This design comes from an exercise in tuning for small area and a short achievable clock period on the open sky130 flow, not from production work. In this exercise RTL edits were held to simulation tests only and were not proved equivalent to the original. Not every run is shown, and edits may drop behaviour that the tests do not exercise. Power figures rest on the tool's default switching activity, not on a simulated workload.

[config.mk]
export PLATFORM = sky130hd
export DESIGN_NAME = alu
export DESIGN_NICKNAME = alu
export VERILOG_FILES = /design/flow/design.v
export SDC_FILE = /design/flow/constraint.sdc
export NUM_CORES = 4
export LEC_CHECK = 0
export CAP_MARGIN = 20
export CORE_MARGIN = 2
export CORE_UTILIZATION = 40
export SLEW_MARGIN = 20
[constraint.sdc]
create_clock -name core_clock -period 10.0 [get_ports {CLK}]
set_input_delay 2.0000 -clock core_clock [delete_from_list [all_inputs] [get_ports {CLK}]]
set_output_delay 2.0000 -clock core_clock [all_outputs]
set_load 0.01 [all_outputs]
[design.v]
module alu #(parameter N = 16)
(
    input  [N-1:0] OPA, OPB,
    input CIN, CLK, RST, CE, MODE,
    input [3:0] CMD,
    input [1:0] INP_VALID,
    output reg COUT,
    output reg OFLOW,
    output reg G,
    output reg L,
    output reg E,
    output reg ERR,
    output reg overflow,
    output reg [2*N:0]RES);
    reg [N-1:0] OPA_temp, OPB_temp;
    reg [3:0] CMD_temp;
    reg [1:0] INP_VALID_temp;
    reg MODE_temp, CIN_temp;
    reg [1:0] mul_counter;
    reg mult_in_progress;
    reg [2*N:0]mul_result;
    reg signed [N-1:0] sa, sb;
    reg signed [N:0] sr;
always @(posedge CLK or posedge RST) begin
    if (RST) begin
        OPA_temp <= 0; OPB_temp <= 0; CMD_temp <= 0;
        INP_VALID_temp <= 0; MODE_temp <= 0; CIN_temp <= 0;
end else if (CE) begin
        OPA_temp <= OPA;
        OPB_temp <= OPB;
        CMD_temp <= CMD;
        INP_VALID_temp <= INP_VALID;
        MODE_temp <= MODE;
        CIN_temp <= CIN;
    end
end
always @(posedge CLK or posedge RST) begin
    if (RST) begin
        RES = 0;
        COUT = 0;
        OFLOW = 0;
        G = 0; L = 0; E = 0; ERR = 0;
        overflow = 0;
        mul_counter = 0;
        mult_in_progress = 0;
    end else if (CE) begin
        COUT = 0;
        OFLOW = 0;
        G = 0; L = 0; E = 0; ERR = 0;
        overflow = 0;  
if (mult_in_progress) begin
            mul_counter = mul_counter + 1;
            if (mul_counter == 1) begin   
                RES = mul_result;
                mult_in_progress = 0;
                mul_counter = 0;
            end
 end else if (MODE_temp) begin   
            if (INP_VALID_temp == 2'b11) begin
                case (CMD_temp)
                    4'b0000: begin  
                        RES[N:0] = OPA_temp + OPB_temp;
                        COUT = RES[N];
                    end
                        4'b0001: begin  
                        RES = OPA_temp - OPB_temp;
                        OFLOW = (OPA_temp < OPB_temp);
                    end
                    4'b0010: begin  
                        {COUT, RES} = OPA_temp + OPB_temp + CIN_temp;
                    end
                    4'b0011: begin  
                        RES = OPA_temp - OPB_temp - CIN_temp;
                        OFLOW = (OPA_temp < (OPB_temp + CIN_temp));
                    end
                   4'b1000: begin  
                        RES = {N+1{1'b0}};
                        if (OPA_temp == OPB_temp) begin E = 1; end
                        else if (OPA_temp > OPB_temp) begin G = 1; end
                        else L = 1;
                    end
                    4'b1001: begin  
                        mul_result = (OPA_temp + 1) * (OPB_temp + 1);
                        mult_in_progress = 1;
                        mul_counter = 0;
                    end
                    4'b1010: begin  
                        mul_result = (OPA_temp << 1) * OPB_temp;
                        mult_in_progress = 1;
                        mul_counter = 0;
                    end
                    4'b1011: begin  
                        sa = OPA_temp; sb = OPB_temp; sr = sa + sb;
                        RES = sr;
                        overflow = (sa[N-1] == sb[N-1]) && (sr[N-1] != sa[N-1]);
                        if (sa == sb) E = 1;
                        else if (sa > sb) G = 1;
                        else L = 1;
                    end
                    4'b1100: begin  
                        sa = OPA_temp; sb = OPB_temp; sr = sa - sb;
                        RES = sr;
                        overflow = (sa[N-1] != sb[N-1]) && (sr[N-1] != sa[N-1]);
                        if (sa == sb) E = 1;
                        else if (sa > sb) G = 1;
                        else L = 1;
                    end
                    default: begin
                        RES = 0; ERR = 1;
                    end
                endcase
 end else if (INP_VALID_temp == 2'b01) begin
                case (CMD_temp)
                    4'b0110:  
                    begin
                    if(OPB_temp == {N{1'b1}})begin
                    RES = 0;
                    COUT =0;
                    ERR =1;
                    end else begin
                   RES = OPB_temp + 1;
                    COUT = 0;
                    ERR = 0;
                    end
                    end
                    4'b0111:   
                    begin
                    if(OPB_temp == 0)begin
                    RES = {N{1'b1}};
                    OFLOW = 1;
                    ERR =0;
                    end else begin
                   RES = OPB_temp - 1;
                    OFLOW = 0;
                    ERR = 0;
                    end
                    end
                    default: begin RES = 0; ERR = 1; end
                endcase
            end else if (INP_VALID_temp == 2'b10) begin
                case (CMD_temp)
                    4'b0100:   begin   
                    if(OPA_temp == {N{1'b1}})begin
                    RES = 0;
                    COUT =0;
                    ERR =1;
                    end else begin
                   RES = OPA_temp + 1;
                    COUT = 0;
                    ERR = 0;
                    end
                    end
                    4'b0101:    begin     
                    if(OPA_temp == 0)begin
                    RES = {N{1'b1}};
                    OFLOW = 1;
                    ERR =1;
                    end else begin
                   RES = OPA_temp - 1;
                    OFLOW = 0;
                    ERR = 0;
                    end
                    end
                    default: begin RES = 0; ERR = 1; end
                endcase
            end
        end else begin   
            if (INP_VALID_temp == 2'b11) begin
                case (CMD_temp)
                    4'b0000: RES = (OPA_temp & OPB_temp);  
                    4'b0001: RES = {1'b0,~(OPA_temp & OPB_temp)}; 
                    4'b0010: RES = OPA_temp | OPB_temp; 
                    4'b0011: RES ={1'b0,~(OPA_temp | OPB_temp)}; 
                    4'b0100: RES = OPA_temp ^ OPB_temp;  
                    4'b0101: RES = {1'b0,~(OPA_temp ^ OPB_temp)}; 
                    4'b1100: begin   
                        if (OPB_temp >= N) begin RES = 0; ERR = 1; end
                        else begin
                        RES = {1'b0, ((OPA_temp << OPB_temp) | (OPA_temp >> (N - OPB_temp))) & ((1 << N) - 1)};
                        ERR =0;
                        end
                    end
                    4'b1101: begin   
                        if (OPB_temp >= N) begin RES = 0; ERR = 1; end
                        else begin
                        RES = {1'b0, ((OPA_temp >> OPB_temp) | (OPA_temp << (N - OPB_temp))) & ((1 << N) - 1)};
                        ERR = 0;
                        end
                    end
                    default: begin RES = 0; ERR = 1; end
                endcase
            end else if (INP_VALID_temp == 2'b01) begin
                case (CMD_temp)
                    4'b0111: RES ={1'b0, ~(OPB_temp)}; 
                    4'b1010: RES = OPB_temp >> 1; 
                    4'b1011: RES = OPB_temp << 1; 
                    default: begin RES = 0; ERR = 1; end
                endcase
            end else if (INP_VALID_temp == 2'b10) begin
                case (CMD_temp)
                    4'b0110: RES ={1'b0, ~(OPA_temp)}; 
                    4'b1000: RES = OPA_temp >> 1;
                    4'b1001: RES = OPA_temp << 1;
                    default: begin RES = 0; ERR = 1; end
                endcase
            end
        end
    end
end
endmodule
[run.sh]
#!/bin/bash
# synth_recipe.tcl (not shown) runs the flow's synth.tcl, then flattens the netlist and writes it again
# the make line also repeats each setting of config.mk as NAME=value (left out here)
make -C /OpenROAD-flow-scripts/flow DESIGN_CONFIG=/design/flow/config.mk WORK_HOME=/design/flow/orfs CLKGATE_MAP_FILE= SYNTH_SCRIPT=/design/flow/synth_recipe.tcl finish
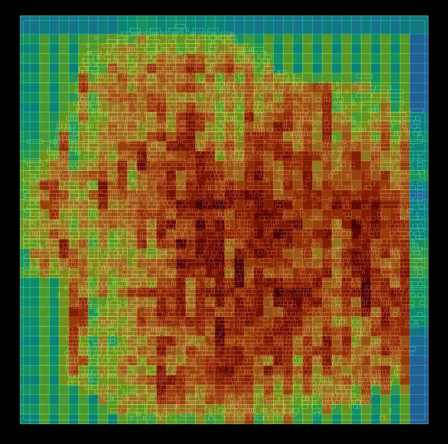
(run_1/congestion.png)
GRT Total Usage: 34.5%
utilization after layout: 43.7%
met1 routing resource usage after global routing: 44.9%

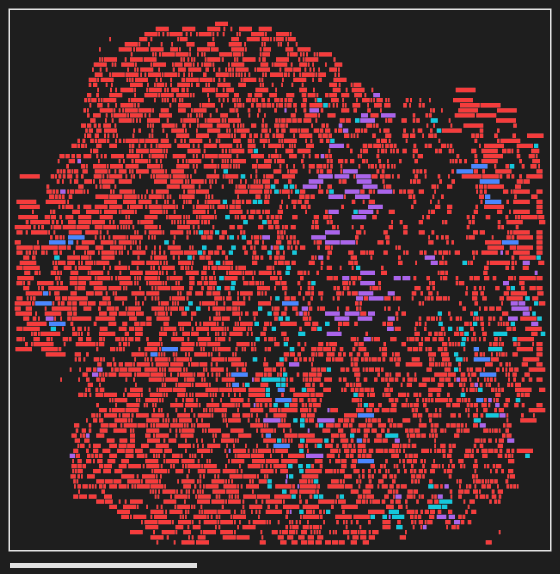
(run_1/sizes.png)
Scale bar: 100 µm.
Key: _6 and larger = blue [cells 28, share 0.69%, most used clkbuf_16]; _2 cells = purple [cells 101, share 2.5%, most used mux4_2]; _0 and _1 cells = red [cells 3,780, share 93%, most used inv_1]; _3 and _4 cells = cyan [cells 145, share 3.6%, most used buf_4]
Non-clock buffers: 207
area of all placed cells without fillers: 0.0352 mm²

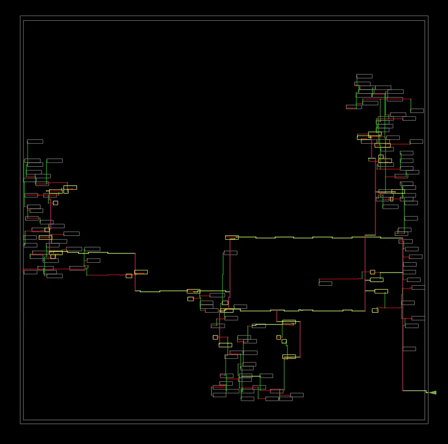
(run_1/clocks.png)
clock group power: 647 µW
Setup Skew: 17.0 ps
TritonCTS Buffers: 17

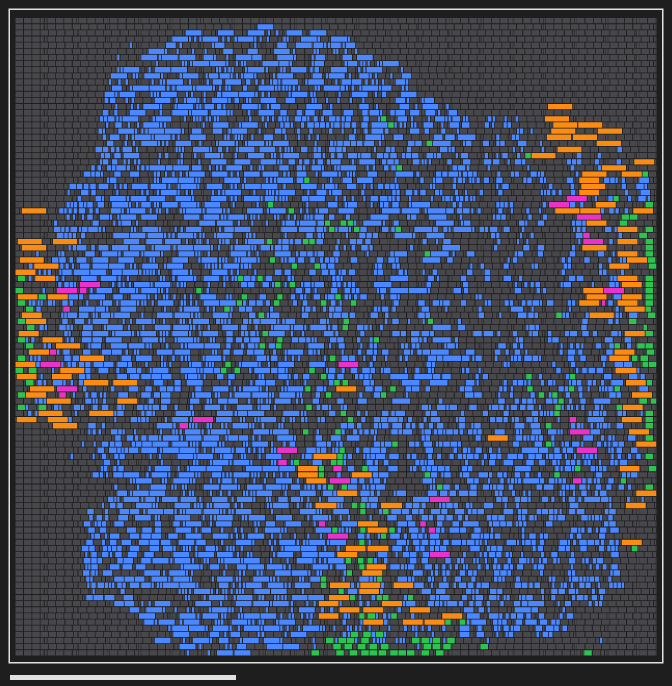
(run_1/placement_by_type.png)
Scale bar: 100 µm. Fill, decap, tap and diode cells in gray.
Key: flops = orange [cells 116]; clock drivers and dummy loads = magenta [cells 32]; other buffers and delay cells = green [cells 207]; combinational and other logic = blue [cells 3,699]
area of the placeable core: 0.0804 mm²
register fraction of the total cell area: 8.75%
num rows: 104

==> parameters.txt, run 1 <==
Parameter                              Value

Run status
  Status ... no timing/DRC/antenna violations

Logic synthesis
  Dominant cell type by area after synthesis ... fa_1
  Number of distinct library cells after synthesis ... between 100 and 150
  Gate count after technology mapping ... between 4,000 and 5,000
  Combinational family with the most area after synthesis ... adder cells
  Syn_area_per_cell ... between 7 and 8 µm²
  Post-synth top flop ... dfrtp_1
  Flip-flop and latch count after synthesis ... roughly 120
  Complex-gate fraction of the synthesized area ... 17.1%
  Sequential share of the synthesized area ... about a tenth
  Count of flip-flops with a built-in enable after synthesis ... 33
  Share of flip-flops with an asynchronous set or reset ... 71.6%
  Combined area of all synthesized cells ... 0.0325 mm²
  Share of the synthesized area in the top cell type ... 25.9%

Clock network
  Number of buffers inserted for hold repair after clock tree synthesis ... 0
  Post-CTS setup buffers ... 0
  Clock tree from TritonCTS ... done
  Clock Sinks ... 116
  Clock insertion delay at the later pin of the skew report ... 490 ps
  Maximum clock path buffer count ... 2
  Root Buffer Master ... clkbuf_16

GRT
  First-pass GRT wire length ... 211,000 µm
  Largest net degree at the start of global routing ... 76
  Antenna violations before repair ... 9
  Busiest layer in global routing ... met2
  Vias in the first global route ... 31,083
  Grt met3 use ... between 9 and 10%

Pwr
  Sequential cell fraction of total power ... 6.7%
  PwrDens ... 360 mW/mm²
  Static power due to leakage ... 0.0158 µW
  Peak supply drop ... around 0.00055 V
  Clock Power Share ... under 10%
  Power group with the highest consumption ... combinational cells
  Cell-internal power ... 5100 µW
  Net Sw Power ... about 7600 µW

Floorplan
  Floorplan die width ... between 200 and 300 µm
  Die boundary height ... 289 µm
  Floorplan die area ... about 0.084 mm²
  Effective utilization at floorplan ... between 40 and 50%

Drt
  Amount of wire on met2 after detailed routing ... approximately 59,000 µm
  Routed wl met3 ... 16,500 µm
  Routed via count ... between 30,000 and 40,000
  Overall routed net length ... 142,000 µm
  Routed metal-1 wirelength ... 55,400 µm
  Drt initial violations ... 4,193
  DRC violations left ... 0
  Antenna viol nets, final ... 0
  Pre-antenna DRT Iters ... 7

Place
  Dpl cell area ... 0.0346 mm²
  Detailed placement HPWL ... 107,000 µm
  Worst slack at placement ... 1310 ps

Worst setup path
  Launch point of the critical path ... OPB_temp[6]
  Slack of the worst reg-to-reg path ... 1230 ps
  Data arrival, critical path ... between 8000 and 9000 ps
  Max Fanout on Critical Path ... 24
  Crit. End Element ... flip-flop
  Crit path top cell by count ... fa_1
  Critical path buffer and inverter count ... 4
  Library cell contributing the largest single delay on the critical path ... nor3_1

Final layout
  Highest-count cells in the layout ignoring fill and taps ... inv_1 (561), nand2_1 (556), fa_1 (421), nor2_1 (389), ha_1 (282)
  Storage cell area ... 0.00308 mm²
  Area of the multi-input gates ... ~0.026 mm²
  Area growth, synth to finish ... 8.29%
  Post-route insts no fill ... 5,117
  Clock buf count ... 17
  Most common cell after layout, fill and taps aside ... inv_1
  Share of post-route cells with drive strength above 1 ... 6.76%
  Count of fill cells added during filler insertion ... between 8,000 and 9,000

Min path
  Min-delay src ... ERR
  Endpoint of the worst hold-timing path ... ERR
  Tightest Hold Check Type ... flip-flop to flip-flop
  Number of cells traversed by the worst hold path ... 1

STA
  Setup TNS Final ... 0 ps
  Final period demand of the worst path ... 8770 ps
  Actual transition at the worst max-transition pin ... 1350 ps
  Final setup fails ... 0

Flow run
  Maximum capacitance violations ... 0
==> run 2: a larger rewrite; changed files in full <==
==> design.v <==
module alu #(parameter N = 16)
(
    input  [N-1:0] OPA, OPB,
    input CIN, CLK, RST, CE, MODE,
    input [3:0] CMD,
    input [1:0] INP_VALID,
    output reg COUT,
    output reg OFLOW,
    output reg G,
    output reg L,
    output reg E,
    output reg ERR,
    output reg overflow,
    output reg [2*N:0] RES);
    reg [15:0] a, b;
    reg [3:0]  cmd;
    reg        mode, cin;
    reg [1:0]  iv;
    reg        mip;
    reg [24:0] acc;
    wire v11 = (iv == 2'b11);
    wire v01 = (iv == 2'b01);
    wire v10 = (iv == 2'b10);
    wire is_mul = mode & v11 & ((cmd == 4'd9) | (cmd == 4'd10));
    wire start = ~mip & is_mul;
    always @(posedge CLK or posedge RST) begin
        if (RST) iv <= 2'b00;
        else if (CE & ~start) iv <= INP_VALID;
    end
    always @(posedge CLK) begin
        if (CE & ~start) begin
            a <= OPA; b <= OPB; cmd <= CMD; mode <= MODE; cin <= CIN;
        end
    end
    wire op9 = cmd[0];
    wire [7:0]  msel = mip ? b[15:8] : b[7:0];
    wire [16:0] rowa = mip ? acc[24:8] : (op9 ? {1'b0, a} : 17'd0);
    wire [15:0] rowb = (~mip & op9) ? b : 16'd0;
    wire        mc   = ~mip & op9;
    wire [24:0] x = a * msel + rowa + rowb + mc;
    always @(posedge CLK) begin
        if (~mip) acc <= x;
    end
    wire [32:0] prod = {x, acc[7:0]};
    wire incdec = ~v11;                  
    wire dec = cmd[0];                   
    wire sgn = (cmd == 4'd11) | (cmd == 4'd12);  
    wire sub = v11 & (cmd[3] ? cmd[2] : cmd[0]);  
    wire [15:0] xo = v01 ? b : a;
    wire [16:0] xs = {sgn & a[15], xo};
    wire [16:0] yb = {sgn & b[15], b};
    wire [16:0] ys = incdec ? {17{dec}} : (sub ? ~yb : yb);
    wire        cs = incdec ? ~dec :
                     (cmd[1] & ~cmd[3]) ? (cin ^ cmd[0]) : sub;
    wire [16:0] s = xs + ys + cs;
    wire [15:0] ca = {a[15] ^ sgn, a[14:0]};
    wire [15:0] cb = {b[15] ^ sgn, b[14:0]};
    wire eq = (a == b);
    wire lt = (ca < cb);
    wire a_one = &a, b_one = &b, a_zero = ~|a, b_zero = ~|b;
    wire [3:0] ramt = cmd[0] ? b[3:0] : (4'd0 - b[3:0]);
    wire [31:0] rr = {a, a} >> ramt;
    wire [15:0] rot = rr[15:0];
    wire big = |b[15:4];
    reg [32:0] rn;
    reg cn, on, gn, ln, en, errn, ovn;
    always @* begin
        rn = 33'd0; cn = 1'b0; on = 1'b0; gn = 1'b0; ln = 1'b0; en = 1'b0; errn = 1'b0; ovn = 1'b0;
        if (mip) begin
            rn = op9 ? prod : {prod[31:0], 1'b0};
        end else if (iv == 2'b00) begin
            rn = RES;
        end else if (mode) begin
            if (v11) begin
                case (cmd)
                    4'd0: begin rn = {RES[32:17], s}; cn = s[16]; end
                    4'd1: begin rn = {{16{s[16]}}, s}; on = lt; end
                    4'd2: rn = {16'd0, s};
                    4'd3: begin rn = {{16{s[16]}}, s}; on = s[16] & ~(cin & b_one); end
                    4'd8: begin en = eq; gn = ~eq & ~lt; ln = lt; end
                    4'd9, 4'd10: rn = RES;
                    4'd11: begin rn = {{16{s[16]}}, s}; ovn = (a[15] == b[15]) & (s[15] != a[15]);
                                 en = eq; gn = ~eq & ~lt; ln = lt; end
                    4'd12: begin rn = {{16{s[16]}}, s}; ovn = (a[15] != b[15]) & (s[15] != a[15]);
                                 en = eq; gn = ~eq & ~lt; ln = lt; end
                    default: errn = 1'b1;
                endcase
            end else if (v01) begin
                case (cmd)
                    4'd6: begin rn = {17'd0, s[15:0]}; errn = b_one; end
                    4'd7: begin rn = {17'd0, s[15:0]}; on = b_zero; end
                    default: errn = 1'b1;
                endcase
            end else begin
                case (cmd)
                    4'd4: begin rn = {17'd0, s[15:0]}; errn = a_one; end
                    4'd5: begin rn = {17'd0, s[15:0]}; on = a_zero; errn = a_zero; end
                    default: errn = 1'b1;
                endcase
            end
        end else begin
            if (v11) begin
                case (cmd)
                    4'd0: rn = {17'd0, a & b};
                    4'd1: rn = {17'd0, ~(a & b)};
                    4'd2: rn = {17'd0, a | b};
                    4'd3: rn = {17'd0, ~(a | b)};
                    4'd4: rn = {17'd0, a ^ b};
                    4'd5: rn = {17'd0, ~(a ^ b)};
                    4'd12, 4'd13: begin rn = big ? 33'd0 : {17'd0, rot}; errn = big; end
                    default: errn = 1'b1;
                endcase
            end else if (v01) begin
                case (cmd)
                    4'd7:  rn = {17'd0, ~b};
                    4'd10: rn = {18'd0, b[15:1]};
                    4'd11: rn = {16'd0, b, 1'b0};
                    default: errn = 1'b1;
                endcase
            end else begin
                case (cmd)
                    4'd6: rn = {17'd0, ~a};
                    4'd8: rn = {18'd0, a[15:1]};
                    4'd9: rn = {16'd0, a, 1'b0};
                    default: errn = 1'b1;
                endcase
            end
        end
    end
    always @(posedge CLK or posedge RST) begin
        if (RST) begin
            RES <= 0; COUT <= 0; OFLOW <= 0; G <= 0; L <= 0; E <= 0; ERR <= 0; overflow <= 0;
            mip <= 0;
        end else if (CE) begin
            RES <= rn; COUT <= cn; OFLOW <= on; G <= gn; L <= ln; E <= en; ERR <= errn; overflow <= ovn;
            mip <= start;
        end
    end
endmodule
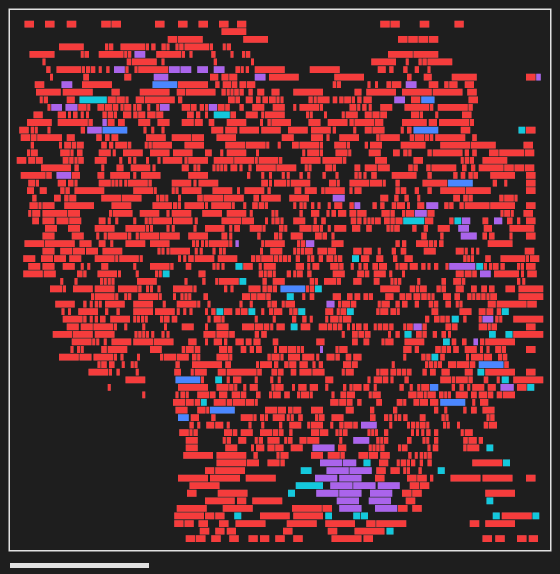
(run_2/sizes.png)
Scale bar: 50 µm.
Key: _3 and _4 cells = cyan [cells 44, share 2.6%, most used buf_4]; _0 and _1 cells = red [cells 1,596, share 93%, most used nor2_1]; _2 cells = purple [cells 56, share 3.3%, most used mux4_2]; _6 and larger = blue [cells 12, share 0.70%, most used clkbuf_16]
Non-clock buffers: 120
Area growth, synth to finish: 10.2%
area of all placed cells without fillers: 0.0159 mm²
final worst setup slack: 3160 ps

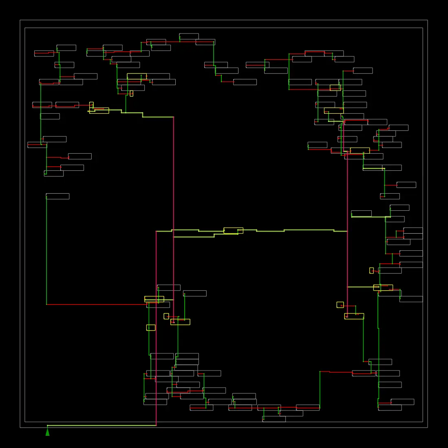
(run_2/clocks.png)
clock insertion delay at the later pin of the skew report: 390 ps
Setup Skew: 9.75 ps
Clock Sinks: 106

==> parameters.txt, run 2 <==
Parameter                              Value

Final layout
  Count of fill cells added during filler insertion ... around 3,500
  Storage cell area ... 0.00297 mm²
  Most common cell after layout, fill and taps aside ... nor2_1
  Post-route insts no fill ... 2,169
  Area of the multi-input gates ... a little over 0.01 mm²

Worst setup path
  Crit. End Element ... flip-flop
  Max Fanout on Critical Path ... 18
  Slack of the worst reg-to-reg path ... 3160 ps
  Launch point of the critical path ... b[0]
  Data arrival, critical path ... 6980 ps
  Critical path buffer and inverter count ... 6

Drt
  Routed metal-1 wirelength ... around 20,000 µm
  Amount of wire on met2 after detailed routing ... around 23,000 µm
  Pre-antenna DRT Iters ... 8
  Antenna viol nets, final ... 0
  Routed via count ... around 13,000

Clock network
  Post-CTS setup buffers ... 0
  Clock tree from TritonCTS ... done
  Maximum clock path buffer count ... 2

Min path
  Min-delay src ... RES[7]
  Endpoint of the worst hold-timing path ... RES[7]
  Tightest Hold Check Type ... flip-flop to flip-flop
  Number of cells traversed by the worst hold path ... 2

Logic synthesis
  Share of flip-flops with an asynchronous set or reset ... 40.6%
  Sequential share of the synthesized area ... 20.5%
  Gate count after technology mapping ... 1,693
  Combinational family with the most area after synthesis ... adder cells
  Count of flip-flops with a built-in enable after synthesis ... 63
  Post-synth top flop ... edfxtp_1

GRT
  Largest net degree at the start of global routing ... 64
  Met1 routing resource usage after global routing ... 34.0%
  Vias in the first global route ... 13,067
  GRT Total Usage ... 26.4%
  Antenna violations before repair ... 0

Place
  Worst slack at placement ... 3200 ps
  Dpl cell area ... 0.0156 mm²

Pwr
  Peak supply drop ... 0.000334 V
  PwrDens ... roughly 300 mW/mm²
  Sequential cell fraction of total power ... 17.0%
  Static power due to leakage ... 0.00690 µW
  Clock Power Share ... 7.6%
  Cell-internal power ... about 2400 µW

Run status
  Status ... no timing/DRC/antenna violations

Floorplan
  Num rows ... slightly below 70
  Die boundary height ... 194 µm
  Area of the placeable core ... 0.0356 mm²
  Floorplan die area ... 0.0377 mm²

STA
  Actual transition at the worst max-transition pin ... between 1000 and 1500 ps
  Final period demand of the worst path ... 6840 ps
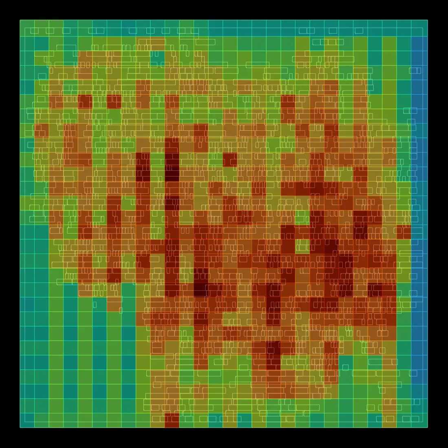
(run_2/congestion.png)
busiest layer in global routing: met2
grt met3 use: 4.47%

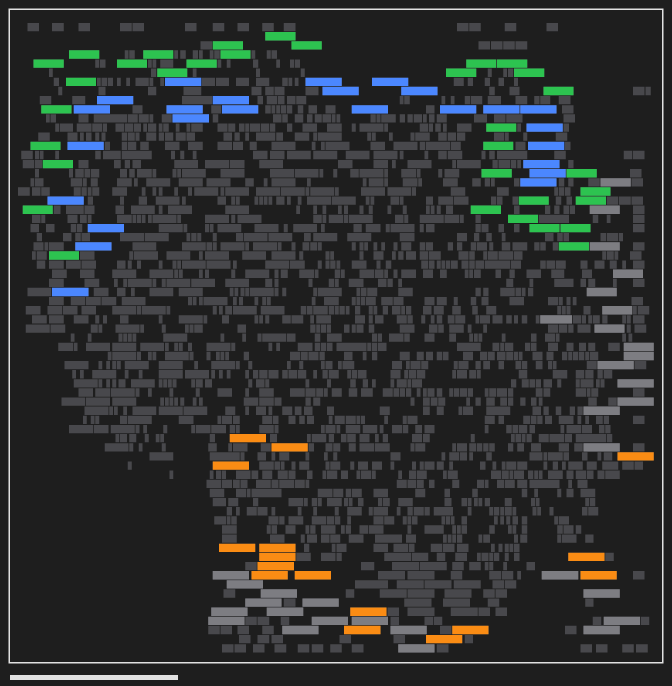
(run_2/flops_by_reg.png)
Scale bar: 50 µm. Other sequential cells in the stronger gray, the rest of the logic in the fainter gray.
Key: `b` = orange [flops 16]; `acc` = blue [flops 25]; `RES` = green [flops 33]
Another 32 sequential cells are not colored.
power of the sequential group: 807 µW
register fraction of the total cell area: 18.6%
utilization after layout: 44.8%

--- run 3 (changed files replaced; the others as in run 2) ---
==> design.v <==
module alu #(parameter N = 16)
(
    input  [N-1:0] OPA, OPB,
    input CIN, CLK, RST, CE, MODE,
    input [3:0] CMD,
    input [1:0] INP_VALID,
    output reg COUT,
    output reg OFLOW,
    output reg G,
    output reg L,
    output reg E,
    output reg ERR,
    output reg overflow,
    output reg [2*N:0] RES);
    reg [15:0] a, b;
    reg [3:0]  cmd;
    reg        mode, cin;
    reg [1:0]  iv;
    reg        mip;
    reg [24:0] acc;
    wire v11 = (iv == 2'b11);
    wire v01 = (iv == 2'b01);
    wire v10 = (iv == 2'b10);
    wire is_mul = mode & v11 & ((cmd == 4'd9) | (cmd == 4'd10));
    wire start = ~mip & is_mul;
    always @(posedge CLK or posedge RST) begin
        if (RST) iv <= 2'b00;
        else if (CE & ~start) iv <= INP_VALID;
    end
    always @(posedge CLK) begin
        if (CE) begin
            if (start) begin
                b[7:0] <= b[15:8];
            end else begin
                a <= OPA; b <= OPB; cmd <= CMD; mode <= MODE; cin <= CIN;
            end
        end
    end
    wire op9 = cmd[0];
    wire m9 = ~mip & op9;
    wire [7:0] sel = b[7:0];
    wire [16:0] a0 = {1'b0, a};
    wire [16:0] a1 = {a, 1'b0};
    wire [16:0] r0 = m9 ? (sel[0] ? a1 : a0) : (sel[0] ? a0 : 17'd0);
    wire [15:0] pp1 = sel[1] ? a : 16'd0;
    wire [15:0] pp2 = sel[2] ? a : 16'd0;
    wire [15:0] pp3 = sel[3] ? a : 16'd0;
    wire [15:0] pp4 = sel[4] ? a : 16'd0;
    wire [15:0] pp5 = sel[5] ? a : 16'd0;
    wire [15:0] pp6 = sel[6] ? a : 16'd0;
    wire [15:0] pp7 = sel[7] ? a : 16'd0;
    wire [16:0] r8 = mip ? acc[24:8] : (op9 ? {1'b0, b} : 17'd0);
    wire mc = m9;
    wire hs1 = r0[5] ^ pp1[4];
    wire hc2 = r0[5] & pp1[4];
    wire fs3 = r0[6] ^ pp1[5] ^ pp2[4];
    wire fc4 = (r0[6] & pp1[5]) | (r0[6] & pp2[4]) | (pp1[5] & pp2[4]);
    wire hs5 = pp3[3] ^ pp4[2];
    wire hc6 = pp3[3] & pp4[2];
    wire fs7 = r0[7] ^ pp1[6] ^ pp2[5];
    wire fc8 = (r0[7] & pp1[6]) | (r0[7] & pp2[5]) | (pp1[6] & pp2[5]);
    wire fs9 = pp3[4] ^ pp4[3] ^ pp5[2];
    wire fc10 = (pp3[4] & pp4[3]) | (pp3[4] & pp5[2]) | (pp4[3] & pp5[2]);
    wire hs11 = pp6[1] ^ pp7[0];
    wire hc12 = pp6[1] & pp7[0];
    wire fs13 = r0[8] ^ pp1[7] ^ pp2[6];
    wire fc14 = (r0[8] & pp1[7]) | (r0[8] & pp2[6]) | (pp1[7] & pp2[6]);
    wire fs15 = pp3[5] ^ pp4[4] ^ pp5[3];
    wire fc16 = (pp3[5] & pp4[4]) | (pp3[5] & pp5[3]) | (pp4[4] & pp5[3]);
    wire fs17 = pp6[2] ^ pp7[1] ^ r8[8];
    wire fc18 = (pp6[2] & pp7[1]) | (pp6[2] & r8[8]) | (pp7[1] & r8[8]);
    wire fs19 = r0[9] ^ pp1[8] ^ pp2[7];
    wire fc20 = (r0[9] & pp1[8]) | (r0[9] & pp2[7]) | (pp1[8] & pp2[7]);
    wire fs21 = pp3[6] ^ pp4[5] ^ pp5[4];
    wire fc22 = (pp3[6] & pp4[5]) | (pp3[6] & pp5[4]) | (pp4[5] & pp5[4]);
    wire fs23 = pp6[3] ^ pp7[2] ^ r8[9];
    wire fc24 = (pp6[3] & pp7[2]) | (pp6[3] & r8[9]) | (pp7[2] & r8[9]);
    wire fs25 = r0[10] ^ pp1[9] ^ pp2[8];
    wire fc26 = (r0[10] & pp1[9]) | (r0[10] & pp2[8]) | (pp1[9] & pp2[8]);
    wire fs27 = pp3[7] ^ pp4[6] ^ pp5[5];
    wire fc28 = (pp3[7] & pp4[6]) | (pp3[7] & pp5[5]) | (pp4[6] & pp5[5]);
    wire fs29 = pp6[4] ^ pp7[3] ^ r8[10];
    wire fc30 = (pp6[4] & pp7[3]) | (pp6[4] & r8[10]) | (pp7[3] & r8[10]);
    wire fs31 = r0[11] ^ pp1[10] ^ pp2[9];
    wire fc32 = (r0[11] & pp1[10]) | (r0[11] & pp2[9]) | (pp1[10] & pp2[9]);
    wire fs33 = pp3[8] ^ pp4[7] ^ pp5[6];
    wire fc34 = (pp3[8] & pp4[7]) | (pp3[8] & pp5[6]) | (pp4[7] & pp5[6]);
    wire fs35 = pp6[5] ^ pp7[4] ^ r8[11];
    wire fc36 = (pp6[5] & pp7[4]) | (pp6[5] & r8[11]) | (pp7[4] & r8[11]);
    wire fs37 = r0[12] ^ pp1[11] ^ pp2[10];
    wire fc38 = (r0[12] & pp1[11]) | (r0[12] & pp2[10]) | (pp1[11] & pp2[10]);
    wire fs39 = pp3[9] ^ pp4[8] ^ pp5[7];
    wire fc40 = (pp3[9] & pp4[8]) | (pp3[9] & pp5[7]) | (pp4[8] & pp5[7]);
    wire fs41 = pp6[6] ^ pp7[5] ^ r8[12];
    wire fc42 = (pp6[6] & pp7[5]) | (pp6[6] & r8[12]) | (pp7[5] & r8[12]);
    wire fs43 = r0[13] ^ pp1[12] ^ pp2[11];
    wire fc44 = (r0[13] & pp1[12]) | (r0[13] & pp2[11]) | (pp1[12] & pp2[11]);
    wire fs45 = pp3[10] ^ pp4[9] ^ pp5[8];
    wire fc46 = (pp3[10] & pp4[9]) | (pp3[10] & pp5[8]) | (pp4[9] & pp5[8]);
    wire fs47 = pp6[7] ^ pp7[6] ^ r8[13];
    wire fc48 = (pp6[7] & pp7[6]) | (pp6[7] & r8[13]) | (pp7[6] & r8[13]);
    wire fs49 = r0[14] ^ pp1[13] ^ pp2[12];
    wire fc50 = (r0[14] & pp1[13]) | (r0[14] & pp2[12]) | (pp1[13] & pp2[12]);
    wire fs51 = pp3[11] ^ pp4[10] ^ pp5[9];
    wire fc52 = (pp3[11] & pp4[10]) | (pp3[11] & pp5[9]) | (pp4[10] & pp5[9]);
    wire fs53 = pp6[8] ^ pp7[7] ^ r8[14];
    wire fc54 = (pp6[8] & pp7[7]) | (pp6[8] & r8[14]) | (pp7[7] & r8[14]);
    wire fs55 = r0[15] ^ pp1[14] ^ pp2[13];
    wire fc56 = (r0[15] & pp1[14]) | (r0[15] & pp2[13]) | (pp1[14] & pp2[13]);
    wire fs57 = pp3[12] ^ pp4[11] ^ pp5[10];
    wire fc58 = (pp3[12] & pp4[11]) | (pp3[12] & pp5[10]) | (pp4[11] & pp5[10]);
    wire fs59 = pp6[9] ^ pp7[8] ^ r8[15];
    wire fc60 = (pp6[9] & pp7[8]) | (pp6[9] & r8[15]) | (pp7[8] & r8[15]);
    wire fs61 = r0[16] ^ pp1[15] ^ pp2[14];
    wire fc62 = (r0[16] & pp1[15]) | (r0[16] & pp2[14]) | (pp1[15] & pp2[14]);
    wire fs63 = pp3[13] ^ pp4[12] ^ pp5[11];
    wire fc64 = (pp3[13] & pp4[12]) | (pp3[13] & pp5[11]) | (pp4[12] & pp5[11]);
    wire fs65 = pp6[10] ^ pp7[9] ^ r8[16];
    wire fc66 = (pp6[10] & pp7[9]) | (pp6[10] & r8[16]) | (pp7[9] & r8[16]);
    wire fs67 = pp2[15] ^ pp3[14] ^ pp4[13];
    wire fc68 = (pp2[15] & pp3[14]) | (pp2[15] & pp4[13]) | (pp3[14] & pp4[13]);
    wire hs69 = pp5[12] ^ pp6[11];
    wire hc70 = pp5[12] & pp6[11];
    wire hs71 = pp3[15] ^ pp4[14];
    wire hc72 = pp3[15] & pp4[14];
    wire hs73 = r0[3] ^ pp1[2];
    wire hc74 = r0[3] & pp1[2];
    wire fs75 = r0[4] ^ pp1[3] ^ pp2[2];
    wire fc76 = (r0[4] & pp1[3]) | (r0[4] & pp2[2]) | (pp1[3] & pp2[2]);
    wire hs77 = pp3[1] ^ pp4[0];
    wire hc78 = pp3[1] & pp4[0];
    wire fs79 = hs1 ^ pp2[3] ^ pp3[2];
    wire fc80 = (hs1 & pp2[3]) | (hs1 & pp3[2]) | (pp2[3] & pp3[2]);
    wire fs81 = pp4[1] ^ pp5[0] ^ r8[5];
    wire fc82 = (pp4[1] & pp5[0]) | (pp4[1] & r8[5]) | (pp5[0] & r8[5]);
    wire fs83 = hc2 ^ fs3 ^ hs5;
    wire fc84 = (hc2 & fs3) | (hc2 & hs5) | (fs3 & hs5);
    wire fs85 = pp5[1] ^ pp6[0] ^ r8[6];
    wire fc86 = (pp5[1] & pp6[0]) | (pp5[1] & r8[6]) | (pp6[0] & r8[6]);
    wire fs87 = fc4 ^ hc6 ^ fs7;
    wire fc88 = (fc4 & hc6) | (fc4 & fs7) | (hc6 & fs7);
    wire fs89 = fs9 ^ hs11 ^ r8[7];
    wire fc90 = (fs9 & hs11) | (fs9 & r8[7]) | (hs11 & r8[7]);
    wire fs91 = fc8 ^ fc10 ^ hc12;
    wire fc92 = (fc8 & fc10) | (fc8 & hc12) | (fc10 & hc12);
    wire fs93 = fs13 ^ fs15 ^ fs17;
    wire fc94 = (fs13 & fs15) | (fs13 & fs17) | (fs15 & fs17);
    wire fs95 = fc14 ^ fc16 ^ fc18;
    wire fc96 = (fc14 & fc16) | (fc14 & fc18) | (fc16 & fc18);
    wire fs97 = fs19 ^ fs21 ^ fs23;
    wire fc98 = (fs19 & fs21) | (fs19 & fs23) | (fs21 & fs23);
    wire fs99 = fc20 ^ fc22 ^ fc24;
    wire fc100 = (fc20 & fc22) | (fc20 & fc24) | (fc22 & fc24);
    wire fs101 = fs25 ^ fs27 ^ fs29;
    wire fc102 = (fs25 & fs27) | (fs25 & fs29) | (fs27 & fs29);
    wire fs103 = fc26 ^ fc28 ^ fc30;
    wire fc104 = (fc26 & fc28) | (fc26 & fc30) | (fc28 & fc30);
    wire fs105 = fs31 ^ fs33 ^ fs35;
    wire fc106 = (fs31 & fs33) | (fs31 & fs35) | (fs33 & fs35);
    wire fs107 = fc32 ^ fc34 ^ fc36;
    wire fc108 = (fc32 & fc34) | (fc32 & fc36) | (fc34 & fc36);
    wire fs109 = fs37 ^ fs39 ^ fs41;
    wire fc110 = (fs37 & fs39) | (fs37 & fs41) | (fs39 & fs41);
    wire fs111 = fc38 ^ fc40 ^ fc42;
    wire fc112 = (fc38 & fc40) | (fc38 & fc42) | (fc40 & fc42);
    wire fs113 = fs43 ^ fs45 ^ fs47;
    wire fc114 = (fs43 & fs45) | (fs43 & fs47) | (fs45 & fs47);
    wire fs115 = fc44 ^ fc46 ^ fc48;
    wire fc116 = (fc44 & fc46) | (fc44 & fc48) | (fc46 & fc48);
    wire fs117 = fs49 ^ fs51 ^ fs53;
    wire fc118 = (fs49 & fs51) | (fs49 & fs53) | (fs51 & fs53);
    wire fs119 = fc50 ^ fc52 ^ fc54;
    wire fc120 = (fc50 & fc52) | (fc50 & fc54) | (fc52 & fc54);
    wire fs121 = fs55 ^ fs57 ^ fs59;
    wire fc122 = (fs55 & fs57) | (fs55 & fs59) | (fs57 & fs59);
    wire fs123 = fc56 ^ fc58 ^ fc60;
    wire fc124 = (fc56 & fc58) | (fc56 & fc60) | (fc58 & fc60);
    wire fs125 = fs61 ^ fs63 ^ fs65;
    wire fc126 = (fs61 & fs63) | (fs61 & fs65) | (fs63 & fs65);
    wire fs127 = fc62 ^ fc64 ^ fc66;
    wire fc128 = (fc62 & fc64) | (fc62 & fc66) | (fc64 & fc66);
    wire fs129 = fs67 ^ hs69 ^ pp7[10];
    wire fc130 = (fs67 & hs69) | (fs67 & pp7[10]) | (hs69 & pp7[10]);
    wire fs131 = fc68 ^ hc70 ^ hs71;
    wire fc132 = (fc68 & hc70) | (fc68 & hs71) | (hc70 & hs71);
    wire fs133 = pp5[13] ^ pp6[12] ^ pp7[11];
    wire fc134 = (pp5[13] & pp6[12]) | (pp5[13] & pp7[11]) | (pp6[12] & pp7[11]);
    wire fs135 = hc72 ^ pp4[15] ^ pp5[14];
    wire fc136 = (hc72 & pp4[15]) | (hc72 & pp5[14]) | (pp4[15] & pp5[14]);
    wire hs137 = pp6[13] ^ pp7[12];
    wire hc138 = pp6[13] & pp7[12];
    wire hs139 = pp5[15] ^ pp6[14];
    wire hc140 = pp5[15] & pp6[14];
    wire hs141 = r0[2] ^ pp1[1];
    wire hc142 = r0[2] & pp1[1];
    wire fs143 = hs73 ^ pp2[1] ^ pp3[0];
    wire fc144 = (hs73 & pp2[1]) | (hs73 & pp3[0]) | (pp2[1] & pp3[0]);
    wire fs145 = hc74 ^ fs75 ^ hs77;
    wire fc146 = (hc74 & fs75) | (hc74 & hs77) | (fs75 & hs77);
    wire fs147 = fc76 ^ hc78 ^ fs79;
    wire fc148 = (fc76 & hc78) | (fc76 & fs79) | (hc78 & fs79);
    wire fs149 = fc80 ^ fc82 ^ fs83;
    wire fc150 = (fc80 & fc82) | (fc80 & fs83) | (fc82 & fs83);
    wire fs151 = fc84 ^ fc86 ^ fs87;
    wire fc152 = (fc84 & fc86) | (fc84 & fs87) | (fc86 & fs87);
    wire fs153 = fc88 ^ fc90 ^ fs91;
    wire fc154 = (fc88 & fc90) | (fc88 & fs91) | (fc90 & fs91);
    wire fs155 = fc92 ^ fc94 ^ fs95;
    wire fc156 = (fc92 & fc94) | (fc92 & fs95) | (fc94 & fs95);
    wire fs157 = fc96 ^ fc98 ^ fs99;
    wire fc158 = (fc96 & fc98) | (fc96 & fs99) | (fc98 & fs99);
    wire fs159 = fc100 ^ fc102 ^ fs103;
    wire fc160 = (fc100 & fc102) | (fc100 & fs103) | (fc102 & fs103);
    wire fs161 = fc104 ^ fc106 ^ fs107;
    wire fc162 = (fc104 & fc106) | (fc104 & fs107) | (fc106 & fs107);
    wire fs163 = fc108 ^ fc110 ^ fs111;
    wire fc164 = (fc108 & fc110) | (fc108 & fs111) | (fc110 & fs111);
    wire fs165 = fc112 ^ fc114 ^ fs115;
    wire fc166 = (fc112 & fc114) | (fc112 & fs115) | (fc114 & fs115);
    wire fs167 = fc116 ^ fc118 ^ fs119;
    wire fc168 = (fc116 & fc118) | (fc116 & fs119) | (fc118 & fs119);
    wire fs169 = fc120 ^ fc122 ^ fs123;
    wire fc170 = (fc120 & fc122) | (fc120 & fs123) | (fc122 & fs123);
    wire fs171 = fc124 ^ fc126 ^ fs127;
    wire fc172 = (fc124 & fc126) | (fc124 & fs127) | (fc126 & fs127);
    wire fs173 = fc128 ^ fc130 ^ fs131;
    wire fc174 = (fc128 & fc130) | (fc128 & fs131) | (fc130 & fs131);
    wire fs175 = fc132 ^ fc134 ^ fs135;
    wire fc176 = (fc132 & fc134) | (fc132 & fs135) | (fc134 & fs135);
    wire fs177 = fc136 ^ hc138 ^ hs139;
    wire fc178 = (fc136 & hc138) | (fc136 & hs139) | (hc138 & hs139);
    wire hs179 = hc140 ^ pp6[15];
    wire hc180 = hc140 & pp6[15];
    wire hs181 = r0[0] ^ r8[0];
    wire hc182 = r0[0] & r8[0];
    wire fs183 = r0[1] ^ pp1[0] ^ r8[1];
    wire fc184 = (r0[1] & pp1[0]) | (r0[1] & r8[1]) | (pp1[0] & r8[1]);
    wire fs185 = hs141 ^ pp2[0] ^ r8[2];
    wire fc186 = (hs141 & pp2[0]) | (hs141 & r8[2]) | (pp2[0] & r8[2]);
    wire fs187 = hc142 ^ fs143 ^ r8[3];
    wire fc188 = (hc142 & fs143) | (hc142 & r8[3]) | (fs143 & r8[3]);
    wire fs189 = fc144 ^ fs145 ^ r8[4];
    wire fc190 = (fc144 & fs145) | (fc144 & r8[4]) | (fs145 & r8[4]);
    wire fs191 = fc146 ^ fs147 ^ fs81;
    wire fc192 = (fc146 & fs147) | (fc146 & fs81) | (fs147 & fs81);
    wire fs193 = fc148 ^ fs149 ^ fs85;
    wire fc194 = (fc148 & fs149) | (fc148 & fs85) | (fs149 & fs85);
    wire fs195 = fc150 ^ fs151 ^ fs89;
    wire fc196 = (fc150 & fs151) | (fc150 & fs89) | (fs151 & fs89);
    wire fs197 = fc152 ^ fs153 ^ fs93;
    wire fc198 = (fc152 & fs153) | (fc152 & fs93) | (fs153 & fs93);
    wire fs199 = fc154 ^ fs155 ^ fs97;
    wire fc200 = (fc154 & fs155) | (fc154 & fs97) | (fs155 & fs97);
    wire fs201 = fc156 ^ fs157 ^ fs101;
    wire fc202 = (fc156 & fs157) | (fc156 & fs101) | (fs157 & fs101);
    wire fs203 = fc158 ^ fs159 ^ fs105;
    wire fc204 = (fc158 & fs159) | (fc158 & fs105) | (fs159 & fs105);
    wire fs205 = fc160 ^ fs161 ^ fs109;
    wire fc206 = (fc160 & fs161) | (fc160 & fs109) | (fs161 & fs109);
    wire fs207 = fc162 ^ fs163 ^ fs113;
    wire fc208 = (fc162 & fs163) | (fc162 & fs113) | (fs163 & fs113);
    wire fs209 = fc164 ^ fs165 ^ fs117;
    wire fc210 = (fc164 & fs165) | (fc164 & fs117) | (fs165 & fs117);
    wire fs211 = fc166 ^ fs167 ^ fs121;
    wire fc212 = (fc166 & fs167) | (fc166 & fs121) | (fs167 & fs121);
    wire fs213 = fc168 ^ fs169 ^ fs125;
    wire fc214 = (fc168 & fs169) | (fc168 & fs125) | (fs169 & fs125);
    wire fs215 = fc170 ^ fs171 ^ fs129;
    wire fc216 = (fc170 & fs171) | (fc170 & fs129) | (fs171 & fs129);
    wire fs217 = fc172 ^ fs173 ^ fs133;
    wire fc218 = (fc172 & fs173) | (fc172 & fs133) | (fs173 & fs133);
    wire fs219 = fc174 ^ fs175 ^ hs137;
    wire fc220 = (fc174 & fs175) | (fc174 & hs137) | (fs175 & hs137);
    wire fs221 = fc176 ^ fs177 ^ pp7[13];
    wire fc222 = (fc176 & fs177) | (fc176 & pp7[13]) | (fs177 & pp7[13]);
    wire fs223 = fc178 ^ hs179 ^ pp7[14];
    wire fc224 = (fc178 & hs179) | (fc178 & pp7[14]) | (hs179 & pp7[14]);
    wire hs225 = hc180 ^ pp7[15];
    wire hc226 = hc180 & pp7[15];
    wire [24:0] xa = {1'b0, hc226, fc224, fc222, fc220, fc218, fc216, fc214, fc212, fc210, fc208, fc206, fc204, fc202, fc200, fc198, fc196, fc194, fc192, fc190, fc188, fc186, fc184, hc182, hs181};
    wire [24:0] xb = {1'b0, 1'b0, hs225, fs223, fs221, fs219, fs217, fs215, fs213, fs211, fs209, fs207, fs205, fs203, fs201, fs199, fs197, fs195, fs193, fs191, fs189, fs187, fs185, fs183, mc};
    wire [24:0] x = xa + xb;
    always @(posedge CLK) begin
        if (~mip) acc <= x;
    end
    wire incdec = ~v11;                        
    wire dec = cmd[0];                         
    wire sgn = (cmd == 4'd11) | (cmd == 4'd12);
    wire sub = (cmd == 4'd1) | (cmd == 4'd3) | (cmd == 4'd12);
    wire [15:0] xo = v01 ? b : a;
    wire [16:0] xs = {sgn & a[15], xo};
    wire [16:0] yb = {sgn & b[15], b};
    wire [16:0] ys = incdec ? {17{dec}} : (sub ? ~yb : yb);
    wire cs = incdec ? ~dec : (cmd == 4'd2) ? cin : (cmd == 4'd3) ? ~cin : sub;
    wire [17:0] s1 = {xs, 1'b1} + {ys, cs};    
    wire [16:0] s = s1[17:1];
    wire [15:0] ca = {a[15] ^ sgn, a[14:0]};
    wire [15:0] cb = {b[15] ^ sgn, b[14:0]};
    wire eq = (a == b);
    wire lt = (ca < cb);
    wire b_one = &b;
    reg [3:0] lut;
    always @* begin
        lut = 4'b0000;
        if (~mode) begin
            if (v11) begin
                case (cmd)
                    4'd0: lut = 4'b1000;
                    4'd1: lut = 4'b0111;
                    4'd2: lut = 4'b1110;
                    4'd3: lut = 4'b0001;
                    4'd4: lut = 4'b0110;
                    4'd5: lut = 4'b1001;
                    default: lut = 4'b0000;
                endcase
            end else if (v01) begin
                if (cmd == 4'd7) lut = 4'b0101;    
            end else if (v10) begin
                if (cmd == 4'd6) lut = 4'b0011;    
            end
        end
    end
    wire [15:0] lg = (a & b & {16{lut[3]}}) | (a & ~b & {16{lut[2]}}) |
                     (~a & b & {16{lut[1]}}) | (~a & ~b & {16{lut[0]}});
    wire rotop = v11;                          
    wire [3:0] ramt = cmd[0] ? (rotop ? b[3:0] : 4'd15) : (rotop ? (4'd0 - b[3:0]) : 4'd1);
    wire [15:0] r1 = ramt[0] ? {xo[0], xo[15:1]} : xo;
    wire [15:0] r2 = ramt[1] ? {r1[1:0], r1[15:2]} : r1;
    wire [15:0] r3 = ramt[2] ? {r2[3:0], r2[15:4]} : r2;
    wire [15:0] rot = ramt[3] ? {r3[7:0], r3[15:8]} : r3;
    wire big = |b[15:4];
    reg selS, selS16, selExt, holdLo, holdHi, selRot, selShr, selShl;
    reg cn, on, gn, ln, en, errn, ovn;
    always @* begin
        selS = 0; selS16 = 0; selExt = 0; holdLo = 0; holdHi = 0;
        selRot = 0; selShr = 0; selShl = 0;
        cn = 0; on = 0; gn = 0; ln = 0; en = 0; errn = 0; ovn = 0;
        if (mip) begin
        end else if (iv == 2'b00) begin
            holdLo = 1; holdHi = 1;
        end else if (mode) begin
            if (v11) begin
                case (cmd)
                    4'd0: begin selS = 1; selS16 = 1; holdHi = 1; cn = s[16]; end
                    4'd1: begin selS = 1; selS16 = 1; selExt = 1; on = s[16]; end
                    4'd2: begin selS = 1; selS16 = 1; end
                    4'd3: begin selS = 1; selS16 = 1; selExt = 1; on = s[16] & ~(cin & b_one); end
                    4'd8: begin en = eq; gn = ~eq & ~lt; ln = lt; end
                    4'd9, 4'd10: begin holdLo = 1; holdHi = 1; end
                    4'd11: begin selS = 1; selS16 = 1; selExt = 1;
                                 ovn = ~(a[15] ^ b[15]) & (s[15] ^ a[15]);
                                 en = eq; gn = ~eq & ~lt; ln = lt; end
                    4'd12: begin selS = 1; selS16 = 1; selExt = 1;
                                 ovn = (a[15] ^ b[15]) & (s[15] ^ a[15]);
                                 en = eq; gn = ~eq & ~lt; ln = lt; end
                    default: errn = 1;
                endcase
            end else if (v01) begin
                case (cmd)
                    4'd6: begin selS = 1; errn = s[16]; end
                    4'd7: begin selS = 1; on = s[16]; end
                    default: errn = 1;
                endcase
            end else begin
                case (cmd)
                    4'd4: begin selS = 1; errn = s[16]; end
                    4'd5: begin selS = 1; on = s[16]; errn = s[16]; end
                    default: errn = 1;
                endcase
            end
        end else begin
            if (v11) begin
                case (cmd)
                    4'd0, 4'd1, 4'd2, 4'd3, 4'd4, 4'd5: ;
                    4'd12, 4'd13: begin selRot = ~big; errn = big; end
                    default: errn = 1;
                endcase
            end else if (v01) begin
                case (cmd)
                    4'd7: ;
                    4'd10: selShr = 1;
                    4'd11: selShl = 1;
                    default: errn = 1;
                endcase
            end else begin
                case (cmd)
                    4'd6: ;
                    4'd8: selShr = 1;
                    4'd9: selShl = 1;
                    default: errn = 1;
                endcase
            end
        end
    end
    wire [15:0] rsel = {selRot | selShl, {14{selRot | selShl | selShr}}, selRot | selShr};
    wire [32:0] y = {{16{selExt & s[16]}},
                     (selS16 & s[16]) | (selShl & xo[15]),
                     ({16{selS}} & s[15:0]) | lg | (rsel & rot)};
    wire [32:0] prod = op9 ? {x, acc[7:0]} : {x[23:0], acc[7:0], 1'b0};
    wire enLo = CE & (mip | ~holdLo);
    wire enHi = CE & (mip | ~holdHi);
    wire [32:0] rn = mip ? prod : y;
    always @(posedge CLK or posedge RST) begin
        if (RST) RES[16:0] <= 0;
        else if (enLo) RES[16:0] <= rn[16:0];
    end
    always @(posedge CLK or posedge RST) begin
        if (RST) RES[32:17] <= 0;
        else if (enHi) RES[32:17] <= rn[32:17];
    end
    always @(posedge CLK or posedge RST) begin
        if (RST) begin
            COUT <= 0; OFLOW <= 0; G <= 0; L <= 0; E <= 0; ERR <= 0; overflow <= 0;
            mip <= 0;
        end else if (CE) begin
            COUT <= cn; OFLOW <= on; G <= gn; L <= ln; E <= en; ERR <= errn; overflow <= ovn;
            mip <= start;
        end
    end
endmodule
==> config.mk <==
export PLATFORM = sky130hd
export DESIGN_NAME = alu
export DESIGN_NICKNAME = alu
export VERILOG_FILES = /design/flow/design.v
export SDC_FILE = /design/flow/constraint.sdc
export NUM_CORES = 4
export LEC_CHECK = 0
export ABC_AREA = 1
export CAP_MARGIN = 20
export CORE_MARGIN = 2
export CORE_UTILIZATION = 40
export SLEW_MARGIN = 20
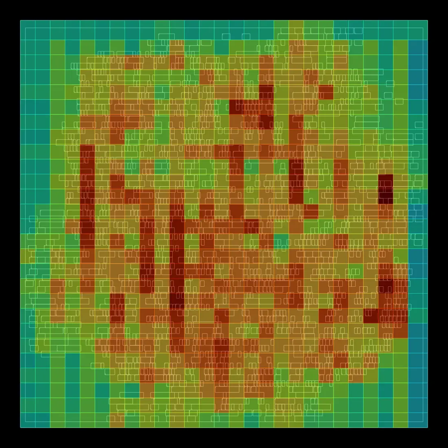
(run_3/congestion.png)
WL/cell: 19.8 µm
met1 routing resource usage after global routing: 38.2%
grt met3 use: 5.12%
utilization after layout: 44.8%

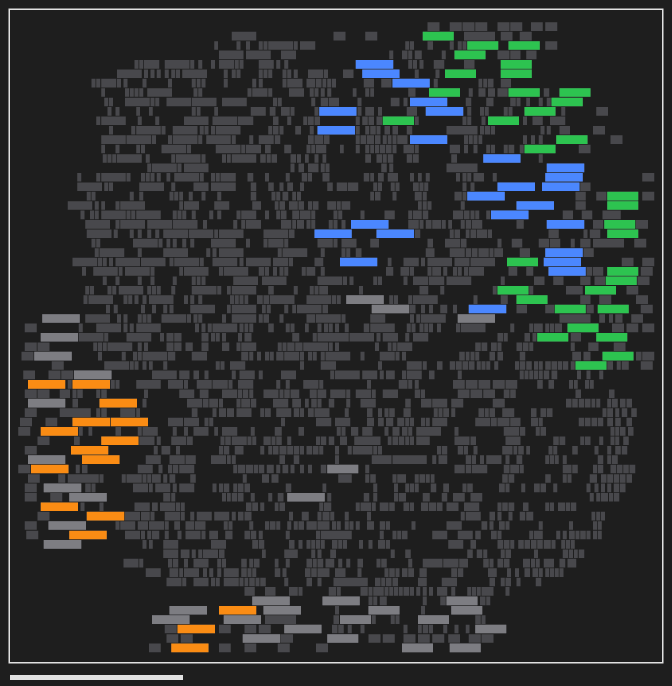
(run_3/flops_by_reg.png)
Scale bar: 50 µm. Other sequential cells in the stronger gray, the rest of the logic in the fainter gray.
Key: `RES` = green [flops 33]; `b` = orange [flops 16]; `acc` = blue [flops 25]
Another 32 sequential cells are not colored.
Storage cell area: 0.00297 mm²
power of the sequential group: 778 µW

==> parameters.txt, run 3 <==
Parameter                              Value

GRT
  Largest net degree at the start of global routing ... 49
  Busiest layer in global routing ... met2
  Vias in the first global route ... around 12,000
  GRT Total Usage ... 26.5%
  First-pass GRT wire length ... between 70,000 and 80,000 µm

Logic synthesis
  Number of distinct library cells after synthesis ... 59
  Share of flip-flops with an asynchronous set or reset ... just over 40%
  Share of the synthesized area in the top cell type ... roughly 15%
  Syn_area_per_cell ... 7.42 µm²
  Complex-gate fraction of the synthesized area ... 14.0%
  Combined area of all synthesized cells ... 0.0136 mm²
  Flip-flop and latch count after synthesis ... between 100 and 150
  Gate count after technology mapping ... 1,833
  Combinational family with the most area after synthesis ... adder cells
  Sequential share of the synthesized area ... 21.8%
  Post-synth top flop ... edfxtp_1
  Count of flip-flops with a built-in enable after synthesis ... 63

Place
  Detailed placement HPWL ... 36,700 µm
  Dpl cell area ... 0.0147 mm²
  Worst slack at placement ... 2670 ps

Pwr
  Peak supply drop ... 0.000181 V
  Sequential cell fraction of total power ... a little over a fifth
  Net Sw Power ... 2000 µW
  PwrDens ... 249 mW/mm²
  Clock Power Share ... between 10% and 20%
  Cell-internal power ... between 1500 and 2000 µW
  Static power due to leakage ... 0.00752 µW
  Power group with the highest consumption ... combinational cells

Clock network
  Clock Sinks ... 106
  Maximum clock path buffer count ... 2
  Clock tree from TritonCTS ... done
  Root Buffer Master ... clkbuf_16
  Clock insertion delay at the later pin of the skew report ... approximately 390 ps
  Post-CTS setup buffers ... 0

Min path
  Min-delay src ... OFLOW
  Tightest Hold Check Type ... flip-flop to flip-flop
  Number of cells traversed by the worst hold path ... 2
  Endpoint of the worst hold-timing path ... OFLOW

Floorplan
  Floorplan die area ... 0.0355 mm²
  Die boundary height ... 188 µm
  Effective utilization at floorplan ... 40.6%
  N_taps ... 448

STA
  Final worst setup slack ... 2550 ps
  Final setup fails ... 0
  Actual transition at the worst max-transition pin ... around 1100 ps
  Final period demand of the worst path ... around 7500 ps

Flow run
  Maximum capacitance violations ... 0

Drt
  Routed via count ... around 13,000
  Antenna viol nets, final ... 0
  Amount of wire on met2 after detailed routing ... 19,400 µm
  Drt initial violations ... 1,305
  Routed wl met3 ... 3650 µm
  Routed metal-1 wirelength ... 21,200 µm
  Pre-antenna DRT Iters ... 7
  Overall routed net length ... around 46,000 µm

Worst setup path
  Library cell contributing the largest single delay on the critical path ... edfxtp_1
  Data arrival, critical path ... 7770 ps
  Crit path top cell by count ... nand2_1
  Max Fanout on Critical Path ... 17
  Critical path buffer and inverter count ... 8
  Launch point of the critical path ... cmd[0]
  Crit. End Element ... flip-flop

Final layout
  Area growth, synth to finish ... 10.3%
  Most common cell after layout, fill and taps aside ... nand2_1
  Area of the multi-input gates ... a little under 0.009 mm²
  Highest-count cells in the layout ignoring fill and taps ... nand2_1 (430), inv_1 (342), ha_1 (121), nand3_1 (117), o21ai_0 (106)
  Share of post-route cells with drive strength above 1 ... 4.02%
  Count of fill cells added during filler insertion ... 3,404

Run status
  Status ... no timing/DRC/antenna violations
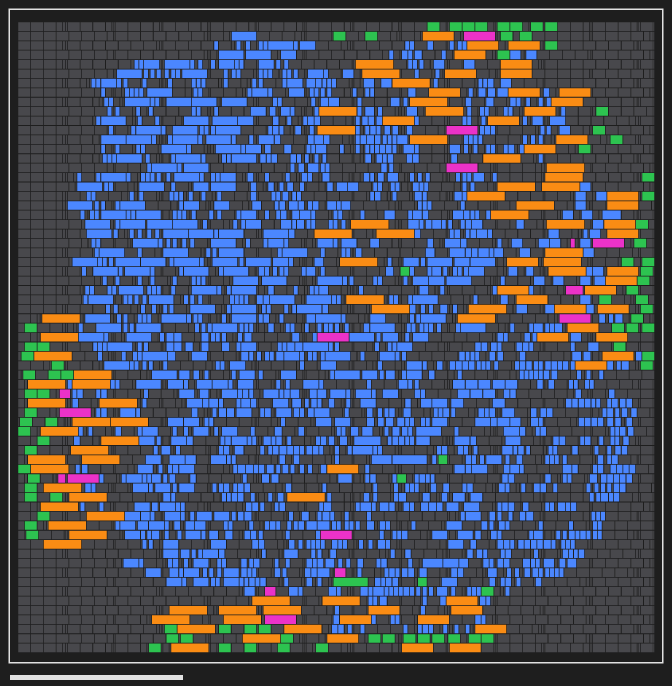
(run_3/placement_by_type.png)
Scale bar: 50 µm. Fill, decap, tap and diode cells in gray.
Key: other buffers and delay cells = green [cells 87]; clock drivers and dummy loads = magenta [cells 16]; combinational and other logic = blue [cells 1,658]; flops = orange [cells 106]
area of all placed cells without fillers: 0.0150 mm²
area of the placeable core: 0.0335 mm²
register fraction of the total cell area: 19.8%
num rows: 67

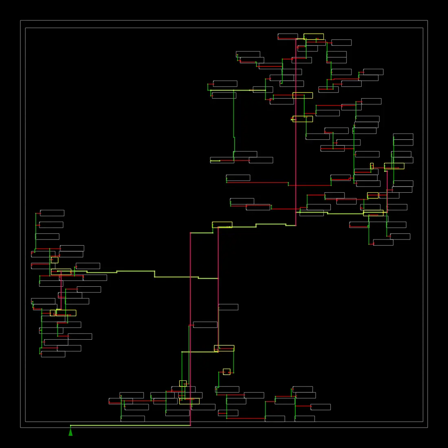
(run_3/clocks.png)
number of flip-flops and latches: 106
Setup Skew: 14.9 ps
TritonCTS Buffers: 9
clock group power: 373 µW
clock buf count: 12

==> run 4: changes to the inputs <==
--- a/design.v
+++ b/design.v
@@ -38,8 +38,11 @@
     end
+    reg m9;
+    always @(posedge CLK) begin
+        if (CE) m9 <= ~start & CMD[0];
+    end
     wire op9 = cmd[0];
-    wire m9 = ~mip & op9;
     wire [7:0] sel = b[7:0];
-    wire [16:0] a0 = {1'b0, a};
-    wire [16:0] a1 = {a, 1'b0};
-    wire [16:0] r0 = m9 ? (sel[0] ? a1 : a0) : (sel[0] ? a0 : 17'd0);
+    wire k1 = m9 ^ sel[0];
+    wire k2 = m9 & sel[0];
+    wire [16:0] r0 = ({17{k1}} & {1'b0, a}) | ({17{k2}} & {a, 1'b0});
     wire [15:0] pp1 = sel[1] ? a : 16'd0;
@@ -51,3 +54,3 @@
     wire [15:0] pp7 = sel[7] ? a : 16'd0;
-    wire [16:0] r8 = mip ? acc[24:8] : (op9 ? {1'b0, b} : 17'd0);
+    wire [16:0] r8 = ({17{mip}} & acc[24:8]) | ({17{m9}} & {1'b0, b});
     wire mc = m9;
@@ -398,13 +401,16 @@
                      ({16{selS}} & s[15:0]) | lg | (rsel & rot)};
-    wire [32:0] prod = op9 ? {x, acc[7:0]} : {x[23:0], acc[7:0], 1'b0};
-    wire enLo = CE & (mip | ~holdLo);
-    wire enHi = CE & (mip | ~holdHi);
-    wire [32:0] rn = mip ? prod : y;
-    always @(posedge CLK or posedge RST) begin
-        if (RST) RES[16:0] <= 0;
-        else if (enLo) RES[16:0] <= rn[16:0];
-    end
+    wire [32:0] prod9 = {x, acc[7:0]};
+    wire [32:0] prod10 = {x[23:0], acc[7:0], 1'b0};
+    wire p9 = CE & mip & op9;
+    wire p10 = CE & mip & ~op9;
+    wire ldLo = CE & ~mip & ~holdLo;
+    wire ldHi = CE & ~mip & ~holdHi;
+    wire [32:0] rn;
+    assign rn[16:0] = ({17{p9}} & prod9[16:0]) | ({17{p10}} & prod10[16:0]) |
+                      ({17{ldLo}} & y[16:0]) | ({17{~(p9 | p10 | ldLo)}} & RES[16:0]);
+    assign rn[32:17] = ({16{p9}} & prod9[32:17]) | ({16{p10}} & prod10[32:17]) |
+                       ({16{ldHi}} & y[32:17]) | ({16{~(p9 | p10 | ldHi)}} & RES[32:17]);
     always @(posedge CLK or posedge RST) begin
-        if (RST) RES[32:17] <= 0;
-        else if (enHi) RES[32:17] <= rn[32:17];
+        if (RST) RES <= 0;
+        else RES <= rn;
     end
--- a/config.mk
+++ b/config.mk
@@ -11,2 +11,3 @@
 export CORE_UTILIZATION = 40
+export SETUP_SLACK_MARGIN = 5
 export SLEW_MARGIN = 20
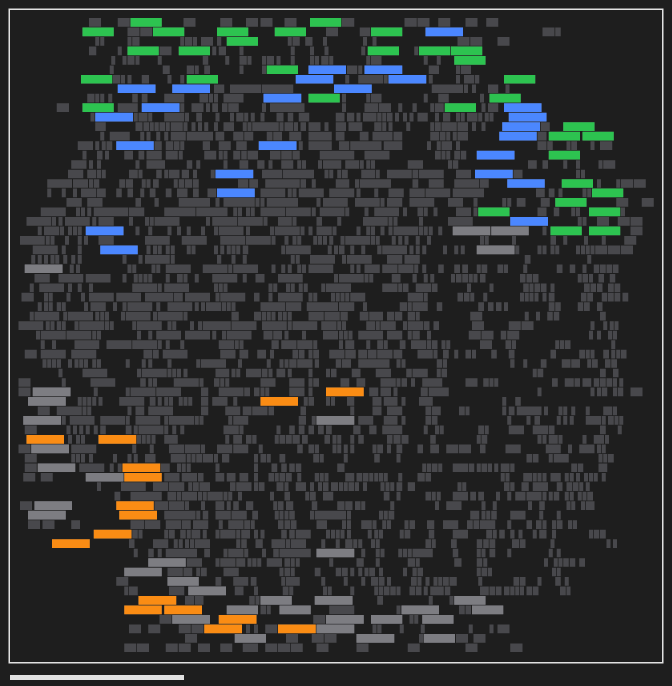
(run_4/flops_by_reg.png)
Scale bar: 50 µm. Other sequential cells in the stronger gray, the rest of the logic in the fainter gray.
Key: `b` = orange [flops 16, where bottom left]; `RES` = green [flops 33]; `acc` = blue [flops 25]
Another 33 sequential cells are not colored.
register fraction of the total cell area: 19.1%
Storage cell area: 0.00300 mm²
utilization after layout: 47.2%
power of the sequential group: 746 µW

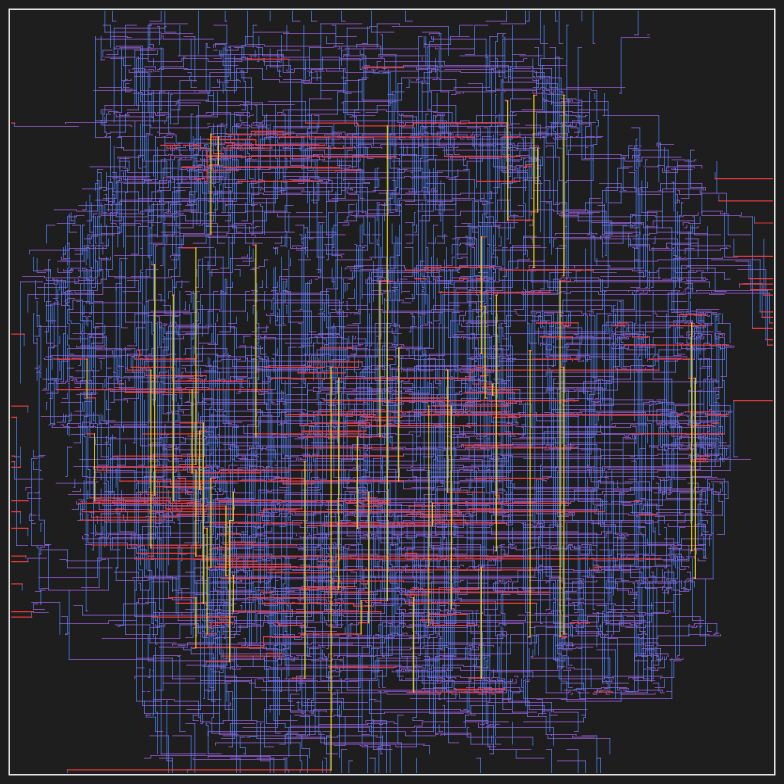
(run_4/wires.png)
Key: metal 3 = red [wire length 3,300 µm]; metal 2 = blue [wire length 22.4 mm]; metal 1 = purple [wire length 20.9 mm]; metal 4 = yellow [wire length 1,750 µm]
WL/cell: 20.4 µm
overall routed net length: 48,300 µm
GRT Total Usage: 27.7%
routed via count: 12,818

==> parameters.txt, run 4 <==
Parameter                              Value

Logic synthesis
  Share of flip-flops with an asynchronous set or reset ... around two fifths
  Combined area of all synthesized cells ... around 0.013 mm²
  Syn_area_per_cell ... 7.27 µm²
  Count of flip-flops with a built-in enable after synthesis ... 64
  Dominant cell type by area after synthesis ... fa_1
  Number of distinct library cells after synthesis ... 47
  Post-synth top flop ... edfxtp_1
  Sequential share of the synthesized area ... ~22%
  Most frequently used cell type in the post-synthesis netlist ... nand2_1
  Simple-Gate Fraction of Synth Area ... 25.0%
  Xor and xnor area share after synthesis ... about 1.7%
  Share of the synthesized area in the top cell type ... 15.2%
  Gate count after technology mapping ... 1,845
  Synthesized Nets ... between 2,000 and 2,500
  Flip-flop and latch count after synthesis ... 107
  Combinational family with the most area after synthesis ... adder cells
  Complex-gate fraction of the synthesized area ... roughly an eighth

Drt
  Routed wl met3 ... 3300 µm
  Drt initial violations ... 1,098
  Antenna viol nets, final ... 0
  Pre-antenna DRT Iters ... 7
  Amount of wire on met2 after detailed routing ... 22,400 µm
  DRC violations left ... 0
  Routed metal-1 wirelength ... 20,900 µm
  Vias per inst ... 5.41

Pwr
  Peak supply drop ... roughly 0.00022 V
  Power group with the highest consumption ... combinational cells
  PnR Total Power ... between 4000 and 5000 µW
  Sequential cell fraction of total power ... between 10% and 20%
  Static power due to leakage ... 0.00789 µW
  Clock group power ... 374 µW
  Power in combinational cells ... between 3000 and 4000 µW
  Cell-internal power ... between 2000 and 2500 µW
  Clock Power Share ... under 10%
  Fraction of power spent switching nets ... approximately half
  Net Sw Power ... 2210 µW
  PwrDens ... 276 mW/mm²

Final layout
  Max reg flops ... 33
  Number of flip-flops and latches ... 107
  Total number of multi-input combinational cells ... 1,324
  Share of post-route cells with drive strength above 1 ... 8.96%
  Area growth, synth to finish ... 17.2%
  Most common cell after layout, fill and taps aside ... nand2_1
  Count of fill cells added during filler insertion ... 3,345
  Area of the multi-input gates ... a little over 0.009 mm²
  Final clock-cell share ... 1.89%
  Non-clock buffers ... 124
  Clock buf count ... 11
  Number of non-clock inverters in the layout ... between 300 and 400
  Cell type taking the most area ... multi-input gates
  Highest-count cells in the layout ignoring fill and taps ... nand2_1 (494), inv_1 (329), nand3_1 (128), ha_1 (110), fa_1 (100)
  Post-route insts no fill ... 2,368

GRT
  Antenna violations before repair ... 0
  First-pass GRT wire length ... 73,900 µm
  Largest net degree at the start of global routing ... 44
  Busiest layer in global routing ... met2
  Vias in the first global route ... around 13,000
  Met1 routing resource usage after global routing ... a little under two fifths

Clock network
  Count of cells resized by post-cts repair ... 31
  Clock insertion delay at the later pin of the skew report ... 380 ps
  Clock tree from TritonCTS ... done
  Post-CTS setup buffers ... 18
  Root Buffer Master ... clkbuf_16
  TritonCTS Buffers ... 9
  Maximum clock path buffer count ... 2
  Clock Sinks ... ~110
  Clock transition at the register clock pins on the worst setup and hold paths after CTS ... 90 ps
  Number of buffers inserted for hold repair after clock tree synthesis ... 0

Place
  Number of buffers inserted by port buffering ... 82
  Worst slack at placement ... 4520 ps
  Dpl cell area ... 0.0145 mm²
  Dpl cells ... 2,314
  Detailed placement HPWL ... 37,100 µm
  Final GP Congestion ... 0.985

Worst setup path
  Library cell contributing the largest single delay on the critical path ... fa_1
  Data arrival, critical path ... 5090 ps
  Critical path buffer and inverter count ... 7
  Launch point of the critical path ... m9
  Max Fanout on Critical Path ... 6
  Crit path kind ... flip-flop to flip-flop
  Worst reg2reg path endpoint ... acc[17]
  Cells along the critical path ... ha_4, clkinvlp_4, buf_6, o22ai_4, inv_2, fa_2, fa_1, inv_2, fa_1, inv_1, fa_1, inv_2, ha_4, a21o_1, o21bai_1, o21bai_4, a21oi_2, inv_1, nand2_1, nand3b_1, and2_4
  Cell type group with the largest total delay on the critical path ... adder cells
  Count of cells along the worst register-to-register path ... 21
  Slack of the worst reg-to-reg path ... 5050 ps
  Crit. End Element ... flip-flop

STA
  Final worst setup slack ... 5050 ps
  Final setup fails ... 0
  Final-report max-slew violation count ... 0
  Setup Skew ... about 16 ps
  Setup TNS Final ... 0 ps
  Actual transition at the worst max-transition pin ... 1020 ps
  Final period demand of the worst path ... just under 5000 ps

Floorplan
  Floorplan die width ... 187 µm
  Effective utilization at floorplan ... roughly two fifths
  Floorplan die area ... 0.0350 mm²
  N_taps ... 448
  Die boundary height ... 187 µm
  Num rows ... 67

Run status
  Status ... no timing/DRC/antenna violations

Min path
  Endpoint of the worst hold-timing path ... G
  Tightest Hold Check Type ... flip-flop to flip-flop
  Min-delay src ... G
  Number of cells traversed by the worst hold path ... 2

Flow run
  Maximum capacitance violations ... 0
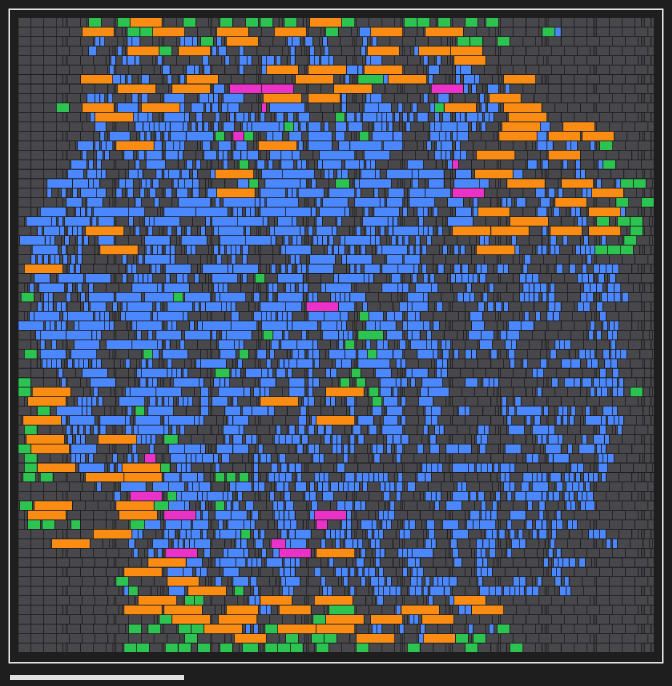
(run_4/placement_by_type.png)
Scale bar: 50 µm. Fill, decap, tap and diode cells in gray.
Key: other buffers and delay cells = green [cells 124]; combinational and other logic = blue [cells 1,673]; clock drivers and dummy loads = magenta [cells 16]; flops = orange [cells 107]
area of all placed cells without fillers: 0.0157 mm²
area of the placeable core: 0.0333 mm²

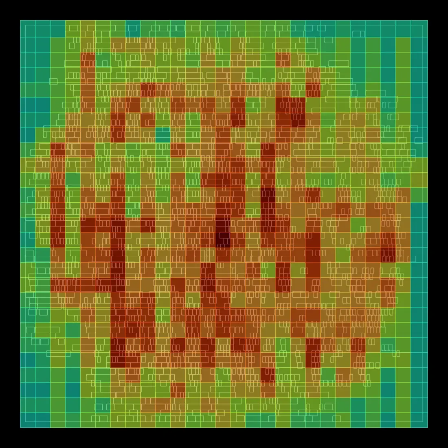
(run_4/congestion.png)
grt met3 use: 3.83%
met2 global-route usage: 45.0%

==> run 5: changes to the inputs <==
--- a/design.v
+++ b/design.v
@@ -19,3 +19,3 @@
     reg        mip;
-    reg [24:0] acc;
+    reg [24:8] acc;      
     wire v11 = (iv == 2'b11);
@@ -33,2 +33,3 @@
                 b[7:0] <= b[15:8];
+                b[15:8] <= x[7:0];
             end else begin
@@ -286,3 +287,3 @@
     always @(posedge CLK) begin
-        if (~mip) acc <= x;
+        if (~mip) acc <= x[24:8];
     end
@@ -401,16 +402,16 @@
                      ({16{selS}} & s[15:0]) | lg | (rsel & rot)};
-    wire [32:0] prod9 = {x, acc[7:0]};
-    wire [32:0] prod10 = {x[23:0], acc[7:0], 1'b0};
-    wire p9 = CE & mip & op9;
-    wire p10 = CE & mip & ~op9;
-    wire ldLo = CE & ~mip & ~holdLo;
-    wire ldHi = CE & ~mip & ~holdHi;
+    wire [32:0] prod9 = {x, b[15:8]};
+    wire [32:0] prod10 = {x[23:0], b[15:8], 1'b0};
+    wire p9 = mip & op9;
+    wire p10 = mip & ~op9;
+    wire ldLo = ~mip & ~holdLo;
+    wire ldHi = ~mip & ~holdHi;
     wire [32:0] rn;
     assign rn[16:0] = ({17{p9}} & prod9[16:0]) | ({17{p10}} & prod10[16:0]) |
-                      ({17{ldLo}} & y[16:0]) | ({17{~(p9 | p10 | ldLo)}} & RES[16:0]);
+                      ({17{ldLo}} & y[16:0]) | ({17{~(mip | ldLo)}} & RES[16:0]);
     assign rn[32:17] = ({16{p9}} & prod9[32:17]) | ({16{p10}} & prod10[32:17]) |
-                       ({16{ldHi}} & y[32:17]) | ({16{~(p9 | p10 | ldHi)}} & RES[32:17]);
+                       ({16{ldHi}} & y[32:17]) | ({16{~(mip | ldHi)}} & RES[32:17]);
     always @(posedge CLK or posedge RST) begin
         if (RST) RES <= 0;
-        else RES <= rn;
+        else if (CE) RES <= rn;
     end
--- a/config.mk
+++ b/config.mk
@@ -7,3 +7,2 @@
 export LEC_CHECK = 0
-export ABC_AREA = 1
 export CAP_MARGIN = 20
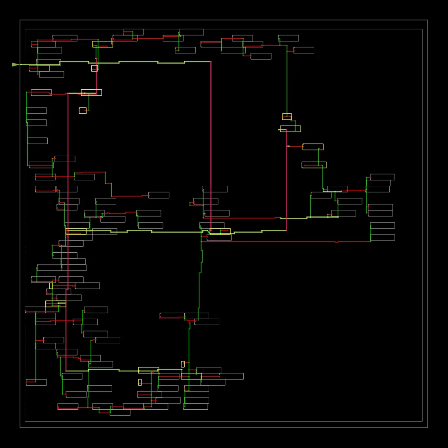
(run_5/clocks.png)
Clock Sinks: 99
clock group power: 383 µW
Setup Skew: 21.1 ps
clock buf count: 11
clock insertion delay at the later pin of the skew report: 400 ps

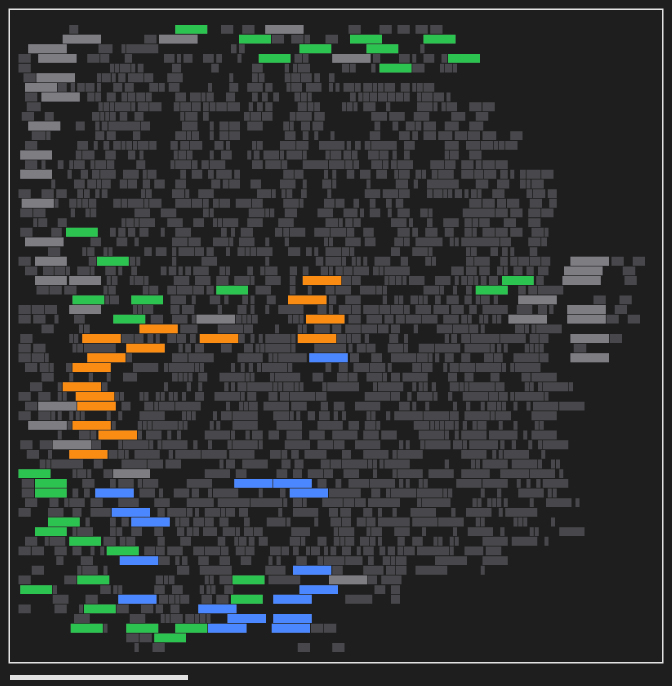
(run_5/flops_by_reg.png)
Scale bar: 50 µm. Other sequential cells in the stronger gray, the rest of the logic in the fainter gray.
Key: `RES` = green [flops 33]; `acc` = blue [flops 17]; `b` = orange [flops 16, where left middle]
Another 33 sequential cells are not colored.
utilization after layout: 49.0%
Storage cell area: 0.00276 mm²
register fraction of the total cell area: 17.8%
power of the sequential group: 630 µW

==> parameters.txt, run 5 <==
Parameter                              Value

Logic synthesis
  Share of the synthesized area in the top cell type ... 15.8%
  Number of distinct library cells after synthesis ... 78
  Complex-gate fraction of the synthesized area ... 20.0%
  Simple-Gate Fraction of Synth Area ... 14.6%
  Post-synth top flop ... edfxtp_1
  Syn_area_per_cell ... 8.59 µm²
  Flip-flop and latch count after synthesis ... 99
  Dominant cell type by area after synthesis ... fa_1

GRT
  Grt met3 use ... between 6 and 7%
  Vias in the first global route ... between 10,000 and 15,000
  First-pass GRT wire length ... 74,500 µm
  Met1 routing resource usage after global routing ... approximately 41%
  Antenna violations before repair ... 0

Drt
  Drt initial violations ... 1,785
  DRC violations left ... 0
  Amount of wire on met2 after detailed routing ... 21,700 µm

Pwr
  Power group with the highest consumption ... combinational cells
  Power in combinational cells ... between 2000 and 3000 µW
  PwrDens ... 248 mW/mm²

Run status
  Status ... no timing/DRC/antenna violations

Clock network
  Count of cells resized by post-cts repair ... 38
  TritonCTS Buffers ... 9
  Post-CTS setup buffers ... 51
  Clock transition at the register clock pins on the worst setup and hold paths after CTS ... 70 ps

Worst setup path
  Worst reg2reg path endpoint ... RES[28]
  Launch point of the critical path ... m9
  Critical path buffer and inverter count ... 5
  Cell type group with the largest total delay on the critical path ... adder cells

Final layout
  Cell type taking the most area ... multi-input gates
  Post-route insts no fill ... 2,024
  Max reg flops ... 33
  Number of flip-flops and latches ... 99
  Most common cell after layout, fill and taps aside ... nand2_1
  Share of post-route cells with drive strength above 1 ... between 15 and 20%
  Count of fill cells added during filler insertion ... 3,017

Place
  Dpl cell area ... 0.0141 mm²
  Worst slack at placement ... 4160 ps
  Detailed placement HPWL ... around 36,000 µm

Floorplan
  Num rows ... 65
  Area of the placeable core ... 0.0316 mm²
  Effective utilization at floorplan ... 40.8%

STA
  Final period demand of the worst path ... 5070 ps
  Final-report max-slew violation count ... 0
  Setup TNS Final ... 0 ps

Min path
  Endpoint of the worst hold-timing path ... G
  Number of cells traversed by the worst hold path ... 1

Flow run
  Maximum capacitance violations ... 0
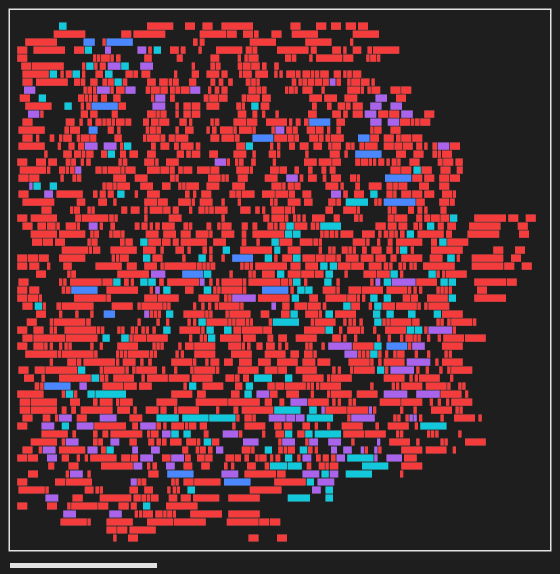
(run_5/sizes.png)
Scale bar: 50 µm.
Key: _0 and _1 cells = red [cells 1,377, share 85%, most used nand2_1]; _6 and larger = blue [cells 19, share 1.2%, most used clkbuf_16]; _2 cells = purple [cells 99, share 6.1%, most used mux2_2]; _3 and _4 cells = cyan [cells 127, share 7.8%, most used buf_4]
area of all placed cells without fillers: 0.0155 mm²
Non-clock buffers: 192
final worst setup slack: 4930 ps
Area growth, synth to finish: 20.0%

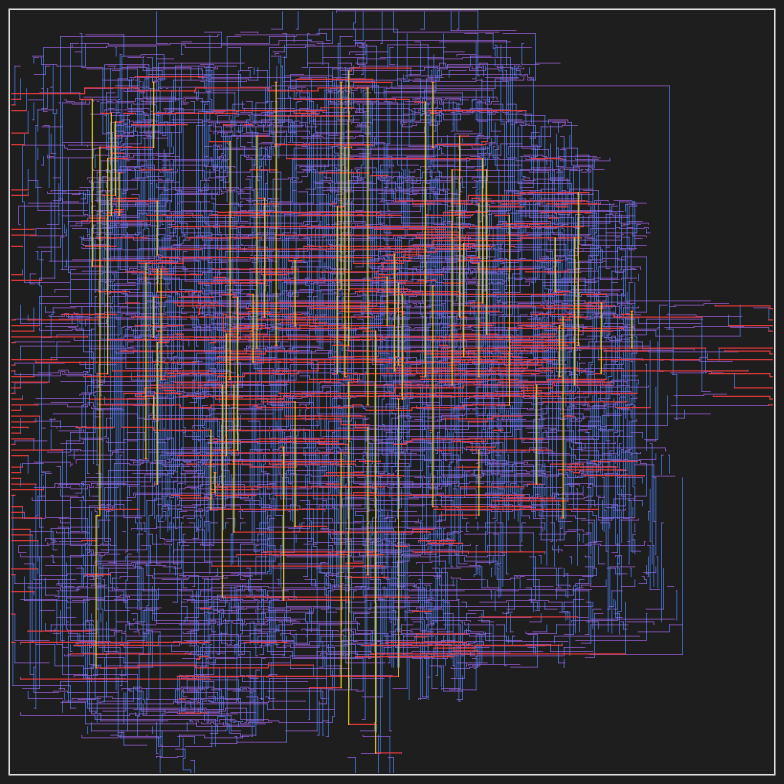
(run_5/wires.png)
Key: metal 2 = blue [wire length 21.7 mm]; metal 3 = red [wire length 5,760 µm]; metal 4 = yellow [wire length 2,240 µm]; metal 1 = purple [wire length 20.5 mm]
routed via count: 12,386
overall routed net length: 50,200 µm
WL/cell: 24.8 µm
GRT Total Usage: 29.9%

==> run 6: changes to the inputs <==
==> flow/run.sh (new file) <==
#!/bin/bash
# The standard layout, with one netlist clean-up between synthesis and
# floorplan: fixinv.py flips full adders that Yosys left with inverted inputs
# or outputs (a full adder is self-dual), so the inverters around them go.
# Registers and everything else in the netlist stay as the standard synthesis
# made them.
set -euo pipefail
W=$(pwd)
R=$W/orfs/results/$FLOW_PLATFORM/alu/base
bash standard.sh "$R/1_2_yosys.v" > synth.log 2>&1
cp "$R/1_2_yosys.v" 1_2_yosys.standard.v
python3 flow/fixinv.py "$R/1_2_yosys.v" > fixinv.log 2>&1
bash standard.sh > layout.log 2>&1
==> flow/fixinv.py (new file) <==
#!/usr/bin/env python3
"""Removes inverters around full adders in a flat sky130 netlist.

A full adder is self-dual: FA(~a, ~b, ~c) = (~sum, ~cout).  Yosys's extract_fa
leaves many full adders with inverted inputs or outputs; flipping such an adder
(feeding it the complemented inputs and complementing its outputs) lets the
inverters around it go.  Only combinational inverters and full adders change;
every register stays as it is.
usage: fixinv.py netlist.v [out.v]"""
import re, sys

src = open(sys.argv[1]).read()
out = sys.argv[2] if len(sys.argv) > 2 else sys.argv[1]
cell_re = re.compile(r'^  (sky130_fd_sc_hd__\w+) (\S+)\s+\((.*?)\n  \);\n', re.S | re.M)
first = cell_re.search(src)
head = src[:first.start()]
tail = src[src.rindex('endmodule'):]
cells = {}
order = []
for m in cell_re.finditer(src):
    typ, name, body = m.group(1), m.group(2), m.group(3)
    pins = dict((k, v.strip()) for k, v in re.findall(r'\.(\w+)\(([^()]*)\)', body))
    cells[name] = [typ, pins]
    order.append(name)
assert src[first.start():src.rindex('endmodule')].count(';') == len(order), "unparsed text"
OUTP = {'X', 'Y', 'SUM', 'COUT', 'Q', 'Q_N', 'HI', 'LO'}
INV = re.compile(r'sky130_fd_sc_hd__(inv|clkinv)_\d+$')
ports = set()
for m in re.finditer(r'^\s*(input|output)\s+(\[\d+:\d+\]\s+)?(\S+);', head, re.M):
    ports.add(m.group(3))
def portnet(n):
    return n.split('[')[0] in ports

def rebuild():
    global drv, loads
    drv, loads = {}, {}
    for name, (typ, pins) in cells.items():
        for p, n in pins.items():
            if p in OUTP:
                drv[n] = (name, p)
            else:
                loads.setdefault(n, []).append((name, p))
rebuild()
def is_inv(name):
    return name in cells and INV.match(cells[name][0])

cnt = [0]
def newnet():
    cnt[0] += 1
    return f"_fixinv{cnt[0]}_"
def newinv(a, y):
    cnt[0] += 1
    nm = f"_fixinv_cell{cnt[0]}_"
    cells[nm] = ['sky130_fd_sc_hd__inv_1', {'A': a, 'Y': y}]
    order.append(nm)
newnets = []

def gain(f):
    typ, pins = cells[f]
    g = 0
    for p in ('A', 'B', 'CIN'):
        n = pins[p]
        d = drv.get(n)
        if d and is_inv(d[0]):
            if len(loads.get(n, [])) == 1 and not portnet(n):
                g += 1
        else:
            if not any(is_inv(c) for c, _ in loads.get(n, [])):
                g -= 1
    for p in ('SUM', 'COUT'):
        n = pins[p]
        if portnet(n):
            return -99
        ls = loads.get(n, [])
        invs = [c for c, _ in ls if is_inv(c) and not portnet(cells[c][1]['Y'])]
        g += len(invs)
        if len(invs) < len(ls):
            g -= 1
    return g

def flip(f):
    typ, pins = cells[f]
    for p in ('A', 'B', 'CIN'):
        n = pins[p]
        d = drv.get(n)
        if d and is_inv(d[0]):
            pins[p] = cells[d[0]][1]['A']
        else:
            inv = [c for c, _ in loads.get(n, []) if is_inv(c)]
            if inv:
                pins[p] = cells[inv[0]][1]['Y']
            else:
                y = newnet(); newnets.append(y); newinv(n, y); pins[p] = y
    for p in ('SUM', 'COUT'):
        n = pins[p]
        n2 = newnet(); newnets.append(n2)
        pins[p] = n2
        rest = []
        for c, cp in loads.get(n, []):
            if is_inv(c) and not portnet(cells[c][1]['Y']):
                k = cells[c][1]['Y']
                for c2, p2 in loads.get(k, []):
                    cells[c2][1][p2] = n2
                del cells[c]
            else:
                rest.append((c, cp))
        if rest:
            newinv(n2, n)
    # drop inverters left without loads
    rebuild()
    changed = True
    while changed:
        changed = False
        for c in list(cells):
            if is_inv(c):
                y = cells[c][1]['Y']
                if not loads.get(y) and not portnet(y):
                    del cells[c]; changed = True
        if changed:
            rebuild()

def ninv():
    return sum(1 for c in cells if is_inv(c))
before = ninv()
while True:
    best = None
    for f, (typ, pins) in cells.items():
        if typ.startswith('sky130_fd_sc_hd__fa_'):
            g = gain(f)
            if g > 0 and (best is None or g > best[0]):
                best = (g, f)
    if best is None:
        break
    n0 = ninv()
    flip(best[1])
    assert ninv() < n0, (best, n0, ninv())
after = ninv()
order = [c for c in order if c in cells]
with open(out, 'w') as fo:
    fo.write(head)
    for n in newnets:
        fo.write(f"  wire {n};\n")
    for c in order:
        typ, pins = cells[c]
        fo.write(f"  {typ} {c} (\n" + ",\n".join(f"    .{p}({n}{' ' if n.startswith(chr(92)) else ''})" for p, n in pins.items()) + "\n  );\n")
    fo.write(tail)
print(f"fixinv: inverters {before} -> {after}", file=sys.stderr)
==> standard.sh (new file) <==
#!/bin/bash
# synth_recipe.tcl (not shown) runs the flow's synth.tcl, then flattens the netlist and writes it again
# the make line also repeats each setting of config.mk as NAME=value (left out here)
make -C /OpenROAD-flow-scripts/flow DESIGN_CONFIG=/design/flow/config.mk WORK_HOME=/design/flow/orfs CLKGATE_MAP_FILE= SYNTH_SCRIPT=/design/flow/synth_recipe.tcl "${@:-finish}"
removed: run.sh
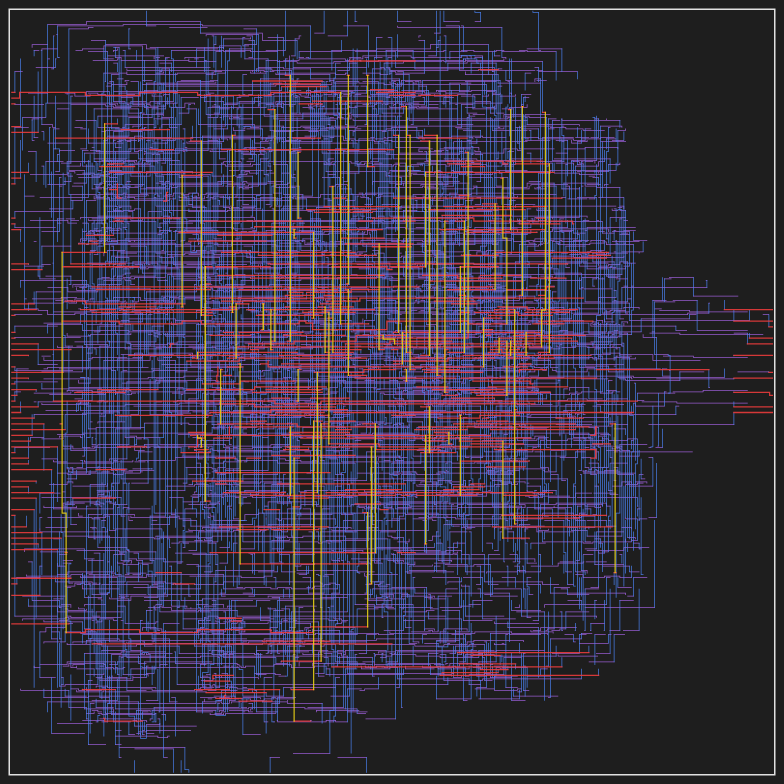
(run_6/wires.png)
routed via count: 12,071
overall routed net length: 48,900 µm
WL/cell: 25.3 µm
GRT Total Usage: 29.7%

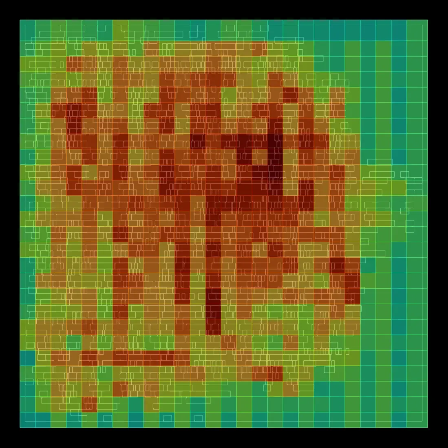
(run_6/congestion.png)
met2 global-route usage: 46.0%
met1 routing resource usage after global routing: 40.0%
utilization after layout: 48.3%
grt met3 use: 7.10%

==> parameters.txt, run 6 <==
Parameter                              Value

Clock network
  Clock transition at the register clock pins on the worst setup and hold paths after CTS ... 80 ps
  Clock tree from TritonCTS ... done
  Number of buffers inserted for hold repair after clock tree synthesis ... 0
  TritonCTS Buffers ... 9
  Maximum clock path buffer count ... 2

Final layout
  Total number of multi-input combinational cells ... 1,144
  Non-clock buffers ... around 170
  Number of non-clock inverters in the layout ... 101
  Highest-count cells in the layout ignoring fill and taps ... nand2_1 (197), nor2_1 (128), ha_1 (109), fa_1 (99)
  Most common cell after layout, fill and taps aside ... nand2_1
  Cell type taking the most area ... multi-input gates
  Area growth, synth to finish ... 19.7%
  Final clock-cell share ... between 2 and 2.5%
  Count of fill cells added during filler insertion ... 2,938
  Max reg flops ... 33

STA
  Actual transition at the worst max-transition pin ... 1040 ps
  Setup TNS Final ... 0 ps
  Final worst setup slack ... around 4900 ps
  Final setup fails ... 0
  Final-report max-slew violation count ... 0
  Final period demand of the worst path ... 5070 ps

GRT
  Antenna violations before repair ... 0
  Vias in the first global route ... between 10,000 and 15,000
  Busiest layer in global routing ... met2
  First-pass GRT wire length ... 73,400 µm
  Largest net degree at the start of global routing ... 58

Worst setup path
  Crit. End Element ... flip-flop
  Data arrival, critical path ... about 5300 ps
  Cell type group with the largest total delay on the critical path ... adder cells
  Crit path top cell by count ... fa_1
  Crit path kind ... flip-flop to flip-flop
  Worst reg2reg path endpoint ... RES[28]
  Library cell contributing the largest single delay on the critical path ... fa_1
  Max Fanout on Critical Path ... 11
  Cells along the critical path ... buf_8, buf_4, a22o_1, fa_1, fa_1, fa_1, fa_1, ha_4, a21o_1, a221o_1, buf_4, a31oi_4, o211ai_1, buf_4, a221o_1
  Critical path buffer and inverter count ... 4
  Launch point of the critical path ... m9

Pwr
  Net Sw Power ... 1900 µW
  Peak supply drop ... 0.000286 V
  PwrDens ... 257 mW/mm²
  PnR Total Power ... 3890 µW
  Sequential cell fraction of total power ... 16.1%
  Cell-internal power ... 1980 µW
  Clock Power Share ... between 10% and 20%
  Fraction of power spent switching nets ... 49.0%
  Static power due to leakage ... between 0.006 and 0.007 µW
  Power group with the highest consumption ... combinational cells

Run status
  Status ... no timing/DRC/antenna violations

Logic synthesis
  Syn_area_per_cell ... 8.82 µm²
  Synthesized Nets ... 1,700
  Combined area of all synthesized cells ... around 0.013 mm²
  Gate count after technology mapping ... 1,433

Place
  Worst slack at placement ... 4200 ps
  Number of buffers inserted by port buffering ... 82
  Final GP Congestion ... 0.994
  Dpl cell area ... approximately 0.014 mm²
  Detailed placement HPWL ... 35,600 µm
  Dpl cells ... between 1,500 and 2,000

Drt
  Drt initial violations ... ~1,500
  Routed wl met3 ... 5270 µm
  Vias per inst ... 6.24
  Routed metal-1 wirelength ... 20,100 µm
  Antenna viol nets, final ... 0
  Pre-antenna DRT Iters ... 12
  Amount of wire on met2 after detailed routing ... roughly 22,000 µm

Min path
  Endpoint of the worst hold-timing path ... G
  Number of cells traversed by the worst hold path ... 1

Floorplan
  N_taps ... 402
  Effective utilization at floorplan ... about two fifths
  Area of the placeable core ... 0.0313 mm²
  Die boundary height ... 182 µm
  Floorplan die area ... 0.0330 mm²
  Floorplan die width ... 182 µm

Flow run
  Maximum capacitance violations ... 0
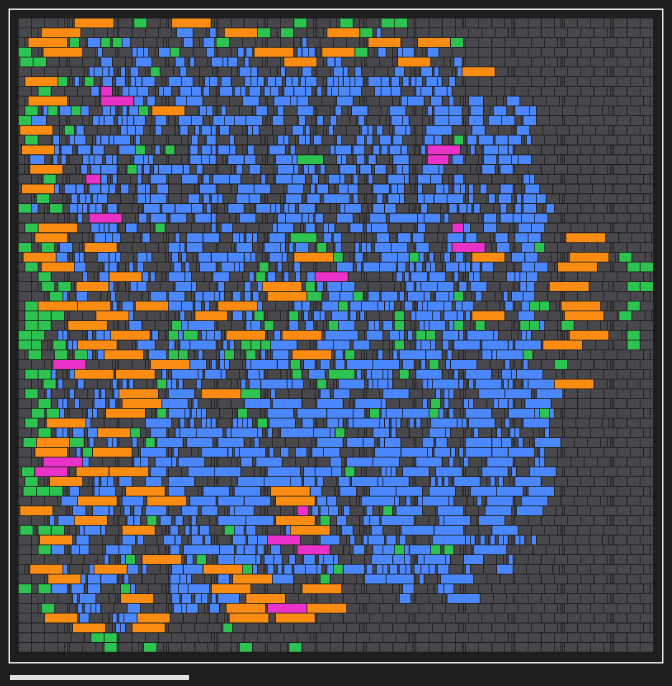
(run_6/placement_by_type.png)
Scale bar: 50 µm. Fill, decap, tap and diode cells in gray.
register fraction of the total cell area: 18.2%
num rows: 65
area of all placed cells without fillers: 0.0151 mm²

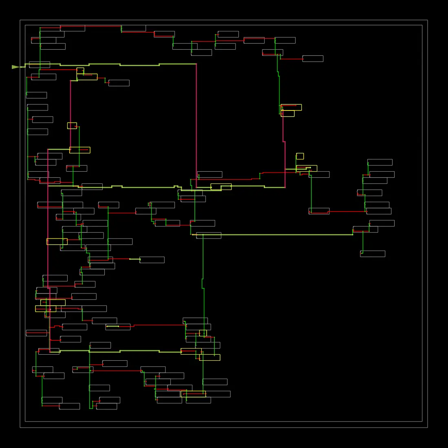
(run_6/clocks.png)
Setup Skew: 24.1 ps
clock buf count: 9
clock group power: 426 µW
number of flip-flops and latches: 99

==> run 7: changes to the inputs <==
--- a/design.v
+++ b/design.v
@@ -39,5 +39,9 @@
     end
-    reg m9;
+    reg m9, k1, k2;
     always @(posedge CLK) begin
-        if (CE) m9 <= ~start & CMD[0];
+        if (CE) begin
+            m9 <= ~start & CMD[0];
+            k1 <= start ? b[8] : CMD[0] ^ OPB[0];
+            k2 <= ~start & CMD[0] & OPB[0];
+        end
     end
@@ -45,4 +49,2 @@
     wire [7:0] sel = b[7:0];
-    wire k1 = m9 ^ sel[0];
-    wire k2 = m9 & sel[0];
     wire [16:0] r0 = ({17{k1}} & {1'b0, a}) | ({17{k2}} & {a, 1'b0});
==> flow/run.sh (replaced) <==
#!/bin/bash
# The standard layout with two changes:
# - between synthesis and floorplan, fixinv.py flips full adders that Yosys
#   left with inverted inputs or outputs (a full adder is self-dual), so the
#   inverters around them go; registers and all else stay as synthesized;
# - the port buffers that placement inserts on every input and output are
#   buf_1 cells instead of the default delay buffer.
set -euo pipefail
W=$(pwd)
R=$W/orfs/results/$FLOW_PLATFORM/alu/base
bash standard.sh "$R/1_2_yosys.v" > synth.log 2>&1
cp "$R/1_2_yosys.v" 1_2_yosys.standard.v
python3 flow/fixinv.py "$R/1_2_yosys.v" > fixinv.log 2>&1
bash standard.sh "BUFFER_PORTS_ARGS=-buffer_cell sky130_fd_sc_hd__buf_1" finish > layout.log 2>&1
--- a/config.mk
+++ b/config.mk
@@ -7,2 +7,3 @@
 export LEC_CHECK = 0
+export ABC_AREA = 1
 export CAP_MARGIN = 20
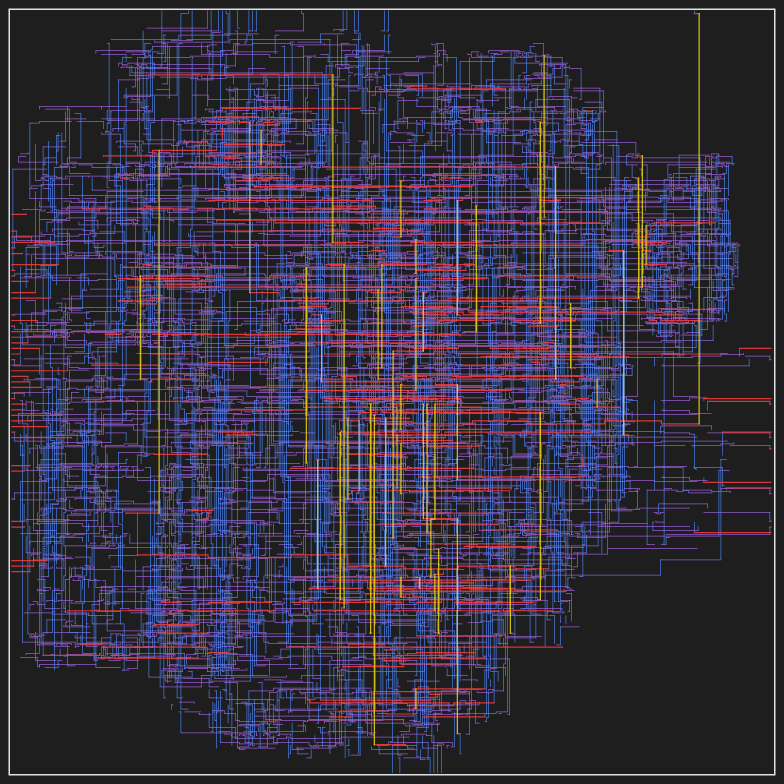
(run_7/wires.png)
Key: metal 4 = yellow [wire length 1,550 µm]; metal 2 = blue [wire length 21.7 mm]; metal 1 = purple [wire length 21.0 mm]; metal 3 = red [wire length 5,140 µm]
overall routed net length: 49,400 µm
routed via count: 13,235

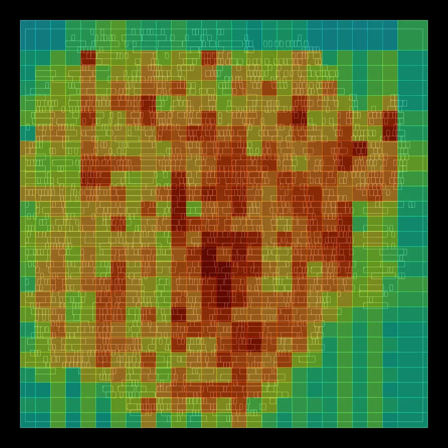
(run_7/congestion.png)
GRT Total Usage: 29.0%
WL/cell: 21.0 µm
met1 routing resource usage after global routing: 40.4%
met2 global-route usage: 44.1%

==> parameters.txt, run 7 <==
Parameter                              Value

Final layout
  Area of the multi-input gates ... about 0.0095 mm²
  Highest-count cells in the layout ignoring fill and taps ... nand2_1 (541), inv_1 (218), nand3_1 (154), ha_1 (111), fa_1 (102)
  Number of flip-flops and latches ... 101
  Max reg flops ... 33
  Most common cell after layout, fill and taps aside ... nand2_1
  Area growth, synth to finish ... 13.4%
  Final clock-cell share ... 2.00%
  Total number of multi-input combinational cells ... 1,399

Worst setup path
  Cell type group with the largest total delay on the critical path ... adder cells
  Crit. End Element ... flip-flop
  Crit path kind ... flip-flop to flip-flop
  Max Fanout on Critical Path ... 6
  Data arrival, critical path ... 5120 ps
  Slack of the worst reg-to-reg path ... 5150 ps

Pwr
  Net Sw Power ... 2120 µW
  Cell-internal power ... 1880 µW
  Peak supply drop ... 0.000249 V
  Fraction of power spent switching nets ... 53.1%
  Sequential cell fraction of total power ... approximately 17%
  Clock Power Share ... 9.4%
  Static power due to leakage ... just over 0.007 µW
  Clock group power ... 374 µW

Floorplan
  Num rows ... 66
  Floorplan die area ... 0.0347 mm²
  Area of the placeable core ... 0.0326 mm²
  N_taps ... roughly 440

Clock network
  Root Buffer Master ... clkbuf_16
  Clock Sinks ... 101
  Post-CTS setup buffers ... 36
  Clock tree from TritonCTS ... done
  Clock insertion delay at the later pin of the skew report ... 390 ps
  Count of cells resized by post-cts repair ... 11
  Number of buffers inserted for hold repair after clock tree synthesis ... 0

Logic synthesis
  Syn_area_per_cell ... roughly 7.3 µm²
  Gate count after technology mapping ... 1,814
  Synthesized Nets ... 2,080
  Combined area of all synthesized cells ... ~0.013 mm²

STA
  Final period demand of the worst path ... 4850 ps
  Setup Skew ... roughly 28 ps
  Actual transition at the worst max-transition pin ... around 1000 ps
  Final-report max-slew violation count ... 0

Drt
  Routed metal-1 wirelength ... 21,000 µm
  Pre-antenna DRT Iters ... 6
  DRC violations left ... 0
  Vias per inst ... 5.63
  Drt initial violations ... approximately 1,500

Place
  Number of buffers inserted by port buffering ... 82
  Final GP Congestion ... 0.979
  Detailed placement HPWL ... 37,700 µm
  Dpl cell area ... approximately 0.014 mm²
  Dpl cells ... 2,272

Min path
  Number of cells traversed by the worst hold path ... 2
  Tightest Hold Check Type ... flip-flop to flip-flop

Run status
  Status ... no timing/DRC/antenna violations

GRT
  Busiest layer in global routing ... met2
  Largest net degree at the start of global routing ... 53
  Grt met3 use ... 7.59%
  Vias in the first global route ... 12,677
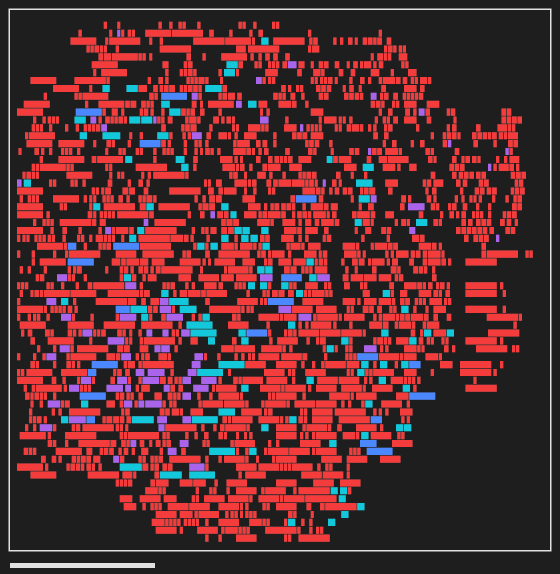
(run_7/sizes.png)
Scale bar: 50 µm.
Key: _6 and larger = blue [cells 21, share 1.1%, most used clkbuf_16]; _2 cells = purple [cells 79, share 4.1%]; _0 and _1 cells = red [cells 1,706, share 89%, most used nand2_1]; _3 and _4 cells = cyan [cells 104, share 5.4%, most used buf_4]
Non-clock buffers: 153
final worst setup slack: 5150 ps

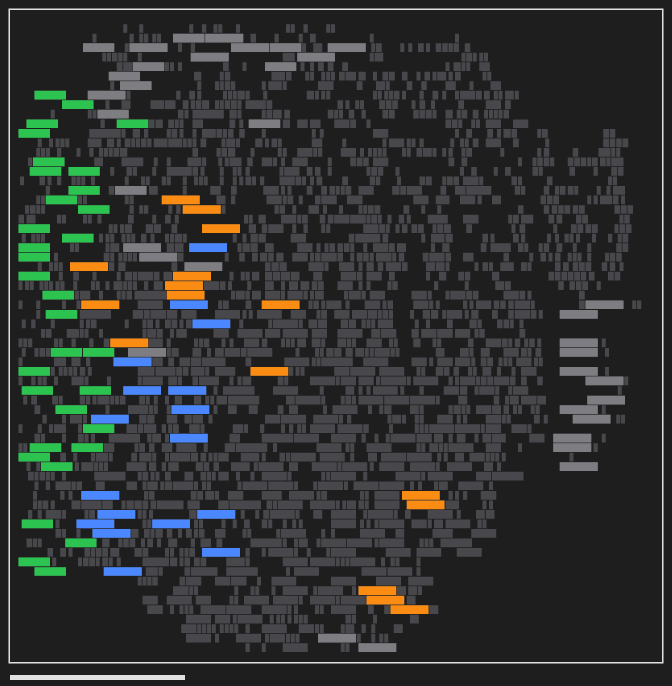
(run_7/flops_by_reg.png)
Scale bar: 50 µm. Other sequential cells in the stronger gray, the rest of the logic in the fainter gray.
utilization after layout: 46.2%
Storage cell area: 0.00282 mm²
power of the sequential group: 664 µW
register fraction of the total cell area: 18.7%

==> run 8: changes to the inputs <==
--- a/design.v
+++ b/design.v
@@ -39,9 +39,5 @@
     end
-    reg m9, k1, k2;
+    reg m9;
     always @(posedge CLK) begin
-        if (CE) begin
-            m9 <= ~start & CMD[0];
-            k1 <= start ? b[8] : CMD[0] ^ OPB[0];
-            k2 <= ~start & CMD[0] & OPB[0];
-        end
+        if (CE) m9 <= ~start & CMD[0];
     end
@@ -49,2 +45,4 @@
     wire [7:0] sel = b[7:0];
+    wire k1 = m9 ^ sel[0];
+    wire k2 = m9 & sel[0];
     wire [16:0] r0 = ({17{k1}} & {1'b0, a}) | ({17{k2}} & {a, 1'b0});
@@ -406,14 +404,14 @@
     wire [32:0] prod10 = {x[23:0], b[15:8], 1'b0};
-    wire p9 = mip & op9;
-    wire p10 = mip & ~op9;
-    wire ldLo = ~mip & ~holdLo;
-    wire ldHi = ~mip & ~holdHi;
+    wire p9 = CE & mip & op9;
+    wire p10 = CE & mip & ~op9;
+    wire ldLo = CE & ~mip & ~holdLo;
+    wire ldHi = CE & ~mip & ~holdHi;
     wire [32:0] rn;
     assign rn[16:0] = ({17{p9}} & prod9[16:0]) | ({17{p10}} & prod10[16:0]) |
-                      ({17{ldLo}} & y[16:0]) | ({17{~(mip | ldLo)}} & RES[16:0]);
+                      ({17{ldLo}} & y[16:0]) | ({17{~(p9 | p10 | ldLo)}} & RES[16:0]);
     assign rn[32:17] = ({16{p9}} & prod9[32:17]) | ({16{p10}} & prod10[32:17]) |
-                       ({16{ldHi}} & y[32:17]) | ({16{~(mip | ldHi)}} & RES[32:17]);
+                       ({16{ldHi}} & y[32:17]) | ({16{~(p9 | p10 | ldHi)}} & RES[32:17]);
     always @(posedge CLK or posedge RST) begin
         if (RST) RES <= 0;
-        else if (CE) RES <= rn;
+        else RES <= rn;
     end
--- a/flow/run.sh
+++ b/flow/run.sh
@@ -1,3 +1,5 @@
 #!/bin/bash
-# The standard layout with two changes:
+# The standard layout with these changes:
+# - synthesis maps no half adders (ha cells are added to the don't-use list),
+#   so Yosys extracts full adders only and ABC maps the rest;
 # - between synthesis and floorplan, fixinv.py flips full adders that Yosys
@@ -10,2 +12,4 @@
 R=$W/orfs/results/$FLOW_PLATFORM/alu/base
+# the platform's config.mk appends its own list to this one
+export DONT_USE_CELLS="sky130_fd_sc_hd__ha_1 sky130_fd_sc_hd__ha_2 sky130_fd_sc_hd__ha_4"
 bash standard.sh "$R/1_2_yosys.v" > synth.log 2>&1
--- a/config.mk
+++ b/config.mk
@@ -13 +13,2 @@
 export SLEW_MARGIN = 20
+export TNS_END_PERCENT = 0
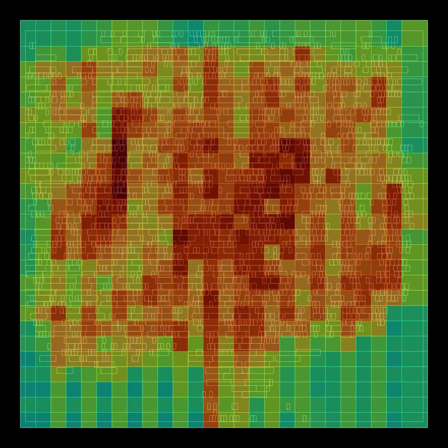
(run_8/congestion.png)
met2 global-route usage: 50.1%
grt met3 use: 3.93%
GRT Total Usage: 29.6%
WL/cell: 21.5 µm
utilization after layout: 45.8%

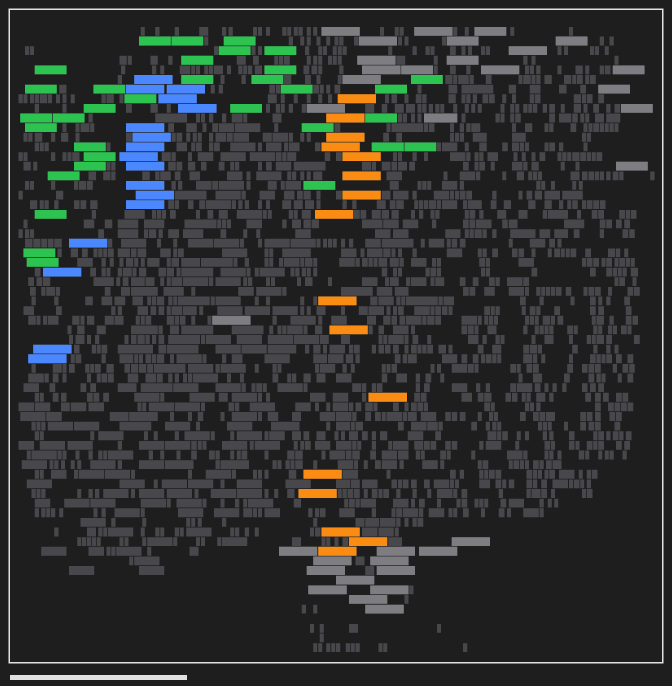
(run_8/flops_by_reg.png)
Scale bar: 50 µm. Other sequential cells in the stronger gray, the rest of the logic in the fainter gray.
Key: `acc` = blue [flops 17, where top left]; `RES` = green [flops 33]; `b` = orange [flops 16]
register fraction of the total cell area: 19.0%
Storage cell area: 0.00276 mm²
power of the sequential group: 673 µW

==> parameters.txt, run 8 <==
Parameter                              Value

Logic synthesis
  Synthesized Nets ... 2,056
  Synth warnings ... 1
  Gate count after technology mapping ... around 1,800
  Combined area of all synthesized cells ... ~0.013 mm²
  Syn_area_per_cell ... 7.26 µm²

STA
  Final period demand of the worst path ... 5030 ps
  Setup TNS Final ... 0 ps
  Actual transition at the worst max-transition pin ... 969 ps
  Fmax achieved ... 199 MHz
  Portion of the clock cycle consumed by the worst path in the final layout ... about half
  Final-report max-slew violation count ... 0
  Final worst setup slack ... 4970 ps
  Final setup fails ... 0
  Setup Skew ... 17.5 ps

Clock network
  Number of buffers inserted for hold repair after clock tree synthesis ... 0
  Post-CTS setup buffers ... 15
  TritonCTS Buffers ... 9
  Clock tree from TritonCTS ... done
  Maximum clock path buffer count ... 2
  Count of cells resized by post-cts repair ... 10
  Root Buffer Master ... clkbuf_16
  Clock Sinks ... 99
  Clock transition at the register clock pins on the worst setup and hold paths after CTS ... 80 ps

GRT
  Largest net degree at the start of global routing ... 44
  Vias in the first global route ... 12,698
  First-pass GRT wire length ... 75,500 µm
  Antenna violations before repair ... 0
  Met1 routing resource usage after global routing ... around 38%
  Busiest layer in global routing ... met2

Pwr
  Static power due to leakage ... 0.00692 µW
  PwrDens ... 278 mW/mm²
  Comb pwr share ... 74.2%
  Power in combinational cells ... 3000 µW
  Cell-internal power ... 1890 µW
  Peak supply drop ... 0.000261 V
  Fraction of power spent switching nets ... 53.1%
  PnR Total Power ... 4040 µW
  Net Sw Power ... 2150 µW
  Clock Power Share ... 9.2%
  Power group with the highest consumption ... combinational cells
  Sequential cell fraction of total power ... between 15 and 20%

Worst setup path
  Data arrival, critical path ... 5280 ps
  Slack of the worst reg-to-reg path ... between 4000 and 5000 ps
  Number of gates on the worst path with buffers counted ... 20
  Max Fanout on Critical Path ... 4
  Worst reg2reg path startpoint ... m9
  Library cell contributing the largest single delay on the critical path ... fa_1
  Worst reg2reg path endpoint ... RES[25]
  Crit path kind ... flip-flop to flip-flop
  Cells along the critical path ... ha_4, clkinvlp_4, o22ai_1, inv_1, fa_1, fa_1, fa_1, inv_1, fa_1, ha_4, nand2_1, o21ai_0, nand2_1, nand3_2, a21oi_4, nor2_1, o21ai_1, and2_1, nand2_1, nand3b_1
  Critical path buffer and inverter count ... 3
  Startpoint kind of the worst setup timing path ... flip-flop
  CP Capture Point ... RES[25]
  Delay of the slowest cell on the worst path ... 560 ps
  Crit. End Element ... flip-flop
  Cell type group with the largest total delay on the critical path ... adder cells
  Count of cells along the worst register-to-register path ... 20
  Launch point of the critical path ... m9
  Crit path top cell by count ... fa_1

Place
  Detailed placement HPWL ... 38,700 µm
  Worst slack at placement ... 4420 ps
  Final GP Congestion ... 0.976
  Number of buffers inserted by port buffering ... 82
  Dpl cell area ... roughly 0.014 mm²
  Dpl cells ... 2,246

Final layout
  Clock buf count ... 9
  Area growth, synth to finish ... 12.0%
  Post-route insts no fill ... 2,298
  Number of flip-flops and latches ... 99
  Non-clock buffers ... between 100 and 150
  Highest-count cells in the layout ignoring fill and taps ... nand2_1 (517), inv_1 (225), nand3_1 (139), ha_1 (109), fa_1 (96)
  Final-layout non-clock buffer area share ... approximately 4.7%
  Area of the multi-input gates ... 0.00932 mm²
  Most common cell after layout, fill and taps aside ... nand2_1
  Count of fill cells added during filler insertion ... 3,253
  Share of post-route cells with drive strength above 1 ... between 8 and 9%
  Area of all placed cells without fillers ... between 0.01 and 0.015 mm²
  Register with the highest flop count ... RES
  Max reg flops ... 33
  Share of cell area taken by multi-input logic gates ... 64.0%
  Cell type taking the most area ... multi-input gates
  Number of non-clock inverters in the layout ... 247
  Layout net count ... 2,125
  Total number of multi-input combinational cells ... 1,373
  Final clock-cell share ... 2.03%

Run status
  Status ... no timing/DRC/antenna violations

Drt
  Drt initial violations ... 1,213
  DRC violations left ... 0
  Vias per inst ... around 5.6
  Routed wl met3 ... 3520 µm
  Amount of wire on met2 after detailed routing ... 23,700 µm
  Routed metal-1 wirelength ... 19,700 µm
  Pre-antenna DRT Iters ... 6
  Antenna viol nets, final ... 0

Min path
  Number of cells traversed by the worst hold path ... 2
  Endpoint of the worst hold-timing path ... overflow
  Tightest Hold Check Type ... flip-flop to flip-flop
  Min-delay src ... overflow

Floorplan
  Area of the placeable core ... 0.0318 mm²
  Effective utilization at floorplan ... 40.8%
  Floorplan die width ... 184 µm
  Floorplan die area ... 0.0339 mm²
  Num rows ... 65
  Boundary Pins ... 83
  N_taps ... approximately 440
  Die boundary height ... 184 µm

Flow run
  Maximum capacitance violations ... 0
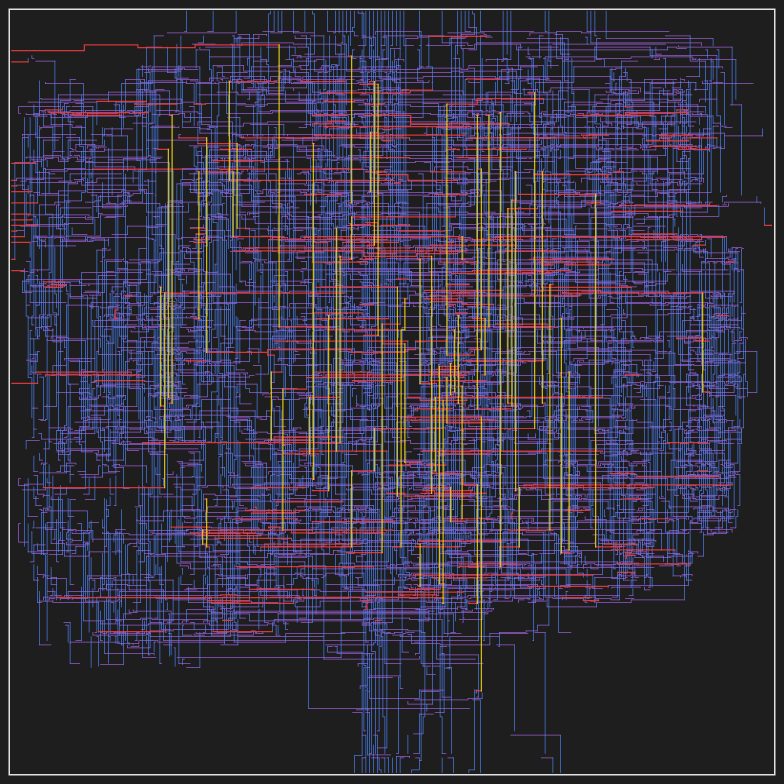
(run_8/wires.png)
overall routed net length: 49,300 µm
routed via count: 12,966

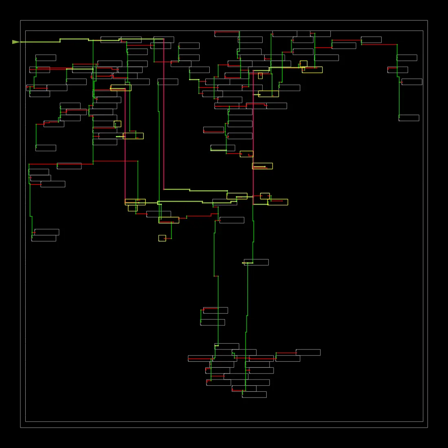
(run_8/clocks.png)
clock insertion delay at the later pin of the skew report: 380 ps
clock group power: 371 µW

==> run 9: changes to the inputs <==
--- a/design.v
+++ b/design.v
@@ -19,3 +19,3 @@
     reg        mip;
-    reg [24:8] acc;      
+    reg [24:0] acc;
     wire v11 = (iv == 2'b11);
@@ -33,3 +33,2 @@
                 b[7:0] <= b[15:8];
-                b[15:8] <= x[7:0];
             end else begin
@@ -287,3 +286,3 @@
     always @(posedge CLK) begin
-        if (~mip) acc <= x[24:8];
+        if (~mip) acc <= x;
     end
@@ -402,4 +401,4 @@
                      ({16{selS}} & s[15:0]) | lg | (rsel & rot)};
-    wire [32:0] prod9 = {x, b[15:8]};
-    wire [32:0] prod10 = {x[23:0], b[15:8], 1'b0};
+    wire [32:0] prod9 = {x, acc[7:0]};
+    wire [32:0] prod10 = {x[23:0], acc[7:0], 1'b0};
     wire p9 = CE & mip & op9;
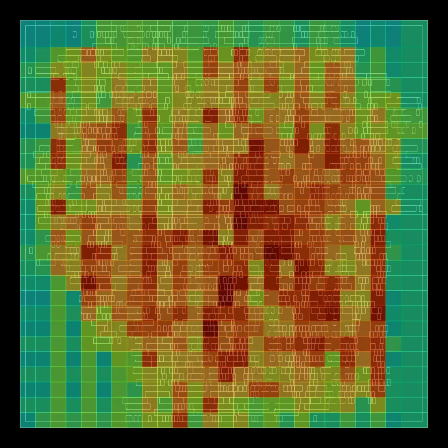
(run_9/congestion.png)
met1 routing resource usage after global routing: 35.4%
utilization after layout: 45.2%
met2 global-route usage: 45.8%
GRT Total Usage: 27.5%

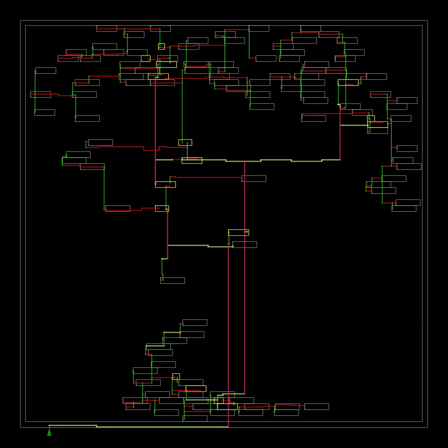
(run_9/clocks.png)
clock insertion delay at the later pin of the skew report: 390 ps
number of flip-flops and latches: 107

==> parameters.txt, run 9 <==
Parameter                              Value

Final layout
  Post-route insts no fill ... between 2,000 and 2,500
  Share of cell area taken by multi-input logic gates ... 62.9%
  Area of the multi-input gates ... 0.00917 mm²
  Area of all placed cells without fillers ... between 0.01 and 0.015 mm²
  Area growth, synth to finish ... 11.9%
  Highest-count cells in the layout ignoring fill and taps ... nand2_1 (497), inv_1 (238), nand3_1 (134), ha_1 (111), fa_1 (102)
  Max reg flops ... 33
  Final-layout non-clock buffer area share ... 4.24%
  Cell type taking the most area ... multi-input gates
  Non-clock buffers ... 119

Min path
  Tightest Hold Check Type ... flip-flop to flip-flop
  Min-delay src ... ERR
  Endpoint of the worst hold-timing path ... ERR

Floorplan
  Die boundary height ... 185 µm
  Area of the placeable core ... 0.0323 mm²
  Floorplan die width ... 185 µm
  Floorplan die area ... approximately 0.034 mm²

Flow run
  Maximum capacitance violations ... 0

Drt
  Amount of wire on met2 after detailed routing ... 21,600 µm
  DRC violations left ... 0
  Routed metal-1 wirelength ... approximately 20,000 µm

Place
  Dpl cell area ... 0.0137 mm²
  Final GP Congestion ... around 0.96

Worst setup path
  Number of gates on the worst path with buffers counted ... 19
  Count of cells along the worst register-to-register path ... 19
  Library cell contributing the largest single delay on the critical path ... fa_1
  Slack of the worst reg-to-reg path ... 5070 ps
  Worst reg2reg path endpoint ... acc[17]

GRT
  Grt met3 use ... 2.87%

Pwr
  Peak supply drop ... approximately 0.00022 V
  Power in combinational cells ... 2770 µW
  Clock group power ... 384 µW
  Sequential cell fraction of total power ... 19.2%
  Comb pwr share ... 71.0%

STA
  Actual transition at the worst max-transition pin ... 966 ps
  Final worst setup slack ... 5070 ps
  Portion of the clock cycle consumed by the worst path in the final layout ... 49.3%

Run status
  Status ... no timing/DRC/antenna violations

Clock network
  Clock Sinks ... 107
  Count of cells resized by post-cts repair ... 17

Logic synthesis
  Combined area of all synthesized cells ... 0.0130 mm²
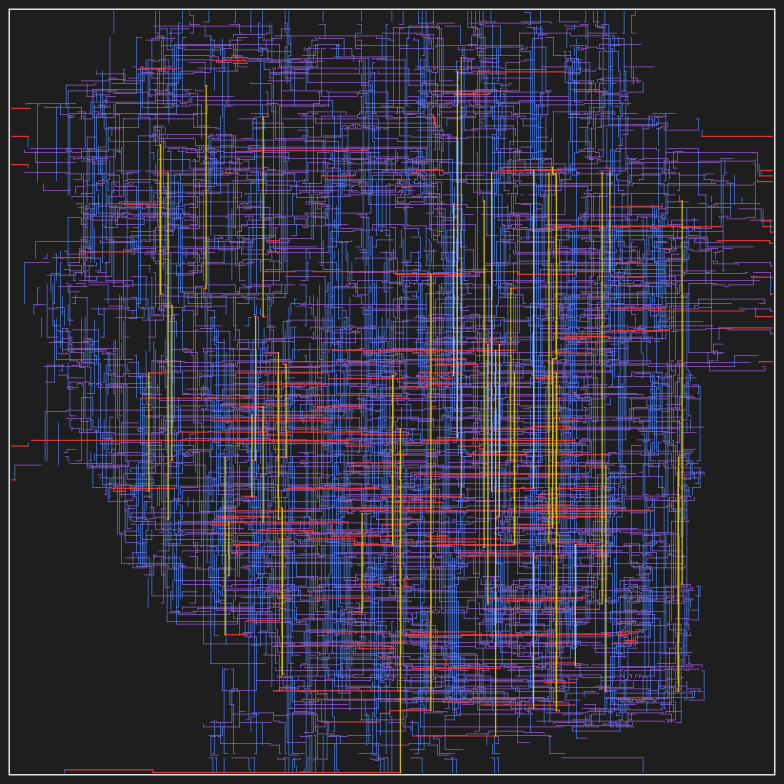
(run_9/wires.png)
Key: metal 3 = red [wire length 2,640 µm]; metal 2 = blue [wire length 21.6 mm]; metal 1 = purple [wire length 19,500 µm]; metal 4 = yellow [wire length 2,190 µm]
overall routed net length: 45,900 µm
WL/cell: 20.3 µm
routed via count: 12,352

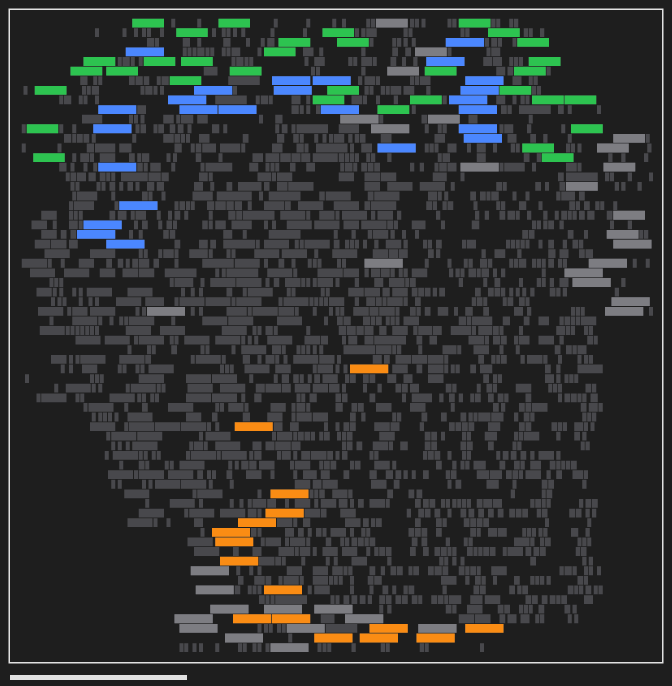
(run_9/flops_by_reg.png)
Scale bar: 50 µm. Other sequential cells in the stronger gray, the rest of the logic in the fainter gray.
Key: `RES` = green [flops 33, where a horizontal strip, top]; `acc` = blue [flops 25]; `b` = orange [flops 16, where bottom middle]
Another 33 sequential cells are not colored.
power of the sequential group: 750 µW
Storage cell area: 0.00300 mm²
register fraction of the total cell area: 20.5%

static timing again, ports no longer ideal:
No port has a modelled driver above. Below, the same layouts with a new extraction and two added sets of constraints. Step 1, drivers: a clkbuf_16 drives CLK and a buf_2 each remaining input, both assumed. Step 2 also shifts input and output timing later by t, the mid clock arrival at the registers, as if the neighbouring blocks saw the same clock. Slacks: ideal ports / drivers / drivers and shift; pairs: ideal ports / drivers.
run | t, ns | setup slack, ns | clock arrival spread, ns | slew at the worst register clock pin (ns) | worst data-port slew with drivers (ns)
run 1 | 0.554 | 1.232 / 1.232 / 1.232 | 0.020 / 0.020 | 0.08 / 0.08 | 0.06
run 2 | 0.436 | 3.160 / 3.160 / 3.160 | 0.010 / 0.010 | 0.08 / 0.08 | 0.05
run 3 | 0.429 | 2.546 / 2.546 / 2.546 | 0.015 / 0.015 | 0.08 / 0.08 | 0.05
run 4 | 0.421 | 5.053 / 5.053 / 5.053 | 0.016 / 0.016 | 0.09 / 0.09 | 0.08
run 5 | 0.445 | 4.932 / 4.932 / 4.932 | 0.021 / 0.022 | 0.09 / 0.09 | 0.04
run 6 | 0.440 | 4.933 / 4.933 / 4.933 | 0.024 / 0.024 | 0.10 / 0.10 | 0.04
run 7 | 0.436 | 5.148 / 5.148 / 5.148 | 0.029 / 0.030 | 0.10 / 0.10 | 0.04
run 8 | 0.420 | 4.967 / 4.967 / 4.967 | 0.017 / 0.018 | 0.09 / 0.09 | 0.05
run 9 | 0.424 | 5.070 / 5.070 / 4.981 | 0.020 / 0.020 | 0.09 / 0.09 | 0.04
After both steps setup and hold are still met in every run listed. The setup slack of run 9, which loses most, moves by 0.000 ns with the drivers and by -0.089 ns with both steps.
